Background: an optimization exercise with open tools, aiming at small area and a short achievable clock period. Do not read the settings as production practice. At most, simulation tests tie the RTL to the original design; equivalence was not proved. The series may have gaps, and a smaller design here may also do less where the tests do not look. Function not checked in runs 2 and 10: the RTL went through the layout flow alone.

## flow/design.v in outline (module list and top-level ports)
// module fast_float_mult: 5004 lines
// module csa_fa: 4 lines
module fast_float_mult(clk, rst, i_cip, i_vstart, i_vector_length, i_v0, i_v1, i_v2, i_v3,
                       i_v4, i_v5, i_v6, i_v7, i_sj, i_sk, o_busy, o_result);
  // ...
==> flow/flow/run.sh <==
#!/bin/bash
set -euo pipefail
bash standard.sh SETUP_SLACK_MARGIN=7.5 finish > make.log 2>&1
==> flow/standard.sh <==
#!/bin/bash
# synth_recipe.tcl (not shown) runs the flow's synth.tcl, then flattens the netlist and writes it again
# the make line also repeats each setting of config.mk as NAME=value (left out here)
make -C /OpenROAD-flow-scripts/flow DESIGN_CONFIG=/design/flow/config.mk WORK_HOME=/design/flow/orfs CLKGATE_MAP_FILE= SYNTH_SCRIPT=/design/flow/synth_recipe.tcl "${@:-finish}"
==> flow/config.mk <==
export PLATFORM = sky130hd
export DESIGN_NAME = fast_float_mult
export DESIGN_NICKNAME = fast_float_mult
export VERILOG_FILES = /design/flow/design.v
export SDC_FILE = /design/flow/constraint.sdc
export NUM_CORES = 4
export LEC_CHECK = 0
export ABC_AREA = 1
export CAP_MARGIN = 20
export CORE_MARGIN = 2
export CORE_UTILIZATION = 40
export PLACE_DENSITY = 0.6
export SLEW_MARGIN = 20
export SYNTH_HIERARCHICAL = 1
export SYNTH_MINIMUM_KEEP_SIZE = 0
==> flow/constraint.sdc <==
create_clock -name core_clock -period 11.0 [get_ports {clk}]
set_input_delay 2.2000 -clock core_clock [delete_from_list [all_inputs] [get_ports {clk}]]
set_output_delay 2.2000 -clock core_clock [all_outputs]
set_load 0.01 [all_outputs]
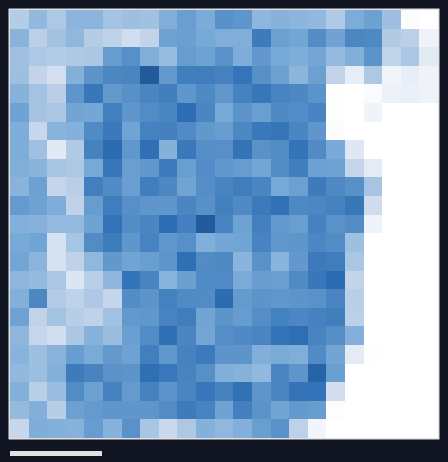
**Above:** run 1 (placement density heat map).
The bar under the picture is 100 µm long. The die is cut into 23 by 23 equal tiles; white is low, dark blue is high, 0 to 100% covered.
15% of the tiles are nearly empty. 1.5% of the tiles are over 75% full. The mean over all tiles is 44%.

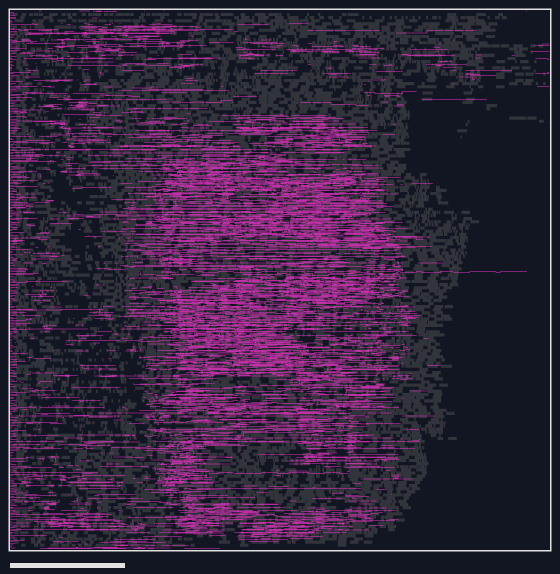
**Above:** run 1 (M3 wires).
The bar under the picture is 100 µm long.
The wires run mostly horizontal. The longest straight run is 183 µm. The layer carries 61.7 mm of wire.

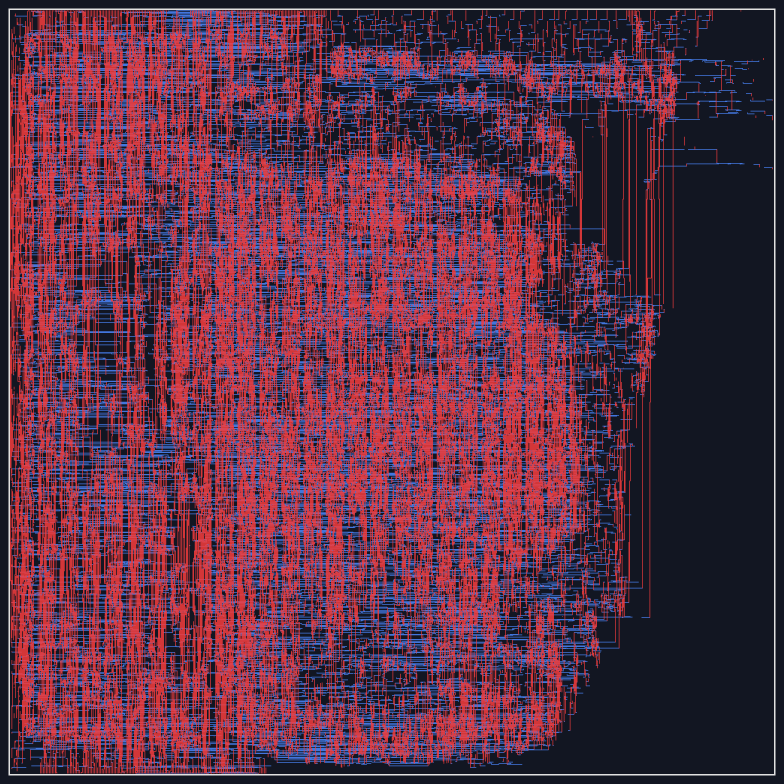
**Above:** run 1 (routed metal, one color a layer).
Only two layers are drawn.
Key: met1 = blue [wire length 137 mm]; met2 = red [wire length 174 mm]

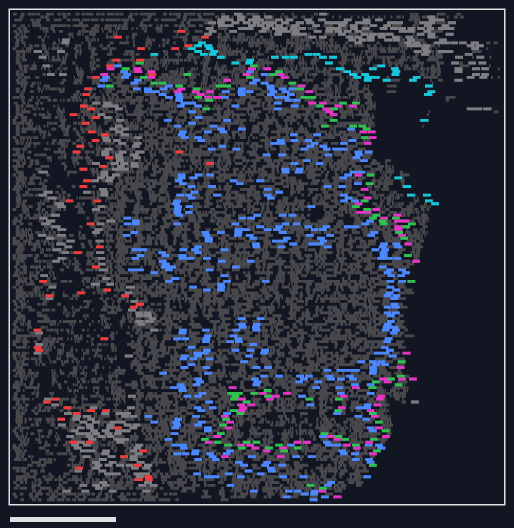
**Above:** run 1 (where the registers sit).
The bar under the picture is 100 µm long. Other sequential cells in the stronger gray, the rest of the logic in the fainter gray.
Key: ry = green [placed flops 92]; rx = magenta [placed flops 96]; t1 = blue [placed flops 454]; a_q = red [placed flops 64, where a column on the left]; ph = cyan [placed flops 48]

==> flow_summary.yaml, run 1 <==
floorplanning:
  dieArea_um2: 219000
  die_w_um: 468
  initial_core_util_pct: 40.1
  ios: 731
  tap-cell-count: 2838
  num_rows: 170
  fp.dieH_um: 468
  core-area_um2: 214000
timing:
  finalMaxSlewViolations: 0
  tns_ns: 0
  rsz0062_at_grt: "true"
  whs_ns: 0.316
  fin_crit_sh_pct: 32.9
  setup_viol: 0
  slew_headroom_pct: 14.6
  hold_violations: 0
  finClkSkew_ns: 0.0335
  worstMarginPinSlew_ns: 1.28
  fin_ws_ns: 7.38
  fmax_ghz: 0.276
  layout_min_cycle_time_ns: 3.62
detailed_routing:
  wl_per_cell_um: 32.9
  wl_met1_um: 137000
  topRoutingLayerUsed: "met5"
  route.met2.wl_um: 174000
  drc: 0
  dr.pass1.iters: 9
  route.met3.wl_um: 61700
  wl_um: 413000
  drtAntennaViolNets: 0
  viasPerCell: 6.30
  dr_total_vias: 79066
  drt_first_iter_violations: 11326
critical_path:
  criticalPathCategory: "flip-flop to flip-flop"
  required_ns: 11.72
  r2r_slack_ns: 7.38
  cp_top_family: "adder cells"
  startpoint_type: "flip-flop"
  cp.arrival_ns: 4.33
  setup.worst_path.end_class: "flip-flop"
  crit_cells: 7
  crit_path_max_fanout: 42
  crit_slowest_cell: "buf_6"
  reg2regPathDepth: 7
  cpPeakStageDelay_ns: 0.62
  crit_chain: "inv_1 > buf_6 > o22ai_1 > xor2_1 > fa_1 > fa_1 > fa_1"
  worst_path_most_repeated_cell: "fa_1"
  critPathBufInv: 2
synthesis:
  synth.avg_cell_area_um2: 9.28
  ys_seq_area_share_pct: 26.0
  yosys-mux-area-fraction_pct: 0.0247
  ys_types: 65
  ys.flop_type: "dfxtp_1"
  yosysWarnings: 7
  syn-cell-area_um2: 86000
  synthesis.instances: 9267
  synth_most_common_cell: "nand2_1"
  synthXorXnorAreaFrac_pct: 13.0
  synth_enable_flop_cells: 0
  ys_top_cells_by_count: "1448 x nand2_1, 1242 x xor2_1, 1137 x o22ai_1"
  yosys.area.top_type: "dfxtp_1"
  synth_seq_cells: 1116
  synth_top_area_share_pct: 26.0
  synth_top_family_by_area: "adder cells"
  async_flop_share_pct: 0
  synth.area.top_cells: "dfxtp_1 26%, fa_1 26%, xor2_1 13%"
  synthAdderAreaFrac_pct: 30.2
  synth-simple-area-share_pct: 11.1
  synth_compound_area_share_pct: 12.9
worst_hold_path:
  hold_class: "flip-flop to flip-flop"
  whs_path_depth: 0
final_layout:
  final-clk-cell-share_pct: 4.53
  fin_area_um2: 100000
  layout_common_cells: "1448 x nand2_1, 1240 x xor2_1, 1137 x o22ai_1, 1111 x fa_1, 1047 x dfxtp_1"
  layout_commonest_cell: "nand2_1"
  design.seq.count: 1116
  nets: 11597
  multi_input_cells: 6674
  multi_input_area_um2: 58000
  sh_seq_area_pct: 22.5
  nNonClkInverters: 695
  buffer_area_share_pct: 8.57
  multi_input_area_share_pct: 58.0
  fillerInstances: 20145
  fin_util_pct: 46.7
  layout-drive-gt1-share_pct: 6.49
  clock_buffers: 172
  seqCellArea_um2: 22500
  largest_reg_flops: 454
  layout-area-overhead-vs-synth_pct: 16.2
  largest_cell_class: "multi-input gates"
  stdcell_count: 12553
  buffers: 902
  num_antenna_cells: 90
clock_tree:
  ctsHtreeMaxLevel: 4
  ctsHoldBuffers: 0
  cts_setup_buffers: 4
  cts_tree: "done"
  cts.clk_slew.worst_paths_ns: 0.07
  cts_buffers: 131
  cts_resized: 306
  clk_latency_ns: 0.85
  clockRootBuffer: "clkbuf_16"
  cts.sinks: 1116
  clockBufferDepth: 3
place:
  portBuffers: 727
  place.gp.congestion: 1.03
  dp.cells: 12214
  place_area_um2: 95000
  post-place-ws_ns: 6.25
  hpwl_um: 271000
grt:
  use_met1_pct: 40.9
  grtUsageMet3_pct: 17.1
  grt-busiest-layer: "met2"
  antenna_found_initial: 109
  grt_max_degree: 66
  grt_pass1_vias: 80344
  grt_pass1_wl_um: 577000
  grt_util_all_layers_pct: 36.8
  grt_use_met2_pct: 54.1
  overflow: 0
status:
  outcome: "finished clean"
job:
  drv_cap: 0
--- run 2 (diff from run 1) ---
--- a/flow/design.v
+++ b/flow/design.v
@@ -4160,196 +4160,198 @@
 always @(posedge clk) side2 <= side1;
 always @(posedge clk) side3 <= side2;
-reg [95:0] rx, ry;
-always @(posedge clk) begin rx <= rowx; ry <= rowy; end
-wire ca_g0 = rx[0] & ry[0];
-wire ca_p0 = rx[0] | ry[0];
-wire ca_g1 = rx[1] & ry[1];
-wire ca_p1 = rx[1] | ry[1];
-wire ca_g2 = rx[2] & ry[2];
-wire ca_p2 = rx[2] | ry[2];
-wire ca_g3 = rx[3] & ry[3];
-wire ca_p3 = rx[3] | ry[3];
-wire ca_g4 = rx[4] & ry[4];
-wire ca_p4 = rx[4] | ry[4];
-wire ca_g5 = rx[5] & ry[5];
-wire ca_p5 = rx[5] | ry[5];
-wire ca_g6 = rx[6] & ry[6];
-wire ca_p6 = rx[6] | ry[6];
-wire ca_g7 = rx[7] & ry[7];
-wire ca_p7 = rx[7] | ry[7];
-wire ca_g8 = rx[8] & ry[8];
-wire ca_p8 = rx[8] | ry[8];
-wire ca_g9 = rx[9] & ry[9];
-wire ca_p9 = rx[9] | ry[9];
-wire ca_g10 = rx[10] & ry[10];
-wire ca_p10 = rx[10] | ry[10];
-wire ca_g11 = rx[11] & ry[11];
-wire ca_p11 = rx[11] | ry[11];
-wire ca_g12 = rx[12] & ry[12];
-wire ca_p12 = rx[12] | ry[12];
-wire ca_g13 = rx[13] & ry[13];
-wire ca_p13 = rx[13] | ry[13];
-wire ca_g14 = rx[14] & ry[14];
-wire ca_p14 = rx[14] | ry[14];
-wire ca_g15 = rx[15] & ry[15];
-wire ca_p15 = rx[15] | ry[15];
-wire ca_g16 = rx[16] & ry[16];
-wire ca_p16 = rx[16] | ry[16];
-wire ca_g17 = rx[17] & ry[17];
-wire ca_p17 = rx[17] | ry[17];
-wire ca_g18 = rx[18] & ry[18];
-wire ca_p18 = rx[18] | ry[18];
-wire ca_g19 = rx[19] & ry[19];
-wire ca_p19 = rx[19] | ry[19];
-wire ca_g20 = rx[20] & ry[20];
-wire ca_p20 = rx[20] | ry[20];
-wire ca_g21 = rx[21] & ry[21];
-wire ca_p21 = rx[21] | ry[21];
-wire ca_g22 = rx[22] & ry[22];
-wire ca_p22 = rx[22] | ry[22];
-wire ca_g23 = rx[23] & ry[23];
-wire ca_p23 = rx[23] | ry[23];
-wire ca_g24 = rx[24] & ry[24];
-wire ca_p24 = rx[24] | ry[24];
-wire ca_g25 = rx[25] & ry[25];
-wire ca_p25 = rx[25] | ry[25];
-wire ca_g26 = rx[26] & ry[26];
-wire ca_p26 = rx[26] | ry[26];
-wire ca_g27 = rx[27] & ry[27];
-wire ca_p27 = rx[27] | ry[27];
-wire ca_g28 = rx[28] & ry[28];
-wire ca_p28 = rx[28] | ry[28];
-wire ca_g29 = rx[29] & ry[29];
-wire ca_p29 = rx[29] | ry[29];
-wire ca_g30 = rx[30] & ry[30];
-wire ca_p30 = rx[30] | ry[30];
-wire ca_g31 = rx[31] & ry[31];
-wire ca_p31 = rx[31] | ry[31];
-wire ca_g32 = rx[32] & ry[32];
-wire ca_p32 = rx[32] | ry[32];
-wire ca_g33 = rx[33] & ry[33];
-wire ca_p33 = rx[33] | ry[33];
-wire ca_g34 = rx[34] & ry[34];
-wire ca_p34 = rx[34] | ry[34];
-wire ca_g35 = rx[35] & ry[35];
-wire ca_p35 = rx[35] | ry[35];
-wire ca_g36 = rx[36] & ry[36];
-wire ca_p36 = rx[36] | ry[36];
-wire ca_g37 = rx[37] & ry[37];
-wire ca_p37 = rx[37] | ry[37];
-wire ca_g38 = rx[38] & ry[38];
-wire ca_p38 = rx[38] | ry[38];
-wire ca_g39 = rx[39] & ry[39];
-wire ca_p39 = rx[39] | ry[39];
-wire ca_g40 = rx[40] & ry[40];
-wire ca_p40 = rx[40] | ry[40];
-wire ca_g41 = rx[41] & ry[41];
-wire ca_p41 = rx[41] | ry[41];
-wire ca_g42 = rx[42] & ry[42];
-wire ca_p42 = rx[42] | ry[42];
-wire ca_g43 = rx[43] & ry[43];
-wire ca_p43 = rx[43] | ry[43];
-wire ca_g44 = rx[44] & ry[44];
-wire ca_p44 = rx[44] | ry[44];
-wire ca_g45 = rx[45] & ry[45];
-wire ca_p45 = rx[45] | ry[45];
-wire ca_g46 = rx[46] & ry[46];
-wire ca_p46 = rx[46] | ry[46];
-wire ca_g47 = rx[47] & ry[47];
-wire ca_p47 = rx[47] | ry[47];
-wire ca_tg0_0 = ca_g1 | (ca_p1 & ca_g0);
-wire ca_tp0_0 = ca_p1 & ca_p0;
-wire ca_tg0_2 = ca_g3 | (ca_p3 & ca_g2);
-wire ca_tp0_2 = ca_p3 & ca_p2;
-wire ca_tg0_4 = ca_g5 | (ca_p5 & ca_g4);
-wire ca_tp0_4 = ca_p5 & ca_p4;
-wire ca_tg0_6 = ca_g7 | (ca_p7 & ca_g6);
-wire ca_tp0_6 = ca_p7 & ca_p6;
-wire ca_tg0_8 = ca_g9 | (ca_p9 & ca_g8);
-wire ca_tp0_8 = ca_p9 & ca_p8;
-wire ca_tg0_10 = ca_g11 | (ca_p11 & ca_g10);
-wire ca_tp0_10 = ca_p11 & ca_p10;
-wire ca_tg0_12 = ca_g13 | (ca_p13 & ca_g12);
-wire ca_tp0_12 = ca_p13 & ca_p12;
-wire ca_tg0_14 = ca_g15 | (ca_p15 & ca_g14);
-wire ca_tp0_14 = ca_p15 & ca_p14;
-wire ca_tg0_16 = ca_g17 | (ca_p17 & ca_g16);
-wire ca_tp0_16 = ca_p17 & ca_p16;
-wire ca_tg0_18 = ca_g19 | (ca_p19 & ca_g18);
-wire ca_tp0_18 = ca_p19 & ca_p18;
-wire ca_tg0_20 = ca_g21 | (ca_p21 & ca_g20);
-wire ca_tp0_20 = ca_p21 & ca_p20;
-wire ca_tg0_22 = ca_g23 | (ca_p23 & ca_g22);
-wire ca_tp0_22 = ca_p23 & ca_p22;
-wire ca_tg0_24 = ca_g25 | (ca_p25 & ca_g24);
-wire ca_tp0_24 = ca_p25 & ca_p24;
-wire ca_tg0_26 = ca_g27 | (ca_p27 & ca_g26);
-wire ca_tp0_26 = ca_p27 & ca_p26;
-wire ca_tg0_28 = ca_g29 | (ca_p29 & ca_g28);
-wire ca_tp0_28 = ca_p29 & ca_p28;
-wire ca_tg0_30 = ca_g31 | (ca_p31 & ca_g30);
-wire ca_tp0_30 = ca_p31 & ca_p30;
-wire ca_tg0_32 = ca_g33 | (ca_p33 & ca_g32);
-wire ca_tp0_32 = ca_p33 & ca_p32;
-wire ca_tg0_34 = ca_g35 | (ca_p35 & ca_g34);
-wire ca_tp0_34 = ca_p35 & ca_p34;
-wire ca_tg0_36 = ca_g37 | (ca_p37 & ca_g36);
-wire ca_tp0_36 = ca_p37 & ca_p36;
-wire ca_tg0_38 = ca_g39 | (ca_p39 & ca_g38);
-wire ca_tp0_38 = ca_p39 & ca_p38;
-wire ca_tg0_40 = ca_g41 | (ca_p41 & ca_g40);
-wire ca_tp0_40 = ca_p41 & ca_p40;
-wire ca_tg0_42 = ca_g43 | (ca_p43 & ca_g42);
-wire ca_tp0_42 = ca_p43 & ca_p42;
-wire ca_tg0_44 = ca_g45 | (ca_p45 & ca_g44);
-wire ca_tp0_44 = ca_p45 & ca_p44;
-wire ca_tg0_46 = ca_g47 | (ca_p47 & ca_g46);
-wire ca_tp0_46 = ca_p47 & ca_p46;
-wire ca_tg1_0 = ca_tg0_2 | (ca_tp0_2 & ca_tg0_0);
-wire ca_tp1_0 = ca_tp0_2 & ca_tp0_0;
-wire ca_tg1_2 = ca_tg0_6 | (ca_tp0_6 & ca_tg0_4);
-wire ca_tp1_2 = ca_tp0_6 & ca_tp0_4;
-wire ca_tg1_4 = ca_tg0_10 | (ca_tp0_10 & ca_tg0_8);
-wire ca_tp1_4 = ca_tp0_10 & ca_tp0_8;
-wire ca_tg1_6 = ca_tg0_14 | (ca_tp0_14 & ca_tg0_12);
-wire ca_tp1_6 = ca_tp0_14 & ca_tp0_12;
-wire ca_tg1_8 = ca_tg0_18 | (ca_tp0_18 & ca_tg0_16);
-wire ca_tp1_8 = ca_tp0_18 & ca_tp0_16;
-wire ca_tg1_10 = ca_tg0_22 | (ca_tp0_22 & ca_tg0_20);
-wire ca_tp1_10 = ca_tp0_22 & ca_tp0_20;
-wire ca_tg1_12 = ca_tg0_26 | (ca_tp0_26 & ca_tg0_24);
-wire ca_tp1_12 = ca_tp0_26 & ca_tp0_24;
-wire ca_tg1_14 = ca_tg0_30 | (ca_tp0_30 & ca_tg0_28);
-wire ca_tp1_14 = ca_tp0_30 & ca_tp0_28;
-wire ca_tg1_16 = ca_tg0_34 | (ca_tp0_34 & ca_tg0_32);
-wire ca_tp1_16 = ca_tp0_34 & ca_tp0_32;
-wire ca_tg1_18 = ca_tg0_38 | (ca_tp0_38 & ca_tg0_36);
-wire ca_tp1_18 = ca_tp0_38 & ca_tp0_36;
-wire ca_tg1_20 = ca_tg0_42 | (ca_tp0_42 & ca_tg0_40);
-wire ca_tp1_20 = ca_tp0_42 & ca_tp0_40;
-wire ca_tg1_22 = ca_tg0_46 | (ca_tp0_46 & ca_tg0_44);
-wire ca_tp1_22 = ca_tp0_46 & ca_tp0_44;
-wire ca_tg2_0 = ca_tg1_2 | (ca_tp1_2 & ca_tg1_0);
-wire ca_tp2_0 = ca_tp1_2 & ca_tp1_0;
-wire ca_tg2_2 = ca_tg1_6 | (ca_tp1_6 & ca_tg1_4);
-wire ca_tp2_2 = ca_tp1_6 & ca_tp1_4;
-wire ca_tg2_4 = ca_tg1_10 | (ca_tp1_10 & ca_tg1_8);
-wire ca_tp2_4 = ca_tp1_10 & ca_tp1_8;
-wire ca_tg2_6 = ca_tg1_14 | (ca_tp1_14 & ca_tg1_12);
-wire ca_tp2_6 = ca_tp1_14 & ca_tp1_12;
-wire ca_tg2_8 = ca_tg1_18 | (ca_tp1_18 & ca_tg1_16);
-wire ca_tp2_8 = ca_tp1_18 & ca_tp1_16;
-wire ca_tg2_10 = ca_tg1_22 | (ca_tp1_22 & ca_tg1_20);
-wire ca_tp2_10 = ca_tp1_22 & ca_tp1_20;
-wire ca_tg3_0 = ca_tg2_2 | (ca_tp2_2 & ca_tg2_0);
-wire ca_tp3_0 = ca_tp2_2 & ca_tp2_0;
-wire ca_tg3_2 = ca_tg2_6 | (ca_tp2_6 & ca_tg2_4);
-wire ca_tp3_2 = ca_tp2_6 & ca_tp2_4;
-wire ca_tg3_4 = ca_tg2_10 | (ca_tp2_10 & ca_tg2_8);
-wire ca_tp3_4 = ca_tp2_10 & ca_tp2_8;
-wire ca_tg4_0 = ca_tg3_2 | (ca_tp3_2 & ca_tg3_0);
-wire ca_tp4_0 = ca_tp3_2 & ca_tp3_0;
-wire ca_tg5_0 = ca_tg3_4 | (ca_tp3_4 & ca_tg4_0);
-wire ca_tp5_0 = ca_tp3_4 & ca_tp4_0;
+wire cl_g0 = t1[0] & t1[1];
+wire cl_p0 = t1[0] | t1[1];
+wire cl_g1 = t1[2] & 1'b0;
+wire cl_p1 = t1[2] | 1'b0;
+wire cl_g2 = t1[3] & 1'b0;
+wire cl_p2 = t1[3] | 1'b0;
+wire cl_g3 = t1[4] & 1'b0;
+wire cl_p3 = t1[4] | 1'b0;
+wire cl_g4 = t1[5] & 1'b0;
+wire cl_p4 = t1[5] | 1'b0;
+wire cl_g5 = hs2171 & t1[8];
+wire cl_p5 = hs2171 | t1[8];
+wire cl_g6 = hs2173 & hc2172;
+wire cl_p6 = hs2173 | hc2172;
+wire cl_g7 = hs2175 & hc2174;
+wire cl_p7 = hs2175 | hc2174;
+wire cl_g8 = hs2177 & hc2176;
+wire cl_p8 = hs2177 | hc2176;
+wire cl_g9 = hs2179 & hc2178;
+wire cl_p9 = hs2179 | hc2178;
+wire cl_g10 = hs2181 & hc2180;
+wire cl_p10 = hs2181 | hc2180;
+wire cl_g11 = hs2183 & hc2182;
+wire cl_p11 = hs2183 | hc2182;
+wire cl_g12 = hs2185 & hc2184;
+wire cl_p12 = hs2185 | hc2184;
+wire cl_g13 = fs2187 & hc2186;
+wire cl_p13 = fs2187 | hc2186;
+wire cl_g14 = fs2189 & fc2188;
+wire cl_p14 = fs2189 | fc2188;
+wire cl_g15 = fs2191 & fc2190;
+wire cl_p15 = fs2191 | fc2190;
+wire cl_g16 = fs2193 & fc2192;
+wire cl_p16 = fs2193 | fc2192;
+wire cl_g17 = fs2195 & fc2194;
+wire cl_p17 = fs2195 | fc2194;
+wire cl_g18 = fs2197 & fc2196;
+wire cl_p18 = fs2197 | fc2196;
+wire cl_g19 = fs2199 & fc2198;
+wire cl_p19 = fs2199 | fc2198;
+wire cl_g20 = fs2201 & fc2200;
+wire cl_p20 = fs2201 | fc2200;
+wire cl_g21 = fs2203 & fc2202;
+wire cl_p21 = fs2203 | fc2202;
+wire cl_g22 = fs2205 & fc2204;
+wire cl_p22 = fs2205 | fc2204;
+wire cl_g23 = fs2207 & fc2206;
+wire cl_p23 = fs2207 | fc2206;
+wire cl_g24 = fs2209 & fc2208;
+wire cl_p24 = fs2209 | fc2208;
+wire cl_g25 = fs2211 & fc2210;
+wire cl_p25 = fs2211 | fc2210;
+wire cl_g26 = fs2213 & fc2212;
+wire cl_p26 = fs2213 | fc2212;
+wire cl_g27 = fs2215 & fc2214;
+wire cl_p27 = fs2215 | fc2214;
+wire cl_g28 = fs2217 & fc2216;
+wire cl_p28 = fs2217 | fc2216;
+wire cl_g29 = fs2219 & fc2218;
+wire cl_p29 = fs2219 | fc2218;
+wire cl_g30 = fs2221 & fc2220;
+wire cl_p30 = fs2221 | fc2220;
+wire cl_g31 = fs2223 & fc2222;
+wire cl_p31 = fs2223 | fc2222;
+wire cl_g32 = fs2225 & fc2224;
+wire cl_p32 = fs2225 | fc2224;
+wire cl_g33 = fs2227 & fc2226;
+wire cl_p33 = fs2227 | fc2226;
+wire cl_g34 = fs2229 & fc2228;
+wire cl_p34 = fs2229 | fc2228;
+wire cl_g35 = fs2231 & fc2230;
+wire cl_p35 = fs2231 | fc2230;
+wire cl_g36 = fs2233 & fc2232;
+wire cl_p36 = fs2233 | fc2232;
+wire cl_g37 = fs2235 & fc2234;
+wire cl_p37 = fs2235 | fc2234;
+wire cl_g38 = fs2237 & fc2236;
+wire cl_p38 = fs2237 | fc2236;
+wire cl_g39 = fs2239 & fc2238;
+wire cl_p39 = fs2239 | fc2238;
+wire cl_g40 = fs2241 & fc2240;
+wire cl_p40 = fs2241 | fc2240;
+wire cl_g41 = fs2243 & fc2242;
+wire cl_p41 = fs2243 | fc2242;
+wire cl_g42 = fs2245 & fc2244;
+wire cl_p42 = fs2245 | fc2244;
+wire cl_g43 = fs2247 & fc2246;
+wire cl_p43 = fs2247 | fc2246;
+wire cl_g44 = fs2249 & fc2248;
+wire cl_p44 = fs2249 | fc2248;
+wire cl_g45 = fs2251 & fc2250;
+wire cl_p45 = fs2251 | fc2250;
+wire cl_g46 = fs2253 & fc2252;
+wire cl_p46 = fs2253 | fc2252;
+wire cl_g47 = fs2255 & fc2254;
+wire cl_p47 = fs2255 | fc2254;
+wire cl_tg0_0 = cl_g1 | (cl_p1 & cl_g0);
+wire cl_tp0_0 = cl_p1 & cl_p0;
+wire cl_tg0_2 = cl_g3 | (cl_p3 & cl_g2);
+wire cl_tp0_2 = cl_p3 & cl_p2;
+wire cl_tg0_4 = cl_g5 | (cl_p5 & cl_g4);
+wire cl_tp0_4 = cl_p5 & cl_p4;
+wire cl_tg0_6 = cl_g7 | (cl_p7 & cl_g6);
+wire cl_tp0_6 = cl_p7 & cl_p6;
+wire cl_tg0_8 = cl_g9 | (cl_p9 & cl_g8);
+wire cl_tp0_8 = cl_p9 & cl_p8;
+wire cl_tg0_10 = cl_g11 | (cl_p11 & cl_g10);
+wire cl_tp0_10 = cl_p11 & cl_p10;
+wire cl_tg0_12 = cl_g13 | (cl_p13 & cl_g12);
+wire cl_tp0_12 = cl_p13 & cl_p12;
+wire cl_tg0_14 = cl_g15 | (cl_p15 & cl_g14);
+wire cl_tp0_14 = cl_p15 & cl_p14;
+wire cl_tg0_16 = cl_g17 | (cl_p17 & cl_g16);
+wire cl_tp0_16 = cl_p17 & cl_p16;
+wire cl_tg0_18 = cl_g19 | (cl_p19 & cl_g18);
+wire cl_tp0_18 = cl_p19 & cl_p18;
+wire cl_tg0_20 = cl_g21 | (cl_p21 & cl_g20);
+wire cl_tp0_20 = cl_p21 & cl_p20;
+wire cl_tg0_22 = cl_g23 | (cl_p23 & cl_g22);
+wire cl_tp0_22 = cl_p23 & cl_p22;
+wire cl_tg0_24 = cl_g25 | (cl_p25 & cl_g24);
+wire cl_tp0_24 = cl_p25 & cl_p24;
+wire cl_tg0_26 = cl_g27 | (cl_p27 & cl_g26);
+wire cl_tp0_26 = cl_p27 & cl_p26;
+wire cl_tg0_28 = cl_g29 | (cl_p29 & cl_g28);
+wire cl_tp0_28 = cl_p29 & cl_p28;
+wire cl_tg0_30 = cl_g31 | (cl_p31 & cl_g30);
+wire cl_tp0_30 = cl_p31 & cl_p30;
+wire cl_tg0_32 = cl_g33 | (cl_p33 & cl_g32);
+wire cl_tp0_32 = cl_p33 & cl_p32;
+wire cl_tg0_34 = cl_g35 | (cl_p35 & cl_g34);
+wire cl_tp0_34 = cl_p35 & cl_p34;
+wire cl_tg0_36 = cl_g37 | (cl_p37 & cl_g36);
+wire cl_tp0_36 = cl_p37 & cl_p36;
+wire cl_tg0_38 = cl_g39 | (cl_p39 & cl_g38);
+wire cl_tp0_38 = cl_p39 & cl_p38;
+wire cl_tg0_40 = cl_g41 | (cl_p41 & cl_g40);
+wire cl_tp0_40 = cl_p41 & cl_p40;
+wire cl_tg0_42 = cl_g43 | (cl_p43 & cl_g42);
+wire cl_tp0_42 = cl_p43 & cl_p42;
+wire cl_tg0_44 = cl_g45 | (cl_p45 & cl_g44);
+wire cl_tp0_44 = cl_p45 & cl_p44;
+wire cl_tg0_46 = cl_g47 | (cl_p47 & cl_g46);
+wire cl_tp0_46 = cl_p47 & cl_p46;
+wire cl_tg1_0 = cl_tg0_2 | (cl_tp0_2 & cl_tg0_0);
+wire cl_tp1_0 = cl_tp0_2 & cl_tp0_0;
+wire cl_tg1_2 = cl_tg0_6 | (cl_tp0_6 & cl_tg0_4);
+wire cl_tp1_2 = cl_tp0_6 & cl_tp0_4;
+wire cl_tg1_4 = cl_tg0_10 | (cl_tp0_10 & cl_tg0_8);
+wire cl_tp1_4 = cl_tp0_10 & cl_tp0_8;
+wire cl_tg1_6 = cl_tg0_14 | (cl_tp0_14 & cl_tg0_12);
+wire cl_tp1_6 = cl_tp0_14 & cl_tp0_12;
+wire cl_tg1_8 = cl_tg0_18 | (cl_tp0_18 & cl_tg0_16);
+wire cl_tp1_8 = cl_tp0_18 & cl_tp0_16;
+wire cl_tg1_10 = cl_tg0_22 | (cl_tp0_22 & cl_tg0_20);
+wire cl_tp1_10 = cl_tp0_22 & cl_tp0_20;
+wire cl_tg1_12 = cl_tg0_26 | (cl_tp0_26 & cl_tg0_24);
+wire cl_tp1_12 = cl_tp0_26 & cl_tp0_24;
+wire cl_tg1_14 = cl_tg0_30 | (cl_tp0_30 & cl_tg0_28);
+wire cl_tp1_14 = cl_tp0_30 & cl_tp0_28;
+wire cl_tg1_16 = cl_tg0_34 | (cl_tp0_34 & cl_tg0_32);
+wire cl_tp1_16 = cl_tp0_34 & cl_tp0_32;
+wire cl_tg1_18 = cl_tg0_38 | (cl_tp0_38 & cl_tg0_36);
+wire cl_tp1_18 = cl_tp0_38 & cl_tp0_36;
+wire cl_tg1_20 = cl_tg0_42 | (cl_tp0_42 & cl_tg0_40);
+wire cl_tp1_20 = cl_tp0_42 & cl_tp0_40;
+wire cl_tg1_22 = cl_tg0_46 | (cl_tp0_46 & cl_tg0_44);
+wire cl_tp1_22 = cl_tp0_46 & cl_tp0_44;
+wire cl_tg2_0 = cl_tg1_2 | (cl_tp1_2 & cl_tg1_0);
+wire cl_tp2_0 = cl_tp1_2 & cl_tp1_0;
+wire cl_tg2_2 = cl_tg1_6 | (cl_tp1_6 & cl_tg1_4);
+wire cl_tp2_2 = cl_tp1_6 & cl_tp1_4;
+wire cl_tg2_4 = cl_tg1_10 | (cl_tp1_10 & cl_tg1_8);
+wire cl_tp2_4 = cl_tp1_10 & cl_tp1_8;
+wire cl_tg2_6 = cl_tg1_14 | (cl_tp1_14 & cl_tg1_12);
+wire cl_tp2_6 = cl_tp1_14 & cl_tp1_12;
+wire cl_tg2_8 = cl_tg1_18 | (cl_tp1_18 & cl_tg1_16);
+wire cl_tp2_8 = cl_tp1_18 & cl_tp1_16;
+wire cl_tg2_10 = cl_tg1_22 | (cl_tp1_22 & cl_tg1_20);
+wire cl_tp2_10 = cl_tp1_22 & cl_tp1_20;
+wire cl_tg3_0 = cl_tg2_2 | (cl_tp2_2 & cl_tg2_0);
+wire cl_tp3_0 = cl_tp2_2 & cl_tp2_0;
+wire cl_tg3_2 = cl_tg2_6 | (cl_tp2_6 & cl_tg2_4);
+wire cl_tp3_2 = cl_tp2_6 & cl_tp2_4;
+wire cl_tg3_4 = cl_tg2_10 | (cl_tp2_10 & cl_tg2_8);
+wire cl_tp3_4 = cl_tp2_10 & cl_tp2_8;
+wire cl_tg4_0 = cl_tg3_2 | (cl_tp3_2 & cl_tg3_0);
+wire cl_tp4_0 = cl_tp3_2 & cl_tp3_0;
+wire cl_tg5_0 = cl_tg3_4 | (cl_tp3_4 & cl_tg4_0);
+wire cl_tp5_0 = cl_tp3_4 & cl_tp4_0;
+wire [47:0] zd = (rowx[47:0] ^ rowy[47:0]) ^ {rowx[46:0] | rowy[46:0], 1'b0};
+reg [95:48] rx, ry;
+reg c48, lz_r, lz_cs;
+always @(posedge clk) begin rx <= rowx[95:48]; ry <= rowy[95:48]; c48 <= cl_tg5_0; lz_r <= ~|zd; lz_cs <= lz_r; end
 wire ca_hg0 = rx[48] & ry[48];
 wire ca_hp0 = rx[48] | ry[48];
@@ -4752,103 +4754,100 @@
 wire ca_sg5_47 = ca_sg3_47 | (ca_sp3_47 & ca_sg4_31);
 wire ca_sp5_47 = ca_sp3_47 & ca_sp4_31;
-wire ca_s0 = ca_hx0 ^ ca_tg5_0;
-wire ca_c1 = ca_hg0 | (ca_hp0 & ca_tg5_0);
+wire ca_s0 = ca_hx0 ^ c48;
+wire ca_c1 = ca_hg0 | (ca_hp0 & c48);
 wire ca_s1 = ca_hx1 ^ ca_c1;
-wire ca_c2 = ca_sg0_1 | (ca_sp0_1 & ca_tg5_0);
+wire ca_c2 = ca_sg0_1 | (ca_sp0_1 & c48);
 wire ca_s2 = ca_hx2 ^ ca_c2;
-wire ca_c3 = ca_sg1_2 | (ca_sp1_2 & ca_tg5_0);
+wire ca_c3 = ca_sg1_2 | (ca_sp1_2 & c48);
 wire ca_s3 = ca_hx3 ^ ca_c3;
-wire ca_c4 = ca_sg1_3 | (ca_sp1_3 & ca_tg5_0);
+wire ca_c4 = ca_sg1_3 | (ca_sp1_3 & c48);
 wire ca_s4 = ca_hx4 ^ ca_c4;
-wire ca_c5 = ca_sg2_4 | (ca_sp2_4 & ca_tg5_0);
+wire ca_c5 = ca_sg2_4 | (ca_sp2_4 & c48);
 wire ca_s5 = ca_hx5 ^ ca_c5;
-wire ca_c6 = ca_sg2_5 | (ca_sp2_5 & ca_tg5_0);
+wire ca_c6 = ca_sg2_5 | (ca_sp2_5 & c48);
 wire ca_s6 = ca_hx6 ^ ca_c6;
-wire ca_c7 = ca_sg2_6 | (ca_sp2_6 & ca_tg5_0);
+wire ca_c7 = ca_sg2_6 | (ca_sp2_6 & c48);
 wire ca_s7 = ca_hx7 ^ ca_c7;
-wire ca_c8 = ca_sg2_7 | (ca_sp2_7 & ca_tg5_0);
+wire ca_c8 = ca_sg2_7 | (ca_sp2_7 & c48);
 wire ca_s8 = ca_hx8 ^ ca_c8;
-wire ca_c9 = ca_sg3_8 | (ca_sp3_8 & ca_tg5_0);
+wire ca_c9 = ca_sg3_8 | (ca_sp3_8 & c48);
 wire ca_s9 = ca_hx9 ^ ca_c9;
-wire ca_c10 = ca_sg3_9 | (ca_sp3_9 & ca_tg5_0);
+wire ca_c10 = ca_sg3_9 | (ca_sp3_9 & c48);
 wire ca_s10 = ca_hx10 ^ ca_c10;
-wire ca_c11 = ca_sg3_10 | (ca_sp3_10 & ca_tg5_0);
+wire ca_c11 = ca_sg3_10 | (ca_sp3_10 & c48);
 wire ca_s11 = ca_hx11 ^ ca_c11;
-wire ca_c12 = ca_sg3_11 | (ca_sp3_11 & ca_tg5_0);
+wire ca_c12 = ca_sg3_11 | (ca_sp3_11 & c48);
 wire ca_s12 = ca_hx12 ^ ca_c12;
-wire ca_c13 = ca_sg3_12 | (ca_sp3_12 & ca_tg5_0);
+wire ca_c13 = ca_sg3_12 | (ca_sp3_12 & c48);
 wire ca_s13 = ca_hx13 ^ ca_c13;
-wire ca_c14 = ca_sg3_13 | (ca_sp3_13 & ca_tg5_0);
+wire ca_c14 = ca_sg3_13 | (ca_sp3_13 & c48);
 wire ca_s14 = ca_hx14 ^ ca_c14;
-wire ca_c15 = ca_sg3_14 | (ca_sp3_14 & ca_tg5_0);
+wire ca_c15 = ca_sg3_14 | (ca_sp3_14 & c48);
 wire ca_s15 = ca_hx15 ^ ca_c15;
-wire ca_c16 = ca_sg3_15 | (ca_sp3_15 & ca_tg5_0);
+wire ca_c16 = ca_sg3_15 | (ca_sp3_15 & c48);
 wire ca_s16 = ca_hx16 ^ ca_c16;
-wire ca_c17 = ca_sg4_16 | (ca_sp4_16 & ca_tg5_0);
+wire ca_c17 = ca_sg4_16 | (ca_sp4_16 & c48);
 wire ca_s17 = ca_hx17 ^ ca_c17;
-wire ca_c18 = ca_sg4_17 | (ca_sp4_17 & ca_tg5_0);
+wire ca_c18 = ca_sg4_17 | (ca_sp4_17 & c48);
 wire ca_s18 = ca_hx18 ^ ca_c18;
-wire ca_c19 = ca_sg4_18 | (ca_sp4_18 & ca_tg5_0);
+wire ca_c19 = ca_sg4_18 | (ca_sp4_18 & c48);
 wire ca_s19 = ca_hx19 ^ ca_c19;
-wire ca_c20 = ca_sg4_19 | (ca_sp4_19 & ca_tg5_0);
+wire ca_c20 = ca_sg4_19 | (ca_sp4_19 & c48);
 wire ca_s20 = ca_hx20 ^ ca_c20;
-wire ca_c21 = ca_sg4_20 | (ca_sp4_20 & ca_tg5_0);
+wire ca_c21 = ca_sg4_20 | (ca_sp4_20 & c48);
 wire ca_s21 = ca_hx21 ^ ca_c21;
-wire ca_c22 = ca_sg4_21 | (ca_sp4_21 & ca_tg5_0);
+wire ca_c22 = ca_sg4_21 | (ca_sp4_21 & c48);
 wire ca_s22 = ca_hx22 ^ ca_c22;
-wire ca_c23 = ca_sg4_22 | (ca_sp4_22 & ca_tg5_0);
+wire ca_c23 = ca_sg4_22 | (ca_sp4_22 & c48);
 wire ca_s23 = ca_hx23 ^ ca_c23;
-wire ca_c24 = ca_sg4_23 | (ca_sp4_23 & ca_tg5_0);
+wire ca_c24 = ca_sg4_23 | (ca_sp4_23 & c48);
 wire ca_s24 = ca_hx24 ^ ca_c24;
-wire ca_c25 = ca_sg4_24 | (ca_sp4_24 & ca_tg5_0);
+wire ca_c25 = ca_sg4_24 | (ca_sp4_24 & c48);
 wire ca_s25 = ca_hx25 ^ ca_c25;
-wire ca_c26 = ca_sg4_25 | (ca_sp4_25 & ca_tg5_0);
+wire ca_c26 = ca_sg4_25 | (ca_sp4_25 & c48);
 wire ca_s26 = ca_hx26 ^ ca_c26;
-wire ca_c27 = ca_sg4_26 | (ca_sp4_26 & ca_tg5_0);
+wire ca_c27 = ca_sg4_26 | (ca_sp4_26 & c48);
 wire ca_s27 = ca_hx27 ^ ca_c27;
-wire ca_c28 = ca_sg4_27 | (ca_sp4_27 & ca_tg5_0);
+wire ca_c28 = ca_sg4_27 | (ca_sp4_27 & c48);
 wire ca_s28 = ca_hx28 ^ ca_c28;
-wire ca_c29 = ca_sg4_28 | (ca_sp4_28 & ca_tg5_0);
+wire ca_c29 = ca_sg4_28 | (ca_sp4_28 & c48);
 wire ca_s29 = ca_hx29 ^ ca_c29;
-wire ca_c30 = ca_sg4_29 | (ca_sp4_29 & ca_tg5_0);
+wire ca_c30 = ca_sg4_29 | (ca_sp4_29 & c48);
 wire ca_s30 = ca_hx30 ^ ca_c30;
-wire ca_c31 = ca_sg4_30 | (ca_sp4_30 & ca_tg5_0);
+wire ca_c31 = ca_sg4_30 | (ca_sp4_30 & c48);
 wire ca_s31 = ca_hx31 ^ ca_c31;
-wire ca_c32 = ca_sg4_31 | (ca_sp4_31 & ca_tg5_0);
+wire ca_c32 = ca_sg4_31 | (ca_sp4_31 & c48);
 wire ca_s32 = ca_hx32 ^ ca_c32;
-wire ca_c33 = ca_sg5_32 | (ca_sp5_32 & ca_tg5_0);
+wire ca_c33 = ca_sg5_32 | (ca_sp5_32 & c48);
 wire ca_s33 = ca_hx33 ^ ca_c33;
-wire ca_c34 = ca_sg5_33 | (ca_sp5_33 & ca_tg5_0);
+wire ca_c34 = ca_sg5_33 | (ca_sp5_33 & c48);
 wire ca_s34 = ca_hx34 ^ ca_c34;
-wire ca_c35 = ca_sg5_34 | (ca_sp5_34 & ca_tg5_0);
+wire ca_c35 = ca_sg5_34 | (ca_sp5_34 & c48);
 wire ca_s35 = ca_hx35 ^ ca_c35;
-wire ca_c36 = ca_sg5_35 | (ca_sp5_35 & ca_tg5_0);
+wire ca_c36 = ca_sg5_35 | (ca_sp5_35 & c48);
 wire ca_s36 = ca_hx36 ^ ca_c36;
-wire ca_c37 = ca_sg5_36 | (ca_sp5_36 & ca_tg5_0);
+wire ca_c37 = ca_sg5_36 | (ca_sp5_36 & c48);
 wire ca_s37 = ca_hx37 ^ ca_c37;
-wire ca_c38 = ca_sg5_37 | (ca_sp5_37 & ca_tg5_0);
+wire ca_c38 = ca_sg5_37 | (ca_sp5_37 & c48);
 wire ca_s38 = ca_hx38 ^ ca_c38;
-wire ca_c39 = ca_sg5_38 | (ca_sp5_38 & ca_tg5_0);
+wire ca_c39 = ca_sg5_38 | (ca_sp5_38 & c48);
 wire ca_s39 = ca_hx39 ^ ca_c39;
-wire ca_c40 = ca_sg5_39 | (ca_sp5_39 & ca_tg5_0);
+wire ca_c40 = ca_sg5_39 | (ca_sp5_39 & c48);
 wire ca_s40 = ca_hx40 ^ ca_c40;
-wire ca_c41 = ca_sg5_40 | (ca_sp5_40 & ca_tg5_0);
+wire ca_c41 = ca_sg5_40 | (ca_sp5_40 & c48);
 wire ca_s41 = ca_hx41 ^ ca_c41;
-wire ca_c42 = ca_sg5_41 | (ca_sp5_41 & ca_tg5_0);
+wire ca_c42 = ca_sg5_41 | (ca_sp5_41 & c48);
 wire ca_s42 = ca_hx42 ^ ca_c42;
-wire ca_c43 = ca_sg5_42 | (ca_sp5_42 & ca_tg5_0);
+wire ca_c43 = ca_sg5_42 | (ca_sp5_42 & c48);
 wire ca_s43 = ca_hx43 ^ ca_c43;
-wire ca_c44 = ca_sg5_43 | (ca_sp5_43 & ca_tg5_0);
+wire ca_c44 = ca_sg5_43 | (ca_sp5_43 & c48);
 wire ca_s44 = ca_hx44 ^ ca_c44;
-wire ca_c45 = ca_sg5_44 | (ca_sp5_44 & ca_tg5_0);
+wire ca_c45 = ca_sg5_44 | (ca_sp5_44 & c48);
 wire ca_s45 = ca_hx45 ^ ca_c45;
-wire ca_c46 = ca_sg5_45 | (ca_sp5_45 & ca_tg5_0);
+wire ca_c46 = ca_sg5_45 | (ca_sp5_45 & c48);
 wire ca_s46 = ca_hx46 ^ ca_c46;
-wire ca_c47 = ca_sg5_46 | (ca_sp5_46 & ca_tg5_0);
+wire ca_c47 = ca_sg5_46 | (ca_sp5_46 & c48);
 wire ca_s47 = ca_hx47 ^ ca_c47;
 wire [95:0] psum = {ca_s47, ca_s46, ca_s45, ca_s44, ca_s43, ca_s42, ca_s41, ca_s40, ca_s39, ca_s38, ca_s37, ca_s36, ca_s35, ca_s34, ca_s33, ca_s32, ca_s31, ca_s30, ca_s29, ca_s28, ca_s27, ca_s26, ca_s25, ca_s24, ca_s23, ca_s22, ca_s21, ca_s20, ca_s19, ca_s18, ca_s17, ca_s16, ca_s15, ca_s14, ca_s13, ca_s12, ca_s11, ca_s10, ca_s9, ca_s8, ca_s7, ca_s6, ca_s5, ca_s4, ca_s3, ca_s2, ca_s1, ca_s0, 48'd0};
-wire [47:0] zd = (rx[47:0] ^ ry[47:0]) ^ {rx[46:0] | ry[46:0], 1'b0};
-reg lz_cs;
-always @(posedge clk) lz_cs <= ~|zd;
 reg [47:0] ph;
 always @(posedge clk) ph <= psum[95:48];
==> flow/flow/run.sh (replaced) <==
#!/bin/bash
set -euo pipefail
bash standard.sh SETUP_SLACK_MARGIN=8.0 finish > make.log 2>&1
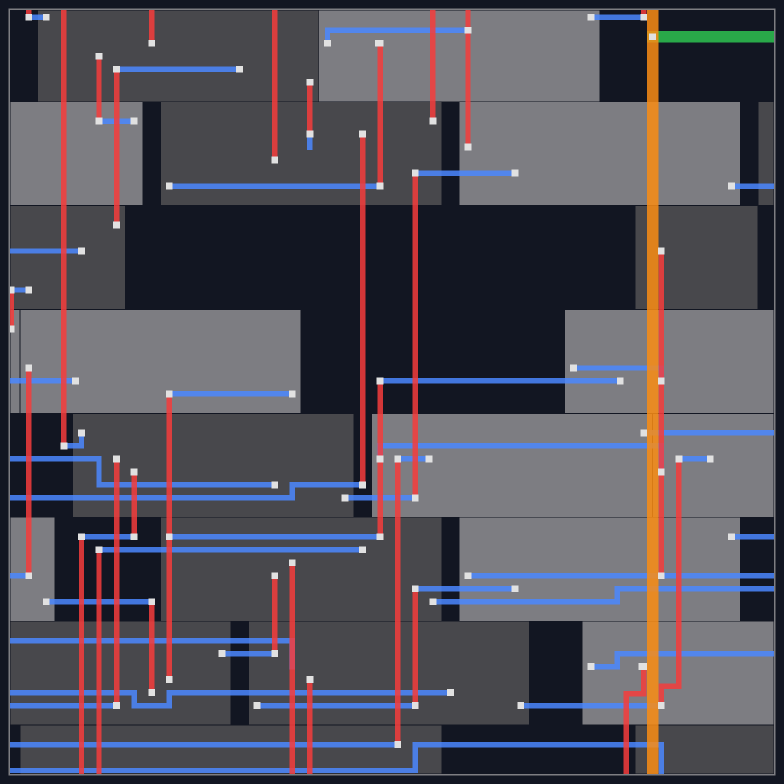
**Above:** run 2 (layout detail).
Region (336, 336) to (356, 356) µm. Cells in gray, sequential cells in the stronger gray; small squares are vias.
Key: met2 = red; met4 = orange; met3 = green; met1 = blue
Most frequent: dfxtp_1 (7), fa_1 (6). Sequential cells in the window: 7. 15 logic cells have their middle in the window.

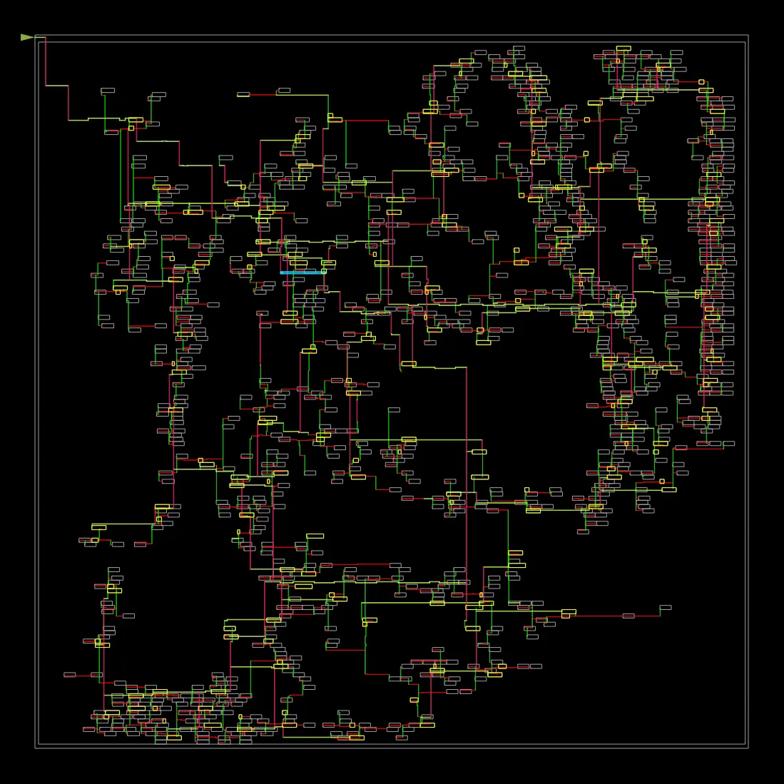
**Above:** run 2 (clock wiring as the flow saved it).
Worst-Skew Late Latency: 0.84 ns
CTS sink count: 1026
Num CTS Buffers: 116
sequential cell count: 1026

==> run 2 against run 1 <==
Still clean on timing, DRC and antenna. Synthesized cell count down 2.7%. Sequential cell count shrank 90. Utilization increased by 2.7 points. Die area fell by 2.6%. Highest routed layer unchanged. Worst hold slack better by 0.0073 ns. Count of clock-buffer cells in the layout decreased by 29. Final area grew 2.5%. Routed wire length grew 6.8%. Critical path depth is 6 higher.
==> flow_summary.yaml, run 2 <==
synthesis:
  yosys-mux-area-fraction_pct: 0.0134
  synth_seq_cells: 1026
  synth.avg_cell_area_um2: 9.29
  ys_types: 61
  synth_top_family_by_area: "adder cells"
  async_flop_share_pct: 0
  synthesis.instances: 9018
  synth_most_common_cell: "nand2_1"
  yosysWarnings: 7
  synthXorXnorAreaFrac_pct: 13.6
  synth_compound_area_share_pct: 13.1
  syn-cell-area_um2: 83700
  synthAdderAreaFrac_pct: 31.0
  ys_seq_area_share_pct: 24.5
critical_path:
  critPathBufInv: 1
  cp.arrival_ns: 4.45
  required_ns: 11.66
  startpoint_type: "flip-flop"
  cpPeakStageDelay_ns: 0.56
  crit_slowest_cell: "fa_1"
  cp_top_family: "adder cells"
  setup.worst_path.end_class: "flip-flop"
  criticalPathCategory: "flip-flop to flip-flop"
final_layout:
  largest_reg_flops: 454
  layout-area-overhead-vs-synth_pct: 22.4
  layout-drive-gt1-share_pct: 11.3
  multi_input_cells: 6554
  sh_seq_area_pct: 20.2
  layout_common_cells: "1272 x nand2_1, 1232 x xor2_1, 1062 x fa_1, 1037 x o22ai_1, 943 x dfxtp_1"
  buffer_area_share_pct: 11.4
  seqCellArea_um2: 20700
  fin_area_um2: 102000
  nNonClkInverters: 660
  final-clk-cell-share_pct: 4.10
  stdcell_count: 12354
  fin_util_pct: 49.3
detailed_routing:
  route.met2.wl_um: 180000
  drt_first_iter_violations: 12916
  topRoutingLayerUsed: "met5"
  drtAntennaViolNets: 0
  dr.pass1.iters: 13
  wl_met1_um: 148000
  wl_um: 441000
  route.met3.wl_um: 69900
  dr_total_vias: 79523
clock_tree:
  ctsHoldBuffers: 0
  clockRootBuffer: "clkbuf_16"
  cts_tree: "done"
  ctsHtreeMaxLevel: 3
  cts_setup_buffers: 47
floorplanning:
  ios: 731
  num_rows: 167
  tap-cell-count: 2788
  die_w_um: 462
grt:
  grtUsageMet3_pct: 19.5
  antenna_found_initial: 118
  grt_pass1_wl_um: 592000
  grt_use_met2_pct: 56.0
  grt_max_degree: 52
  use_met1_pct: 45.0
place:
  place.gp.congestion: 1.08
  dp.cells: 11925
  post-place-ws_ns: 6.35
  place_area_um2: 92900
  portBuffers: 727
worst_hold_path:
  whs_path_depth: 0
  hold_class: "flip-flop to flip-flop"
status:
  outcome: "finished clean"
timing:
  fmax_ghz: 0.264
  setup_viol: 0
  hold_violations: 0
  layout_min_cycle_time_ns: 3.79
  finalMaxSlewViolations: 0
  slew_headroom_pct: 24.3
  fin_ws_ns: 7.21
  whs_ns: 0.324
  finClkSkew_ns: 0.0947
  worstMarginPinSlew_ns: 1.13
job:
  drv_cap: 0
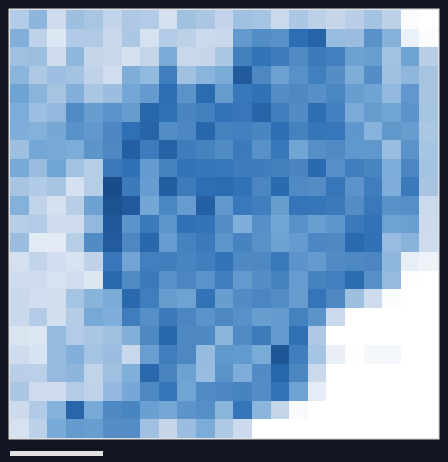
**Above:** run 2 (placement density heat map).
The bar under the picture is 100 µm long. The die is cut into 23 by 23 equal tiles; white is low, dark blue is high, 0 to 100% covered.
The mean over all tiles is 46%. 6.2% of the tiles are over 75% full. The fullest tile reaches 89%. The densest ninth of the die: middle.

--- run 3: outline of the changes from run 2 ---
flow/design.v: 5007 -> 4891 lines; modules unchanged: 1
  fast_float_mult: edited, 5003 -> 4887 lines
==> flow/flow/run.sh (replaced) <==
#!/bin/bash
# The standard layout (standard.sh: unchanged synthesis and steps), with
# - plain buffers (buf_1, resized by the repair steps like any other cell) on the
#   ports instead of the delay buffers buffer_ports picks by default.
# Each ORFS step logs to orfs/logs/; make's own output goes to make.log here.
set -euo pipefail
bash standard.sh SETUP_SLACK_MARGIN=7.6 "BUFFER_PORTS_ARGS=-buffer_cell sky130_fd_sc_hd__buf_1" finish > make.log 2>&1
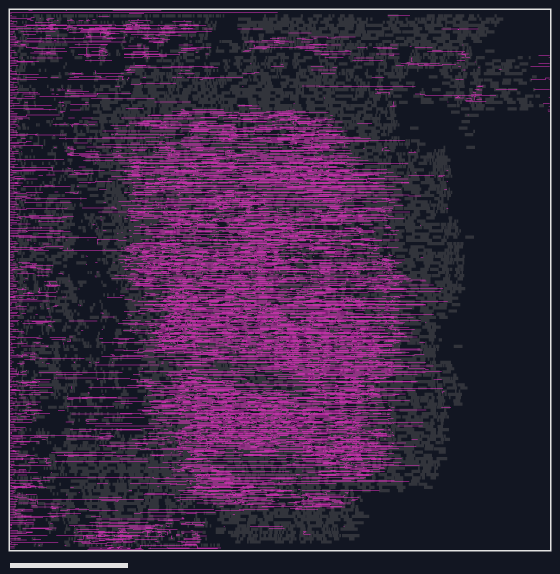
**Above:** run 3 (M3 wires).
The bar under the picture is 100 µm long.
The wires run mostly horizontal. The layer carries 69.8 mm of wire. The longest straight run is 226 µm.

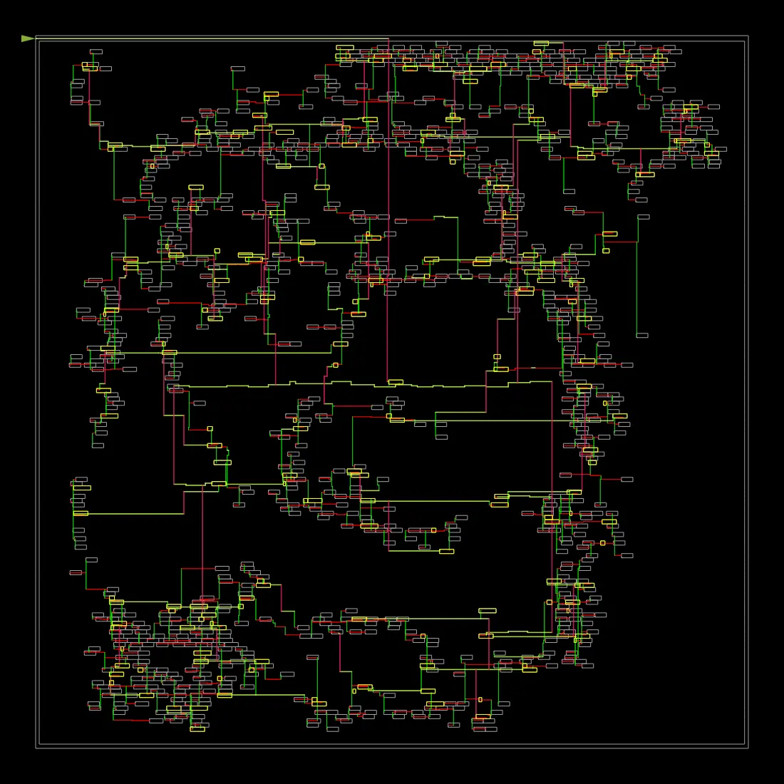
**Above:** run 3 (clock wiring as the flow saved it).
CTS sink count: 946
Worst Skew: 0.0395 ns

==> run 3 against run 2 <==
Routed wire length is 3.4% lower. Non-clock buffer count is 1 higher. Utilization fell by 1.9 points. Sequential share of layout area fell by 0.39 points. Synthesized cell count hardly changed. Worst hold slack worse by 0.014 ns. Clock skew fell by 0.055 ns. Via count rose by 0.73%. Critical path type unchanged.
==> flow_summary.yaml, run 3 <==
final_layout:
  layout_commonest_cell: "nand2_1"
  nNonClkInverters: 684
  multi_input_area_share_pct: 61.5
  largest_cell_class: "multi-input gates"
  largest_reg_flops: 335
  fin_util_pct: 47.5
  design.seq.count: 946
  layout-drive-gt1-share_pct: 12.2
  final-clk-cell-share_pct: 4.11
  stdcell_count: 12236
  num_antenna_cells: 89
  buffers: 1025
  nets: 11435
  fin_area_um2: 97100
  layout_common_cells: "1344 x nand2_1, 1207 x xor2_1, 973 x fa_1, 972 x o22ai_1, 822 x dfxtp_1"
  multi_input_area_um2: 59700
  multi_input_cells: 6598
  fillerInstances: 19009
  sh_seq_area_pct: 19.8
  layout-area-overhead-vs-synth_pct: 17.9
  clock_buffers: 131
  buffer_area_share_pct: 8.07
  seqCellArea_um2: 19300
clock_tree:
  cts_setup_buffers: 53
  clockRootBuffer: "clkbuf_16"
  cts.clk_slew.worst_paths_ns: 0.07
  cts_tree: "done"
  cts_resized: 549
  clockBufferDepth: 3
  cts_buffers: 108
  ctsHtreeMaxLevel: 3
  ctsHoldBuffers: 0
  clk_latency_ns: 0.84
floorplanning:
  tap-cell-count: 2688
  num_rows: 166
  initial_core_util_pct: 40.3
  dieArea_um2: 210000
  die_w_um: 458
  core-area_um2: 205000
  fp.dieH_um: 458
  ios: 731
grt:
  grt_pass1_wl_um: 573000
  grt_util_all_layers_pct: 38.2
  antenna_found_initial: 108
  grtUsageMet3_pct: 19.6
  grt_pass1_vias: 78693
  grt_max_degree: 62
  overflow: 0
  grt-busiest-layer: "met2"
  use_met1_pct: 40.7
  grt_use_met2_pct: 55.4
timing:
  setup_viol: 0
  worstMarginPinSlew_ns: 1.41
  layout_min_cycle_time_ns: 3.70
  fmax_ghz: 0.270
  rsz0062_at_grt: "true"
  hold_violations: 0
  finalMaxSlewViolations: 0
  fin_ws_ns: 7.30
  whs_ns: 0.309
  fin_crit_sh_pct: 33.6
  tns_ns: 0
  slew_headroom_pct: 5.98
synthesis:
  ys_seq_area_share_pct: 23.0
  yosys-mux-area-fraction_pct: 0.0258
  synth_top_area_share_pct: 27.0
  syn-cell-area_um2: 82400
  ys_types: 59
  synth-simple-area-share_pct: 11.2
  synth.area.top_cells: "fa_1 27%, dfxtp_1 23%, xor2_1 13%"
  ys.flop_type: "dfxtp_1"
  synthesis.instances: 9009
  yosysWarnings: 7
  synth_compound_area_share_pct: 13.7
  synth_top_family_by_area: "adder cells"
  synthAdderAreaFrac_pct: 31.5
  synth_seq_cells: 946
  synth_most_common_cell: "nand2_1"
  yosys.area.top_type: "fa_1"
  ys_top_cells_by_count: "1345 x nand2_1, 1248 x xor2_1, 1135 x o22ai_1"
  synthXorXnorAreaFrac_pct: 13.6
  synth_enable_flop_cells: 0
critical_path:
  setup.worst_path.end_class: "flip-flop"
  cp.arrival_ns: 4.39
  crit_cells: 8
  worst_path_most_repeated_cell: "fa_1"
  r2r_slack_ns: 7.30
  required_ns: 11.69
  crit_path_max_fanout: 48
  crit_chain: "inv_1 > clkbuf_16 > o22ai_2 > xor2_1 > fa_1 > fa_1 > fa_1 > fa_1"
  critPathBufInv: 2
  cpPeakStageDelay_ns: 0.53
  crit_slowest_cell: "fa_1"
  reg2regPathDepth: 8
  startpoint_type: "flip-flop"
  criticalPathCategory: "flip-flop to flip-flop"
detailed_routing:
  drt_first_iter_violations: 14054
  viasPerCell: 6.55
  wl_per_cell_um: 34.8
  wl_um: 426000
  route.met2.wl_um: 172000
  drc: 0
  dr_total_vias: 80104
  wl_met1_um: 133000
  topRoutingLayerUsed: "met5"
  dr.pass1.iters: 15
place:
  portBuffers: 727
  place.gp.congestion: 1.04
  dp.cells: 11806
  place_area_um2: 86800
  post-place-ws_ns: 6.24
  hpwl_um: 267000
worst_hold_path:
  whs_path_depth: 0
  hold_class: "flip-flop to flip-flop"
job:
  drv_cap: 0
status:
  outcome: "finished clean"
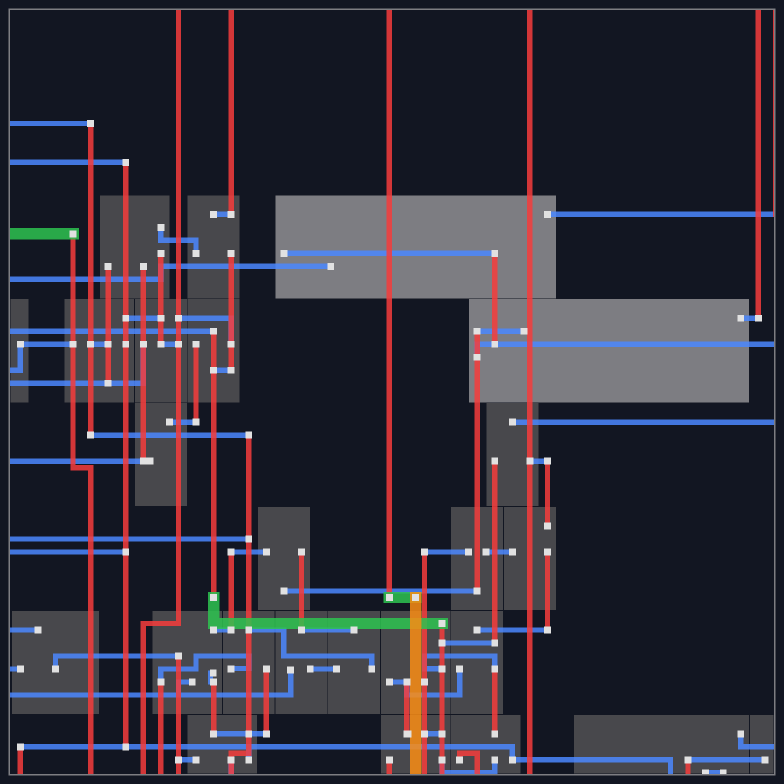
**Above:** run 3 (layout detail).
Region (333, 333) to (353, 353) µm. Cells in gray, sequential cells in the stronger gray; small squares are vias.
Key: met1 = blue; met3 = green; met2 = red; met4 = orange
Most frequent: nand2_1 (9), nand3_1 (6), inv_1 (3). Sequential cells in the window: 2. 23 logic cells have their middle in the window.

--- run 4 (diff from run 3) ---
--- a/flow/flow/run.sh
+++ b/flow/flow/run.sh
@@ -5,3 +5,3 @@
 # Each ORFS step logs to orfs/logs/; make's own output goes to make.log here.
 set -euo pipefail
-bash standard.sh SETUP_SLACK_MARGIN=7.6 "BUFFER_PORTS_ARGS=-buffer_cell sky130_fd_sc_hd__buf_1" finish > make.log 2>&1
+bash standard.sh SETUP_SLACK_MARGIN=7.35 "BUFFER_PORTS_ARGS=-buffer_cell sky130_fd_sc_hd__buf_1" finish > make.log 2>&1
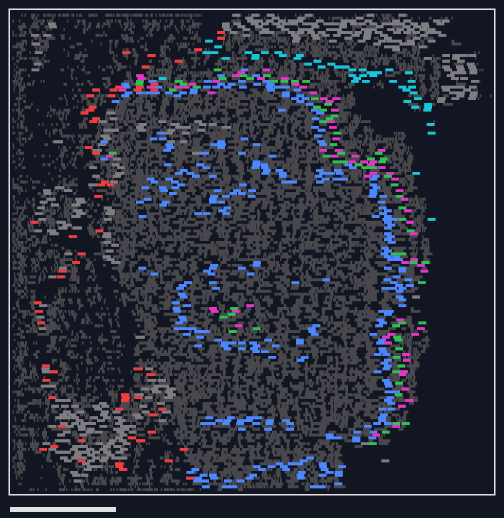
**Above:** run 4 (where the registers sit).
The bar under the picture is 100 µm long. Other sequential cells in the stronger gray, the rest of the logic in the fainter gray.
Key: ry = green [placed flops 67]; ph = cyan [placed flops 48]; t1 = blue [placed flops 335]; a_q = red [placed flops 64, where a column on the left]; rx = magenta [placed flops 68]
Another 364 sequential cells are not colored.

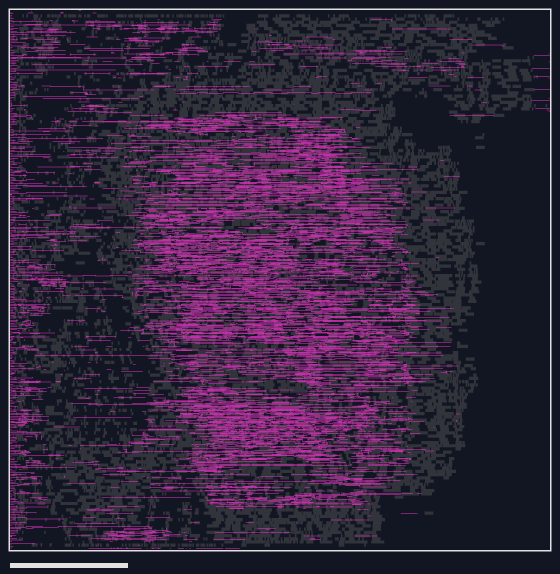
**Above:** run 4 (M3 wires).
The bar under the picture is 100 µm long.
The layer carries 57.5 mm of wire. The longest straight run is 157 µm. 1454 nets have wire on it. The layer holds 14% of the routed length. The wires run mostly horizontal.

==> run 4 against run 3 <==
Final area fell by 5.2%. Register-to-register slack got worse by 0.10 ns. Worst hold slack got worse by 0.029 ns. Non-clock buffer count fell by 108. Synthesized cell count stayed put. Global-route usage decreased by 0.94 points. Critical endpoint is now t1[53]. Highest routed layer unchanged.
==> flow_summary.yaml, run 4 <==
timing:
  hold_violations: 0
  fmax_ghz: 0.263
  setup_viol: 0
  whs_ns: 0.280
  slew_headroom_pct: 7.81
  fin_ws_ns: 7.20
  worstMarginPinSlew_ns: 1.38
  fin_crit_sh_pct: 34.6
  tns_ns: 0
  finClkSkew_ns: 0.104
  rsz0062_at_grt: "true"
  layout_min_cycle_time_ns: 3.80
clock_tree:
  clockRootBuffer: "clkbuf_16"
  cts_buffers: 106
  cts_setup_buffers: 17
  clockBufferDepth: 3
  cts.sinks: 946
  clk_latency_ns: 0.85
  cts.clk_slew.worst_paths_ns: 0.06
  ctsHtreeMaxLevel: 3
  cts_tree: "done"
  cts_resized: 189
critical_path:
  crit_path_max_fanout: 26
  worst_path_most_repeated_cell: "fa_1"
  cp_top_family: "adder cells"
  crit_cells: 6
  criticalPathCategory: "flip-flop to flip-flop"
  r2r_slack_ns: 7.20
  reg2regPathDepth: 6
  startpoint_type: "flip-flop"
  required_ns: 11.62
  crit_chain: "buf_12 > nand2_1 > xor2_1 > fa_1 > fa_1 > fa_1"
  cp.arrival_ns: 4.42
  cpPeakStageDelay_ns: 1.11
  crit_slowest_cell: "xor2_1"
  critPathBufInv: 1
  setup.worst_path.end_class: "flip-flop"
final_layout:
  layout_commonest_cell: "nand2_1"
  buffer_area_share_pct: 5.46
  layout-drive-gt1-share_pct: 5.97
  multi_input_area_share_pct: 62.9
  largest_reg_flops: 335
  final-clk-cell-share_pct: 4.09
  multi_input_cells: 6598
  sh_seq_area_pct: 20.8
  nNonClkInverters: 687
  buffers: 917
  layout-area-overhead-vs-synth_pct: 11.7
  stdcell_count: 12116
  largest_cell_class: "multi-input gates"
  nets: 11328
  num_antenna_cells: 84
  design.seq.count: 946
  fillerInstances: 19579
  fin_area_um2: 92000
  multi_input_area_um2: 57900
  fin_util_pct: 45.0
  seqCellArea_um2: 19100
  clock_buffers: 138
  layout_common_cells: "1345 x nand2_1, 1238 x xor2_1, 1135 x o22ai_1, 1112 x fa_1, 880 x dfxtp_1"
synthesis:
  synth.avg_cell_area_um2: 9.14
  ys_seq_area_share_pct: 23.0
  ys_types: 59
  synth_enable_flop_cells: 0
  synth_most_common_cell: "nand2_1"
  yosys-mux-area-fraction_pct: 0.0258
  syn-cell-area_um2: 82400
  synthAdderAreaFrac_pct: 31.5
  synth_compound_area_share_pct: 13.7
  synth_top_area_share_pct: 27.0
  synthXorXnorAreaFrac_pct: 13.6
  synthesis.instances: 9009
  synth_seq_cells: 946
  ys.flop_type: "dfxtp_1"
  synth.area.top_cells: "fa_1 27%, dfxtp_1 23%, xor2_1 13%"
  yosys.area.top_type: "fa_1"
  synth-simple-area-share_pct: 11.2
  synth_top_family_by_area: "adder cells"
grt:
  grt_max_degree: 66
  overflow: 0
  grt-busiest-layer: "met2"
  grtUsageMet3_pct: 15.8
  grt_pass1_wl_um: 562000
  grt_pass1_vias: 77749
  antenna_found_initial: 97
  use_met1_pct: 41.7
  grt_util_all_layers_pct: 37.2
  grt_use_met2_pct: 55.7
detailed_routing:
  wl_per_cell_um: 33.0
  wl_met1_um: 133000
  drtAntennaViolNets: 0
  drc: 0
  drt_first_iter_violations: 10664
  route.met3.wl_um: 57500
  dr_total_vias: 76514
  topRoutingLayerUsed: "met5"
  viasPerCell: 6.32
  wl_um: 400000
place:
  place_area_um2: 86700
  place.gp.congestion: 1.02
  portBuffers: 727
  hpwl_um: 270000
  dp.cells: 11805
  post-place-ws_ns: 6.41
floorplanning:
  fp.dieH_um: 458
  initial_core_util_pct: 40.3
  dieArea_um2: 210000
  num_rows: 166
  core-area_um2: 205000
  tap-cell-count: 2688
  ios: 731
  die_w_um: 458
status:
  outcome: "finished clean"
worst_hold_path:
  whs_path_depth: 0
  hold_class: "flip-flop to flip-flop"
job:
  drv_cap: 0
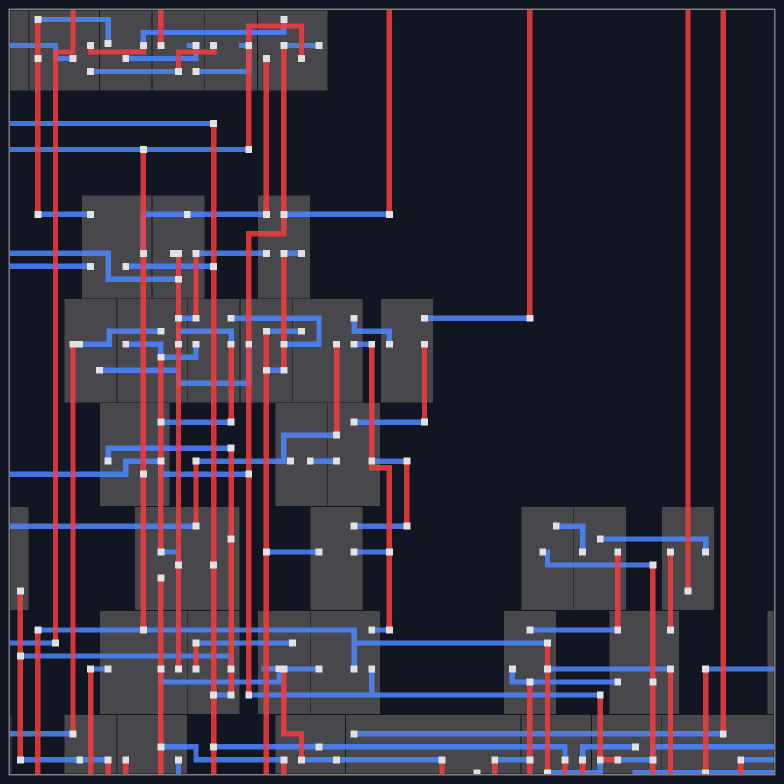
**Above:** run 4 (layout detail).
Region (333, 333) to (353, 353) µm. Cells in gray, sequential cells in the stronger gray; small squares are vias.
Key: met1 = blue; met2 = red
Sequential cells in the window: 0. 35 logic cells have their middle in the window. Most frequent: nand2_1 (12), nand3_1 (8), inv_1 (6).

--- run 5 (diff from run 4) ---
==> flow/flow/run.sh (replaced) <==
#!/bin/bash
# The standard layout (standard.sh, the same ORFS steps and scripts), with
# - ABC's area script mapping with amap (area-oriented mapper) instead of map:
#   ORFS's scripts are copied to scripts_amap/ here and only abc_area.script is
#   replaced by flow/abc_area.script (registers are mapped before ABC runs and
#   are not touched by it);
# - plain buffers (buf_1, resized by the repair steps like any other cell) on
#   the ports instead of the delay buffers buffer_ports picks by default.
# Each ORFS step logs to orfs/logs/; make's own output goes to make.log here.
set -euo pipefail
rm -rf scripts_amap
cp -r "$FLOW_HOME/scripts" scripts_amap
cp flow/abc_area.script scripts_amap/abc_area.script
bash standard.sh "SCRIPTS_DIR=$PWD/scripts_amap" SETUP_SLACK_MARGIN=7.6 \
  "BUFFER_PORTS_ARGS=-buffer_cell sky130_fd_sc_hd__buf_1" finish > make.log 2>&1
==> flow/flow/abc_area.script (new file) <==
strash
dch
amap
topo
stime -c
buffer -c
upsize -c
dnsize -c
--- a/flow/config.mk
+++ b/flow/config.mk
@@ -9,6 +9,6 @@
 export CAP_MARGIN = 20
 export CORE_MARGIN = 2
-export CORE_UTILIZATION = 40
-export PLACE_DENSITY = 0.6
+export CORE_UTILIZATION = 55
+export PLACE_DENSITY = 0.7
 export SLEW_MARGIN = 20
 export SYNTH_HIERARCHICAL = 1
==> run 5 against run 4 <==
The flow now stops in 5_1_grt. Synthesized cell count fell by 0.23%. Area after synthesis fell by 4.7%.
==> flow_summary.yaml, run 5 <==
synthesis:
  ys_seq_area_share_pct: 24.1
  synth_seq_cells: 946
  yosys.area.top_type: "fa_1"
  synth_most_common_cell: "nor2_1"
  yosysWarnings: 7
  ys_top_cells_by_count: "1530 x nor2_1, 1295 x a21oi_1, 1164 x o22ai_1"
  synth_top_area_share_pct: 28.4
  ys.flop_type: "dfxtp_1"
  synth.avg_cell_area_um2: 8.73
  synthAdderAreaFrac_pct: 33.1
  synthesis.instances: 8988
  syn-cell-area_um2: 78500
  yosys-mux-area-fraction_pct: 0
  ys_types: 63
  synth-simple-area-share_pct: 10.1
  synthXorXnorAreaFrac_pct: 0.0446
  async_flop_share_pct: 0
  synth.area.top_cells: "fa_1 28%, dfxtp_1 24%, o22ai_1 9.3%"
  synth_compound_area_share_pct: 25.8
  synth_enable_flop_cells: 0
  synth_top_family_by_area: "adder cells"
place:
  dp.cells: 10877
  portBuffers: 727
  hpwl_um: 268000
  place_area_um2: 81500
  post-place-ws_ns: 6.29
  place.gp.congestion: 1.12
floorplanning:
  initial_core_util_pct: 55.4
  ios: 731
  fp.dieH_um: 382
  num_rows: 138
  die_w_um: 382
clock_tree:
  clockBufferDepth: 3
  cts_setup_buffers: 69
  cts.sinks: 946
  ctsHoldBuffers: 0
  ctsHtreeMaxLevel: 3
  clockRootBuffer: "clkbuf_16"
  cts_buffers: 102
  cts_resized: 510
grt:
  grt_max_degree: 76
status:
  stop_stage: "5_1_grt"
  error: "[ERROR GRT-0232] Routing congestion too high. Check the congestion heatmap in the GUI."
  outcome: "aborted with a tool error"
--- run 6 (diff from run 5) ---
--- a/flow/flow/run.sh
+++ b/flow/flow/run.sh
@@ -12,4 +12,4 @@
 cp -r "$FLOW_HOME/scripts" scripts_amap
 cp flow/abc_area.script scripts_amap/abc_area.script
-bash standard.sh "SCRIPTS_DIR=$PWD/scripts_amap" SETUP_SLACK_MARGIN=7.6 \
+bash standard.sh "SCRIPTS_DIR=$PWD/scripts_amap" SETUP_SLACK_MARGIN=7.5 \
   "BUFFER_PORTS_ARGS=-buffer_cell sky130_fd_sc_hd__buf_1" finish > make.log 2>&1
--- a/flow/config.mk
+++ b/flow/config.mk
@@ -9,6 +9,6 @@
 export CAP_MARGIN = 20
 export CORE_MARGIN = 2
-export CORE_UTILIZATION = 55
-export PLACE_DENSITY = 0.7
+export CORE_UTILIZATION = 40
+export PLACE_DENSITY = 0.6
 export SLEW_MARGIN = 20
 export SYNTH_HIERARCHICAL = 1
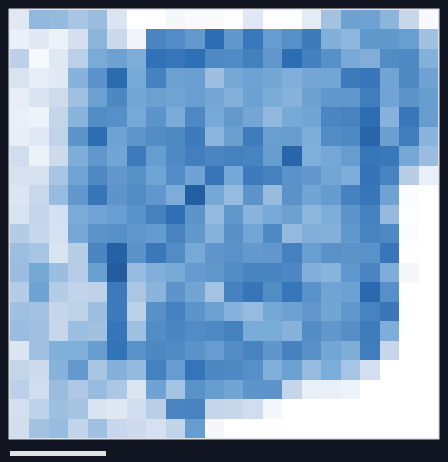
**Above:** run 6 (placement density heat map).
The bar under the picture is 100 µm long. The die is cut into 22 by 22 equal tiles; white is low, dark blue is high, 0 to 100% covered.
The mean over all tiles is 44%. 2.3% of the tiles are over 75% full. The fullest tile reaches 82%. The emptiest ninth of the die: bottom right.

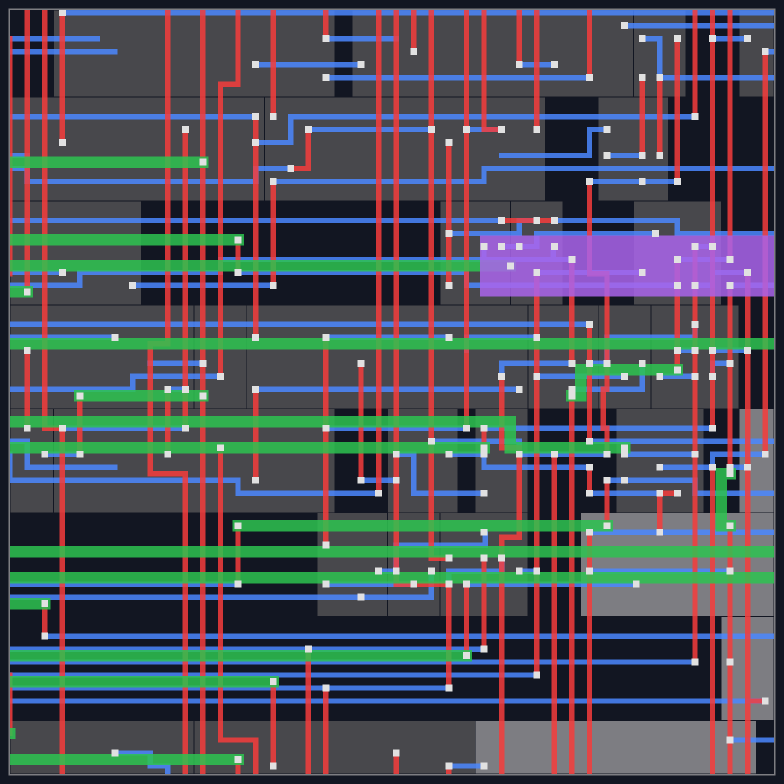
**Above:** run 6 (layout detail).
Region (325, 325) to (345, 345) µm. Cells in gray, sequential cells in the stronger gray; small squares are vias.
Key: met5 = purple; met2 = red; met3 = green; met1 = blue
Most frequent: fa_1 (9), nor2_1 (6), a21oi_1 (5). Sequential cells in the window: 2. 27 logic cells have their middle in the window.

==> run 6 against run 5 <==
Now clean on timing, DRC and antenna. Synthesized cell count is the same. Area after synthesis unchanged.
==> flow_summary.yaml, run 6 <==
final_layout:
  buffer_area_share_pct: 7.85
  largest_reg_flops: 335
  nNonClkInverters: 515
  stdcell_count: 12059
  fin_area_um2: 91000
  layout_common_cells: "1522 x nor2_1, 1241 x a21oi_1, 1106 x fa_1, 1095 x o22ai_1, 894 x dfxtp_1"
  nets: 11307
  layout-drive-gt1-share_pct: 8.86
  layout_commonest_cell: "nor2_1"
  layout-area-overhead-vs-synth_pct: 15.9
  buffers: 1026
  fillerInstances: 18770
  fin_util_pct: 46.6
  seqCellArea_um2: 19100
  multi_input_area_share_pct: 61.0
  sh_seq_area_pct: 21.0
  design.seq.count: 946
  num_antenna_cells: 113
  multi_input_area_um2: 55500
  final-clk-cell-share_pct: 4.06
  clock_buffers: 134
  multi_input_cells: 6642
  largest_cell_class: "multi-input gates"
detailed_routing:
  route.met2.wl_um: 177000
  dr.pass1.iters: 15
  wl_per_cell_um: 36.5
  drt_first_iter_violations: 16049
  drc: 0
  drtAntennaViolNets: 0
  wl_met1_um: 141000
  wl_um: 440000
  route.met3.wl_um: 70700
  viasPerCell: 6.93
  dr_total_vias: 83518
  topRoutingLayerUsed: "met5"
synthesis:
  synth.area.top_cells: "fa_1 28%, dfxtp_1 24%, o22ai_1 9.3%"
  synth_top_family_by_area: "adder cells"
  ys_types: 63
  async_flop_share_pct: 0
  ys_top_cells_by_count: "1530 x nor2_1, 1295 x a21oi_1, 1164 x o22ai_1"
  ys.flop_type: "dfxtp_1"
  synthXorXnorAreaFrac_pct: 0.0446
  syn-cell-area_um2: 78500
  synth_top_area_share_pct: 28.4
  ys_seq_area_share_pct: 24.1
  synth_most_common_cell: "nor2_1"
  synthAdderAreaFrac_pct: 33.1
  synth_seq_cells: 946
  synth_enable_flop_cells: 0
  synth_compound_area_share_pct: 25.8
  synth-simple-area-share_pct: 10.1
  synthesis.instances: 8988
  yosysWarnings: 7
  yosys.area.top_type: "fa_1"
  synth.avg_cell_area_um2: 8.73
  yosys-mux-area-fraction_pct: 0
critical_path:
  required_ns: 11.71
  crit_slowest_cell: "or3_4"
  cp_top_family: "simple AND/OR/NAND/NOR gates"
  crit_chain: "inv_1 > ha_2 > or2_4 > or3_4 > or3_4 > or3_4 > or2_4 > or3_4 > o21ai_4 > buf_12 > buf_6 > a221o_1 > and2_4 > nor2_2 > a21oi_1"
  cpPeakStageDelay_ns: 0.43
  critPathBufInv: 3
  reg2regPathDepth: 15
  startpoint_type: "flip-flop"
  criticalPathCategory: "flip-flop to flip-flop"
  crit_cells: 15
  cp.arrival_ns: 4.38
  r2r_slack_ns: 7.33
  worst_path_most_repeated_cell: "or3_4"
  setup.worst_path.end_class: "flip-flop"
  crit_path_max_fanout: 4
clock_tree:
  ctsHtreeMaxLevel: 3
  clockBufferDepth: 3
  cts_resized: 283
  cts.clk_slew.worst_paths_ns: 0.06
  ctsHoldBuffers: 0
  clockRootBuffer: "clkbuf_16"
  cts_setup_buffers: 43
  cts_tree: "done"
  clk_latency_ns: 0.81
  cts_buffers: 104
  cts.sinks: 946
timing:
  finClkSkew_ns: 0.0495
  tns_ns: 0
  layout_min_cycle_time_ns: 3.67
  slew_headroom_pct: 10.0
  whs_ns: 0.321
  fin_crit_sh_pct: 33.4
  fin_ws_ns: 7.33
  setup_viol: 0
  fmax_ghz: 0.272
  finalMaxSlewViolations: 0
  rsz0062_at_grt: "true"
  worstMarginPinSlew_ns: 1.35
  hold_violations: 0
place:
  place_area_um2: 82600
  hpwl_um: 269000
  post-place-ws_ns: 6.60
  portBuffers: 727
  dp.cells: 11627
  place.gp.congestion: 1.05
grt:
  grt_use_met2_pct: 58.7
  use_met1_pct: 45.7
  grt_util_all_layers_pct: 41.5
  grt_pass1_vias: 80264
  grtUsageMet3_pct: 19.6
  grt-busiest-layer: "met2"
  overflow: 0
  grt_pass1_wl_um: 588000
  antenna_found_initial: 130
  grt_max_degree: 78
floorplanning:
  num_rows: 162
  dieArea_um2: 200000
  initial_core_util_pct: 40.3
  ios: 731
  core-area_um2: 195000
  tap-cell-count: 2624
  fp.dieH_um: 447
  die_w_um: 447
worst_hold_path:
  hold_class: "flip-flop to flip-flop"
  whs_path_depth: 0
status:
  outcome: "finished clean"
job:
  drv_cap: 0
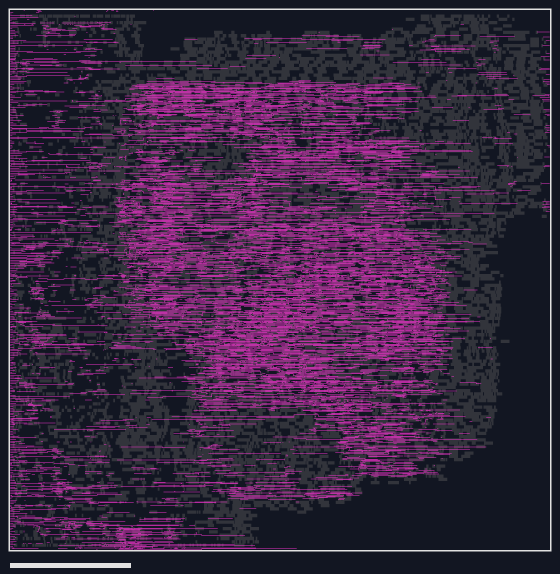
**Above:** run 6 (M3 wires).
The bar under the picture is 100 µm long.
The layer holds 16% of the routed length. The longest straight run is 197 µm.

--- run 7 (diff from run 6) ---
--- a/flow/flow/run.sh
+++ b/flow/flow/run.sh
@@ -12,4 +12,4 @@
 cp -r "$FLOW_HOME/scripts" scripts_amap
 cp flow/abc_area.script scripts_amap/abc_area.script
-bash standard.sh "SCRIPTS_DIR=$PWD/scripts_amap" SETUP_SLACK_MARGIN=7.5 \
+bash standard.sh "SCRIPTS_DIR=$PWD/scripts_amap" SETUP_SLACK_MARGIN=7.35 \
   "BUFFER_PORTS_ARGS=-buffer_cell sky130_fd_sc_hd__buf_1" finish > make.log 2>&1
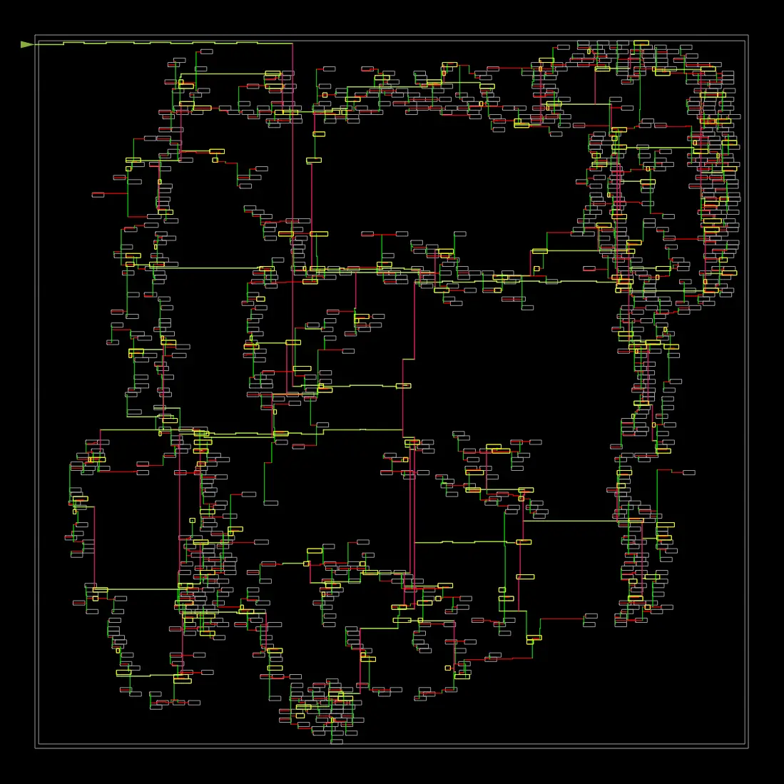
**Above:** run 7 (clock wiring as the flow saved it).
sequential cell count: 946
Worst Skew: 0.0458 ns
clk_buf instances: 134

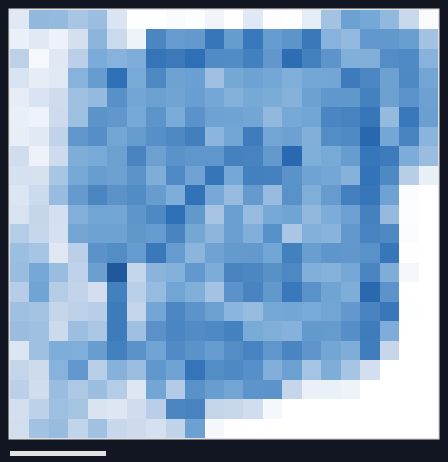
**Above:** run 7 (placement density heat map).
The bar under the picture is 100 µm long. The die is cut into 22 by 22 equal tiles; white is low, dark blue is high, 0 to 100% covered.
The emptiest ninth of the die: bottom right. 1.0% of the tiles are over 75% full. The mean over all tiles is 43%. 10% of the tiles are nearly empty. The fullest tile reaches 84%.

==> run 7 against run 6 <==
Worst hold slack about the same. Still clean on timing, DRC and antenna. Clock skew down 0.0037 ns. Critical path type is now primary input to flip-flop. Area after synthesis unchanged. Non-clock buffer count down 75. Largest cell class unchanged. Setup slack worse by 0.13 ns. Final area down 2.7%. Via count down 1.7%. Routed wire length down 3.5%.
==> flow_summary.yaml, run 7 <==
place:
  post-place-ws_ns: 6.60
  place_area_um2: 82600
  place.gp.congestion: 1.05
  hpwl_um: 269000
timing:
  fin_ws_ns: 7.20
  worstMarginPinSlew_ns: 1.27
  rsz0062_at_grt: "true"
  slew_headroom_pct: 15.1
  fmax_ghz: 0.263
  fin_crit_sh_pct: 34.5
  hold_violations: 0
  finalMaxSlewViolations: 0
  setup_viol: 0
  tns_ns: 0
  layout_min_cycle_time_ns: 3.80
clock_tree:
  ctsHoldBuffers: 0
  cts_buffers: 104
  cts_resized: 126
  cts.clk_slew.worst_paths_ns: 0.06
  cts.sinks: 946
  clk_latency_ns: 0.79
  clockRootBuffer: "clkbuf_16"
  clockBufferDepth: 3
  ctsHtreeMaxLevel: 3
  cts_setup_buffers: 15
detailed_routing:
  wl_met1_um: 137000
  drt_first_iter_violations: 14362
  wl_um: 425000
  drtAntennaViolNets: 0
  route.met3.wl_um: 66400
  dr_total_vias: 82071
  dr.pass1.iters: 22
  wl_per_cell_um: 35.5
  viasPerCell: 6.85
  drc: 0
synthesis:
  syn-cell-area_um2: 78500
  synthXorXnorAreaFrac_pct: 0.0446
  ys.flop_type: "dfxtp_1"
  synth.area.top_cells: "fa_1 28%, dfxtp_1 24%, o22ai_1 9.3%"
  yosys-mux-area-fraction_pct: 0
  ys_types: 63
  synth_most_common_cell: "nor2_1"
  yosys.area.top_type: "fa_1"
  synth_top_area_share_pct: 28.4
  synth-simple-area-share_pct: 10.1
  ys_top_cells_by_count: "1530 x nor2_1, 1295 x a21oi_1, 1164 x o22ai_1"
  synth_seq_cells: 946
  synthesis.instances: 8988
  synth_enable_flop_cells: 0
  synth_compound_area_share_pct: 25.8
  synth.avg_cell_area_um2: 8.73
  synth_top_family_by_area: "adder cells"
  async_flop_share_pct: 0
  yosysWarnings: 7
  synthAdderAreaFrac_pct: 33.1
grt:
  antenna_found_initial: 123
  use_met1_pct: 45.6
  grt_max_degree: 78
  grtUsageMet3_pct: 18.9
  grt_pass1_vias: 79853
  overflow: 0
  grt-busiest-layer: "met2"
  grt_pass1_wl_um: 584000
  grt_util_all_layers_pct: 41.0
final_layout:
  multi_input_area_share_pct: 61.8
  buffers: 951
  final-clk-cell-share_pct: 4.18
  nets: 11232
  nNonClkInverters: 515
  layout-area-overhead-vs-synth_pct: 12.8
  multi_input_area_um2: 54700
  stdcell_count: 11975
  largest_cell_class: "multi-input gates"
  fin_area_um2: 88500
  multi_input_cells: 6642
  num_antenna_cells: 104
  layout_common_cells: "1525 x nor2_1, 1278 x a21oi_1, 1157 x o22ai_1, 1113 x fa_1, 902 x dfxtp_1"
  buffer_area_share_pct: 6.19
  sh_seq_area_pct: 21.6
  layout-drive-gt1-share_pct: 6.14
  seqCellArea_um2: 19100
  fin_util_pct: 45.4
  layout_commonest_cell: "nor2_1"
  largest_reg_flops: 335
critical_path:
  cp_top_family: "compound AO/OA/AOI/OAI gates"
  criticalPathCategory: "primary input to flip-flop"
  r2r_slack_ns: 7.28
  required_ns: 11.62
  crit_chain: "buf_1 > a222oi_1 > nand3_1 > inv_1 > nand2_1 > o21ai_0 > a21oi_1"
  cp.arrival_ns: 4.42
  reg2regPathDepth: 9
  cpPeakStageDelay_ns: 1.09
  critPathBufInv: 2
  setup.worst_path.end_class: "flip-flop"
  crit_slowest_cell: "a222oi_1"
  crit_path_max_fanout: 2
  startpoint_type: "primary input"
  crit_cells: 7
floorplanning:
  num_rows: 162
  tap-cell-count: 2624
  dieArea_um2: 200000
  ios: 731
  initial_core_util_pct: 40.3
  die_w_um: 447
status:
  outcome: "finished clean"
job:
  drv_cap: 0
worst_hold_path:
  whs_path_depth: 0
  hold_class: "flip-flop to flip-flop"
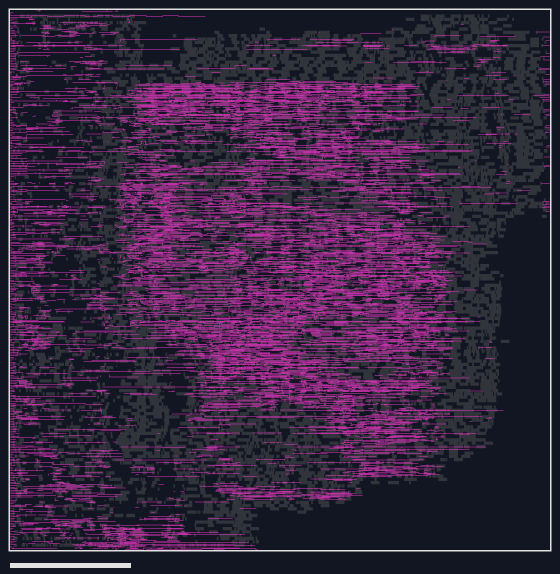
**Above:** run 7 (M3 wires).
The bar under the picture is 100 µm long.
The layer holds 16% of the routed length. The longest straight run is 229 µm. 1648 nets have wire on it. The layer carries 66.4 mm of wire. The wires run mostly horizontal.

--- run 8 (diff from run 7) ---
--- a/flow/config.mk
+++ b/flow/config.mk
@@ -10,4 +10,5 @@
 export CORE_MARGIN = 2
 export CORE_UTILIZATION = 40
+export CTS_BUF_LIST = sky130_fd_sc_hd__clkbuf_8
 export PLACE_DENSITY = 0.6
 export SLEW_MARGIN = 20
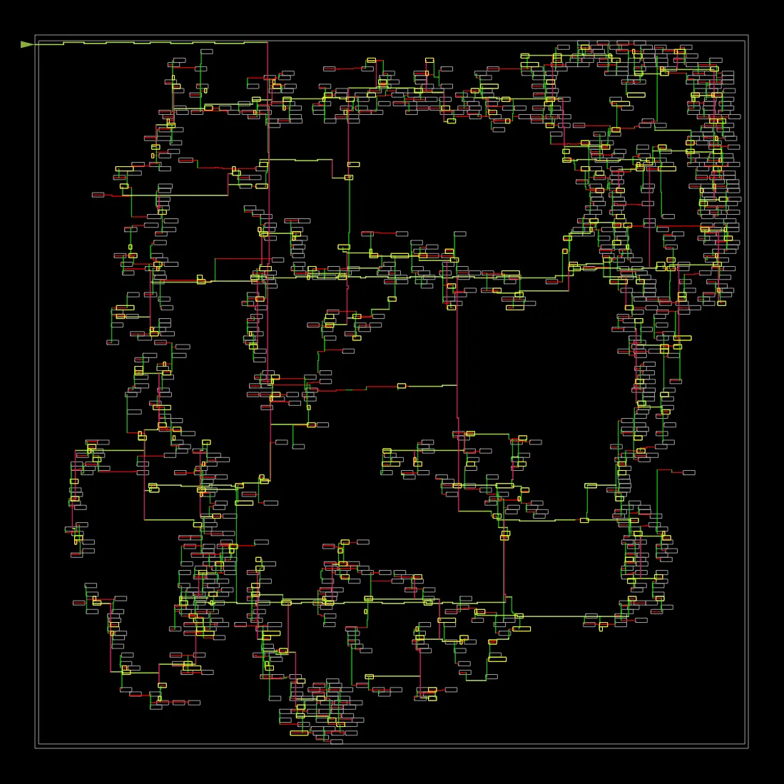
**Above:** run 8 (clock wiring as the flow saved it).
Worst-Skew Late Latency: 1.01 ns
Worst Skew: 0.0834 ns
clk_buf instances: 198
Num CTS Buffers: 167

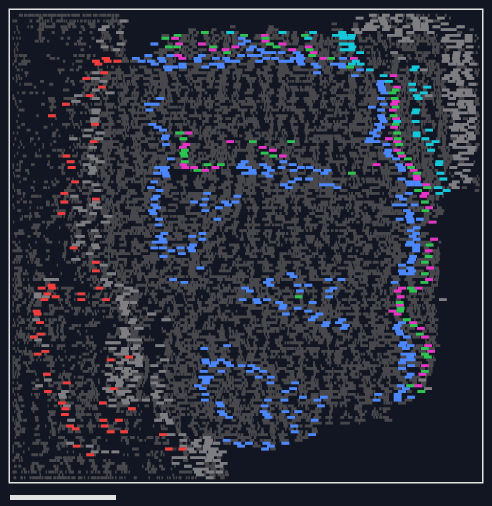
**Above:** run 8 (where the registers sit).
The bar under the picture is 100 µm long. Other sequential cells in the stronger gray, the rest of the logic in the fainter gray.
Key: a_q = red [placed flops 64, where a column on the left]; ry = green [placed flops 67]; rx = magenta [placed flops 68]; t1 = blue [placed flops 335]; ph = cyan [placed flops 48, where top right]

==> run 8 against run 7 <==
Sequential share of layout area fell by 0.14 points. Via count rose by 0.69%. Register-to-register slack improved by 0.04 ns. Utilization rose by 0.36 points. Non-clock buffer count rose by 12. Synthesized cell count did not move. Sequential cell count did not move. Final area rose by 0.80%. Maximum frequency rose by 3.3%. Largest cell class unchanged. Highest routed layer unchanged.
==> flow_summary.yaml, run 8 <==
status:
  outcome: "finished clean"
synthesis:
  synth_compound_area_share_pct: 25.8
  synth_top_family_by_area: "adder cells"
  yosys.area.top_type: "fa_1"
  yosys-mux-area-fraction_pct: 0
  synthXorXnorAreaFrac_pct: 0.0446
  async_flop_share_pct: 0
  synthAdderAreaFrac_pct: 33.1
  synth_enable_flop_cells: 0
  ys_seq_area_share_pct: 24.1
  synth_most_common_cell: "nor2_1"
  ys.flop_type: "dfxtp_1"
  synth.avg_cell_area_um2: 8.73
  synth_top_area_share_pct: 28.4
  syn-cell-area_um2: 78500
  ys_types: 63
  ys_top_cells_by_count: "1530 x nor2_1, 1295 x a21oi_1, 1164 x o22ai_1"
  synth-simple-area-share_pct: 10.1
detailed_routing:
  drc: 0
  wl_um: 428000
  topRoutingLayerUsed: "met5"
  route.met3.wl_um: 67800
  drt_first_iter_violations: 15234
  wl_per_cell_um: 35.4
  dr_total_vias: 82636
  dr.pass1.iters: 49
  drtAntennaViolNets: 0
  viasPerCell: 6.83
floorplanning:
  core-area_um2: 195000
  tap-cell-count: 2624
  die_w_um: 447
  num_rows: 162
  fp.dieH_um: 447
  dieArea_um2: 200000
  initial_core_util_pct: 40.3
critical_path:
  critPathBufInv: 3
  cpPeakStageDelay_ns: 0.57
  reg2regPathDepth: 9
  required_ns: 11.89
  cp.arrival_ns: 4.57
  criticalPathCategory: "flip-flop to flip-flop"
  r2r_slack_ns: 7.32
  crit_slowest_cell: "fa_1"
  crit_chain: "inv_1 > buf_4 > buf_6 > o22ai_1 > a21oi_1 > fa_1 > fa_1 > fa_1 > fa_1"
  startpoint_type: "flip-flop"
  cp_top_family: "adder cells"
  setup.worst_path.end_class: "flip-flop"
  crit_cells: 9
final_layout:
  multi_input_area_share_pct: 61.3
  stdcell_count: 12096
  largest_reg_flops: 335
  nNonClkInverters: 515
  nets: 11306
  largest_cell_class: "multi-input gates"
  design.seq.count: 946
  fin_area_um2: 89200
  final-clk-cell-share_pct: 4.40
  sh_seq_area_pct: 21.4
  buffers: 963
  buffer_area_share_pct: 6.67
  multi_input_cells: 6641
  fin_util_pct: 45.8
  layout_commonest_cell: "nor2_1"
  layout-area-overhead-vs-synth_pct: 13.7
  seqCellArea_um2: 19100
  multi_input_area_um2: 54700
  fillerInstances: 18952
  layout-drive-gt1-share_pct: 7.92
  num_antenna_cells: 107
grt:
  grt-busiest-layer: "met2"
  grt_util_all_layers_pct: 41.3
  grt_max_degree: 78
  overflow: 0
  grt_pass1_wl_um: 586000
  grt_use_met2_pct: 58.6
  use_met1_pct: 45.7
  grt_pass1_vias: 80473
  grtUsageMet3_pct: 19.5
  antenna_found_initial: 125
timing:
  rsz0062_at_grt: "true"
  fin_crit_sh_pct: 33.4
  whs_ns: 0.320
  hold_violations: 0
  finalMaxSlewViolations: 0
  tns_ns: 0
  layout_min_cycle_time_ns: 3.68
  fin_ws_ns: 7.32
  fmax_ghz: 0.272
clock_tree:
  ctsHoldBuffers: 0
  cts.clk_slew.worst_paths_ns: 0.07
  cts_setup_buffers: 20
  cts.sinks: 946
  cts_tree: "done"
  clockRootBuffer: "clkbuf_8"
  cts_resized: 211
place:
  post-place-ws_ns: 6.60
  place_area_um2: 82600
  dp.cells: 11627
  hpwl_um: 269000
  portBuffers: 727
  place.gp.congestion: 1.05
worst_hold_path:
  hold_class: "flip-flop to flip-flop"
  whs_path_depth: 0
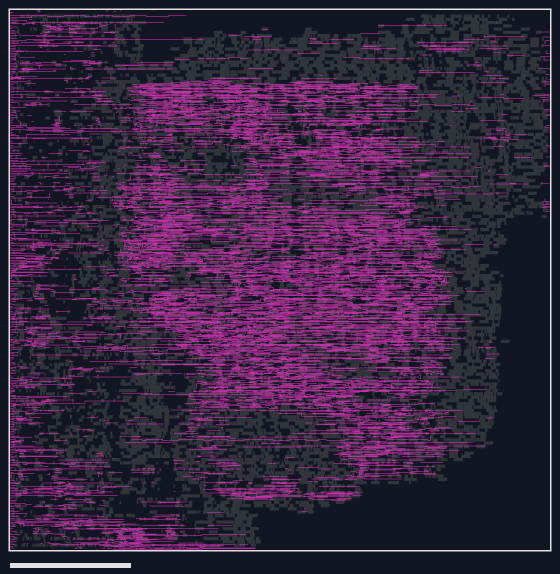
**Above:** run 8 (M3 wires).
The bar under the picture is 100 µm long.
The wires run mostly horizontal. 1625 nets have wire on it.

--- run 9 (diff from run 8) ---
--- a/flow/flow/run.sh
+++ b/flow/flow/run.sh
@@ -12,4 +12,4 @@
 cp -r "$FLOW_HOME/scripts" scripts_amap
 cp flow/abc_area.script scripts_amap/abc_area.script
-bash standard.sh "SCRIPTS_DIR=$PWD/scripts_amap" SETUP_SLACK_MARGIN=7.35 \
+bash standard.sh "SCRIPTS_DIR=$PWD/scripts_amap" SETUP_SLACK_MARGIN=7.5 \
   "BUFFER_PORTS_ARGS=-buffer_cell sky130_fd_sc_hd__buf_1" finish > make.log 2>&1
--- a/flow/config.mk
+++ b/flow/config.mk
@@ -9,7 +9,6 @@
 export CAP_MARGIN = 20
 export CORE_MARGIN = 2
-export CORE_UTILIZATION = 40
-export CTS_BUF_LIST = sky130_fd_sc_hd__clkbuf_8
-export PLACE_DENSITY = 0.6
+export CORE_UTILIZATION = 45
+export PLACE_DENSITY = 0.62
 export SLEW_MARGIN = 20
 export SYNTH_HIERARCHICAL = 1
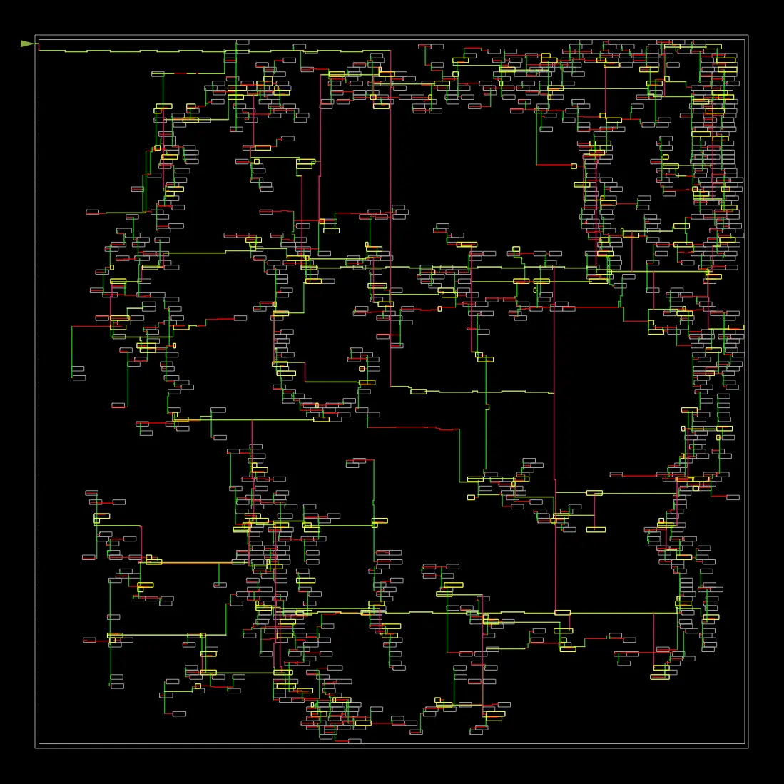
**Above:** run 9 (clock wiring as the flow saved it).
Worst Skew: 0.103 ns

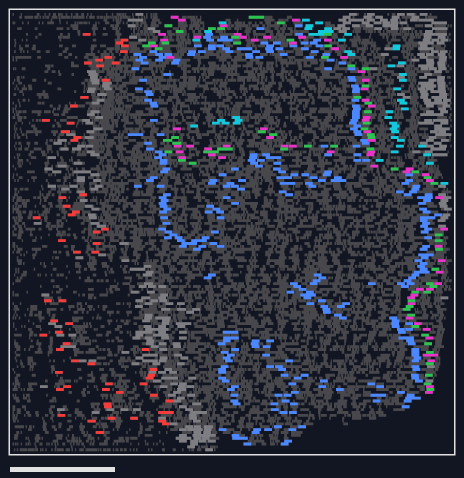
**Above:** run 9 (where the registers sit).
The bar under the picture is 100 µm long. Other sequential cells in the stronger gray, the rest of the logic in the fainter gray.
Key: t1 = blue [placed flops 335]; ph = cyan [placed flops 48, where top right]; ry = green [placed flops 67]; rx = magenta [placed flops 68]; a_q = red [placed flops 64, where a column on the left]
Another 364 sequential cells are not colored.

==> run 9 against run 8 <==
Still clean on timing, DRC and antenna. Area after synthesis unchanged. Non-clock buffer count grew 69. Setup slack gained 0.032 ns. Global-route usage increased by 5.8 points. Register-to-register slack gained 0.03 ns. Sequential share of layout area is 0.45 points lower. Critical path depth unchanged. Critical endpoint is now t1[88].
==> flow_summary.yaml, run 9 <==
synthesis:
  synth.avg_cell_area_um2: 8.73
  synth.area.top_cells: "fa_1 28%, dfxtp_1 24%, o22ai_1 9.3%"
  async_flop_share_pct: 0
  synthXorXnorAreaFrac_pct: 0.0446
  synth_top_area_share_pct: 28.4
  synth_top_family_by_area: "adder cells"
  syn-cell-area_um2: 78500
  yosysWarnings: 7
  yosys.area.top_type: "fa_1"
  ys_types: 63
  synth_compound_area_share_pct: 25.8
  synth_enable_flop_cells: 0
  synthAdderAreaFrac_pct: 33.1
  ys_top_cells_by_count: "1530 x nor2_1, 1295 x a21oi_1, 1164 x o22ai_1"
  ys.flop_type: "dfxtp_1"
  synth-simple-area-share_pct: 10.1
  synthesis.instances: 8988
  synth_seq_cells: 946
  ys_seq_area_share_pct: 24.1
  synth_most_common_cell: "nor2_1"
  yosys-mux-area-fraction_pct: 0
clock_tree:
  cts_tree: "done"
  cts_buffers: 108
  cts.sinks: 946
  clockBufferDepth: 3
  cts_resized: 280
  clk_latency_ns: 0.84
  cts.clk_slew.worst_paths_ns: 0.06
  ctsHtreeMaxLevel: 3
  cts_setup_buffers: 54
  ctsHoldBuffers: 0
  clockRootBuffer: "clkbuf_16"
floorplanning:
  fp.dieH_um: 422
  ios: 731
  initial_core_util_pct: 45.2
  dieArea_um2: 178000
  num_rows: 153
  tap-cell-count: 2325
  core-area_um2: 174000
  die_w_um: 422
critical_path:
  startpoint_type: "flip-flop"
  worst_path_most_repeated_cell: "fa_1"
  cp.arrival_ns: 4.27
  critPathBufInv: 2
  crit_cells: 9
  crit_chain: "clkinvlp_4 > clkbuf_16 > o22ai_2 > nor2_1 > a21oi_1 > fa_1 > fa_1 > fa_1 > fa_1"
  cpPeakStageDelay_ns: 0.63
  crit_path_max_fanout: 25
  cp_top_family: "adder cells"
  required_ns: 11.62
  crit_slowest_cell: "fa_1"
  r2r_slack_ns: 7.35
  reg2regPathDepth: 9
  criticalPathCategory: "flip-flop to flip-flop"
  setup.worst_path.end_class: "flip-flop"
detailed_routing:
  wl_met1_um: 141000
  route.met3.wl_um: 71100
  drc: 0
  wl_per_cell_um: 37.7
  viasPerCell: 7.16
  dr_total_vias: 84299
  dr.pass1.iters: 15
  route.met2.wl_um: 177000
  drtAntennaViolNets: 0
  wl_um: 444000
  drt_first_iter_violations: 16654
  topRoutingLayerUsed: "met5"
final_layout:
  num_antenna_cells: 112
  multi_input_cells: 6642
  fin_area_um2: 91100
  multi_input_area_um2: 55300
  fin_util_pct: 52.5
  nNonClkInverters: 516
  fillerInstances: 15981
  layout-drive-gt1-share_pct: 8.86
  nets: 11318
  seqCellArea_um2: 19100
  sh_seq_area_pct: 21.0
  final-clk-cell-share_pct: 4.38
  layout-area-overhead-vs-synth_pct: 16.0
  largest_reg_flops: 335
  stdcell_count: 11778
  multi_input_area_share_pct: 60.7
  layout_commonest_cell: "nor2_1"
  layout_common_cells: "1521 x nor2_1, 1262 x a21oi_1, 1108 x fa_1, 1087 x o22ai_1, 892 x dfxtp_1"
  largest_cell_class: "multi-input gates"
  design.seq.count: 946
  clock_buffers: 132
  buffer_area_share_pct: 8.24
  buffers: 1032
place:
  place_area_um2: 82200
  dp.cells: 11325
  hpwl_um: 271000
  place.gp.congestion: 1.04
  post-place-ws_ns: 5.84
  portBuffers: 727
timing:
  worstMarginPinSlew_ns: 1.30
  setup_viol: 0
  rsz0062_at_grt: "true"
  fin_crit_sh_pct: 33.1
  tns_ns: 0
  hold_violations: 0
  finalMaxSlewViolations: 0
  fmax_ghz: 0.274
  slew_headroom_pct: 13.0
  fin_ws_ns: 7.35
  layout_min_cycle_time_ns: 3.65
  whs_ns: 0.323
grt:
  grt_pass1_vias: 80769
  use_met1_pct: 52.3
  antenna_found_initial: 117
  grtUsageMet3_pct: 21.9
  grt_util_all_layers_pct: 47.0
  grt-busiest-layer: "met2"
  grt_max_degree: 71
  grt_pass1_wl_um: 598000
  grt_use_met2_pct: 66.4
  overflow: 0
status:
  outcome: "finished clean"
job:
  drv_cap: 0
worst_hold_path:
  whs_path_depth: 0
  hold_class: "flip-flop to flip-flop"
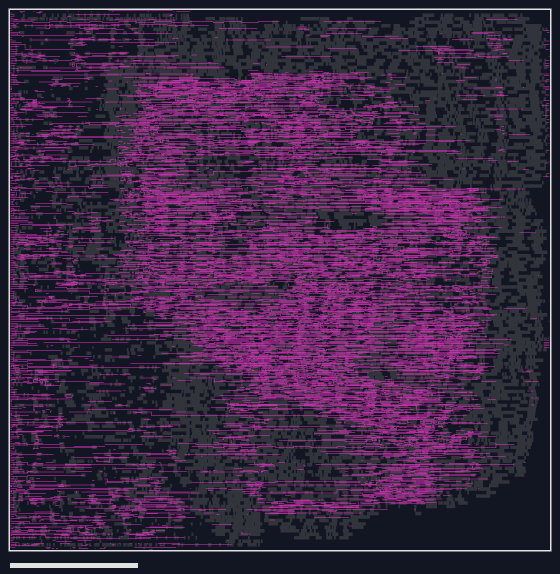
**Above:** run 9 (M3 wires).
The bar under the picture is 100 µm long.
The layer carries 71.1 mm of wire. The wires run mostly horizontal.

==> run 10: too many edits to list; what changed since run 9 <==
flow/design.v: 4891 -> 196 lines; modules unchanged: 0
  fast_float_mult: edited, 4887 -> 195 lines
  removed: csa_fa
==> flow/run.sh (new file) <==
#!/bin/bash
# synth_recipe.tcl (not shown) runs the flow's synth.tcl, then flattens the netlist and writes it again
# the make line also repeats each setting of config.mk as NAME=value (left out here)
make -C /OpenROAD-flow-scripts/flow DESIGN_CONFIG=/design/flow/config.mk WORK_HOME=/design/flow/orfs CLKGATE_MAP_FILE= SYNTH_SCRIPT=/design/flow/synth_recipe.tcl finish
==> flow/config.mk (replaced) <==
export PLATFORM = sky130hd
export DESIGN_NAME = fast_float_mult
export DESIGN_NICKNAME = fast_float_mult
export VERILOG_FILES = /design/flow/design.v
export SDC_FILE = /design/flow/constraint.sdc
export NUM_CORES = 4
export LEC_CHECK = 0
export CAP_MARGIN = 20
export CORE_MARGIN = 2
export CORE_UTILIZATION = 40
export PLACE_DENSITY = 0.6
export SLEW_MARGIN = 20
removed: flow/flow/run.sh
removed: flow/flow/abc_area.script
removed: flow/standard.sh
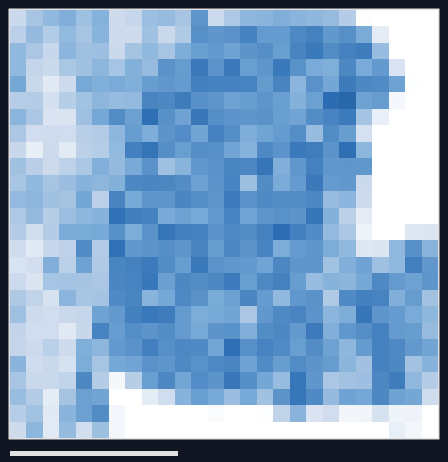
**Above:** run 10 (placement density heat map).
The bar under the picture is 200 µm long. The die is cut into 26 by 26 equal tiles; white is low, dark blue is high, 0 to 100% covered.
0.60% of the tiles are over 75% full. The fullest tile reaches 78%. The mean over all tiles is 43%.

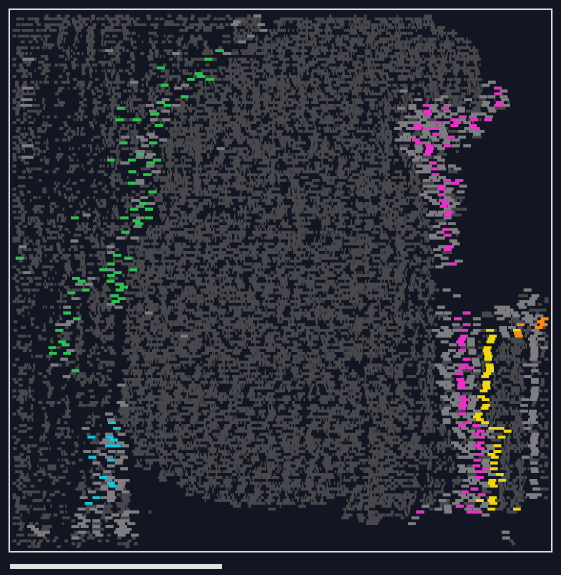
**Above:** run 10 (where the registers sit).
The bar under the picture is 200 µm long. Other sequential cells in the stronger gray, the rest of the logic in the fainter gray.
Key: exp2 = cyan [placed flops 14, where bottom left]; temp5 = yellow [placed flops 48, where bottom right]; instr5 = orange [placed flops 7, where right middle]; pipe_3 = magenta [placed flops 96, where a column on the right]; selected_j_src_r = green [placed flops 64]

==> run 10 against run 9 <==
Register-to-register slack got worse by 6.3 ns. Still clean. Setup slack got worse by 6.3 ns. Routed wire length is 8.7% lower. Global-route usage shrank 16 points. Final cell count rose by 28%. Critical path depth up 17. Critical endpoint is now mult_res[90].
==> flow_summary.yaml, run 10 <==
final_layout:
  multi_input_area_share_pct: 65.7
  fin_area_um2: 116000
  num_antenna_cells: 107
  clock_buffers: 109
  layout-area-overhead-vs-synth_pct: 13.2
  buffers: 907
  multi_input_area_um2: 76200
  layout_common_cells: "2204 x inv_1, 2114 x fa_1, 1706 x nand2_1, 1026 x and2_1, 727 x clkdlybuf4s50_1"
  fillerInstances: 24480
  layout_commonest_cell: "inv_1"
  nNonClkInverters: 2208
  fin_util_pct: 45.6
critical_path:
  crit_path_max_fanout: 19
  cp_top_family: "adder cells"
  reg2regPathDepth: 26
  startpoint_type: "flip-flop"
  crit_slowest_cell: "dfxtp_1"
  setup.worst_path.end_class: "flip-flop"
  critPathBufInv: 5
  worst_path_most_repeated_cell: "fa_1"
  criticalPathCategory: "flip-flop to flip-flop"
  cp.arrival_ns: 10.64
synthesis:
  synth_most_common_cell: "inv_1"
  synth.avg_cell_area_um2: 9.13
  yosys.area.top_type: "fa_1"
  ys_top_cells_by_count: "2207 x inv_1, 2114 x fa_1, 1707 x nand2_1"
  synth_seq_cells: 759
  yosys-mux-area-fraction_pct: 3.26
  ys_types: 82
  synth_compound_area_share_pct: 6.68
  async_flop_share_pct: 0
  synthXorXnorAreaFrac_pct: 1.84
clock_tree:
  clockRootBuffer: "clkbuf_16"
  clk_latency_ns: 0.78
  cts.clk_slew.worst_paths_ns: 0.06
  clockBufferDepth: 3
  ctsHtreeMaxLevel: 3
place:
  place.gp.congestion: 1.06
  place_area_um2: 113000
  portBuffers: 727
  hpwl_um: 329000
detailed_routing:
  topRoutingLayerUsed: "met5"
  wl_met1_um: 150000
  wl_per_cell_um: 27.0
  drc: 0
  route.met3.wl_um: 39600
  viasPerCell: 5.38
  dr.pass1.iters: 5
timing:
  fin_ws_ns: 1.03
  hold_violations: 0
  rsz0062_at_grt: "false"
  worstMarginPinSlew_ns: 1.23
  fmax_ghz: 0.100
floorplanning:
  num_rows: 185
  fp.dieH_um: 510
  core-area_um2: 254000
  initial_core_util_pct: 40.3
  ios: 731
grt:
  grt_use_met2_pct: 48.5
  grt_util_all_layers_pct: 31.2
  grtUsageMet3_pct: 8.34
  grt-busiest-layer: "met2"
  grt_max_degree: 114
  antenna_found_initial: 156
status:
  outcome: "finished clean"
job:
  drv_cap: 0
worst_hold_path:
  hold_class: "flip-flop to flip-flop"
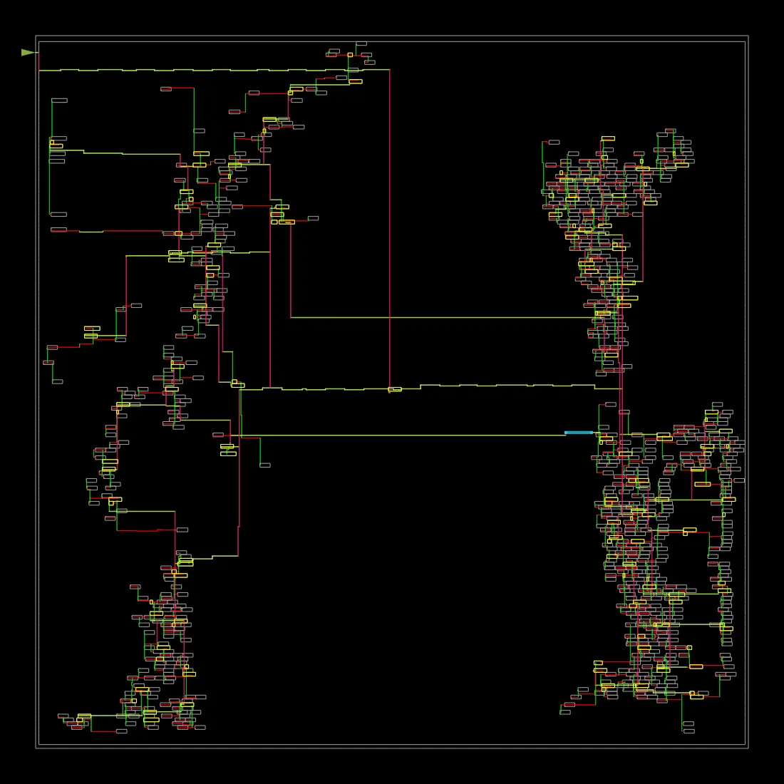
**Above:** run 10 (clock wiring as the flow saved it).
Num CTS Buffers: 83
sequential cell count: 759
Worst Skew: 0.0628 ns
CTS sink count: 759


==> screenshots <==
Clock wiring as the flow saved it.
image #1
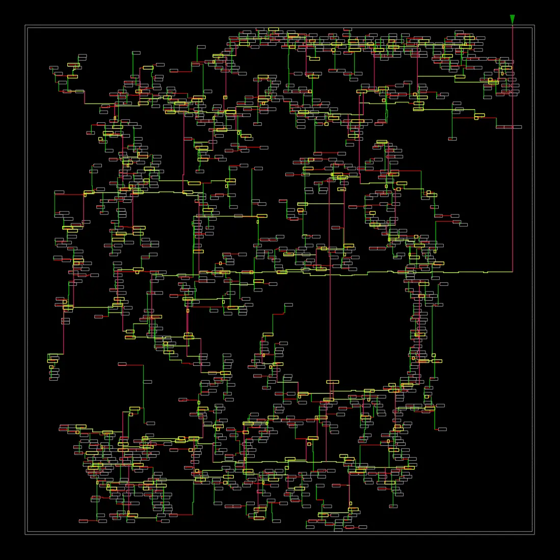
image #2
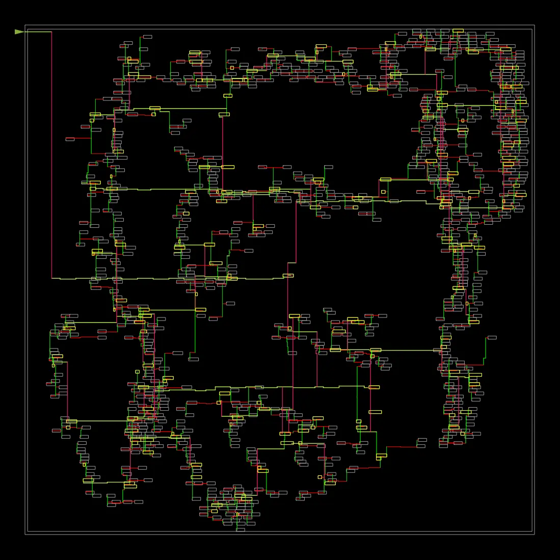
For run 1, see image #1.
For run 6, see image #2.
The one with the most clock buffers is image #1.
The one with the most sequential cells is image #1.

==> re-timing with driven ports <==
Ports are ideal in the flow. The routed layouts listed here were re-timed in OpenROAD.
Step 1: set_driving_cell puts a clkbuf_16 on clk and a buf_2 on each other input, an assumption about the parent block.
Step 2 adds t to the input delays and takes it off the output delays; t is the mean of the earliest and latest rising clock arrival at the registers after step 1. Input paths then give back, and output paths get back, about the clock's delay inside the block.
Slacks: ideal / step 1 / step 2; pairs: ideal / step 1.
run | shift t [ns] | slack for setup (ns) | worst setup path after step 2 | worst slew at a driven data input, ns | cell pins on the clock port's net
run 1 | 0.920 | 7.382 / 7.375 / 6.691 | input to register | 0.32 | 1
run 2 | 0.907 | 7.205 / 7.205 / 7.030 | input to register | 0.32 | 1
run 3 | 0.915 | 7.300 / 7.300 / 6.801 | input to register | 0.41 | 1
run 4 | 0.901 | 7.198 / 7.198 / 6.518 | input to register | 0.42 | 1
run 6 | 0.892 | 7.330 / 7.330 / 6.554 | input to register | 0.65 | 1
run 7 | 0.875 | 7.202 / 7.279 / 6.406 | input to register | 0.43 | 1
run 8 | 1.065 | 7.322 / 7.254 / 6.457 | input to register | 0.46 | 1
run 9 | 0.891 | 7.354 / 7.354 / 6.624 | input to register | 0.46 | 1
run 10 | 0.861 | 1.033 / 1.033 / 1.033 | register to register | 0.52 | 1
After both steps every run listed still meets setup and hold. For run 8, which loses most, drivers alone change the setup slack by -0.068 ns; drivers and shift together by -0.865 ns.
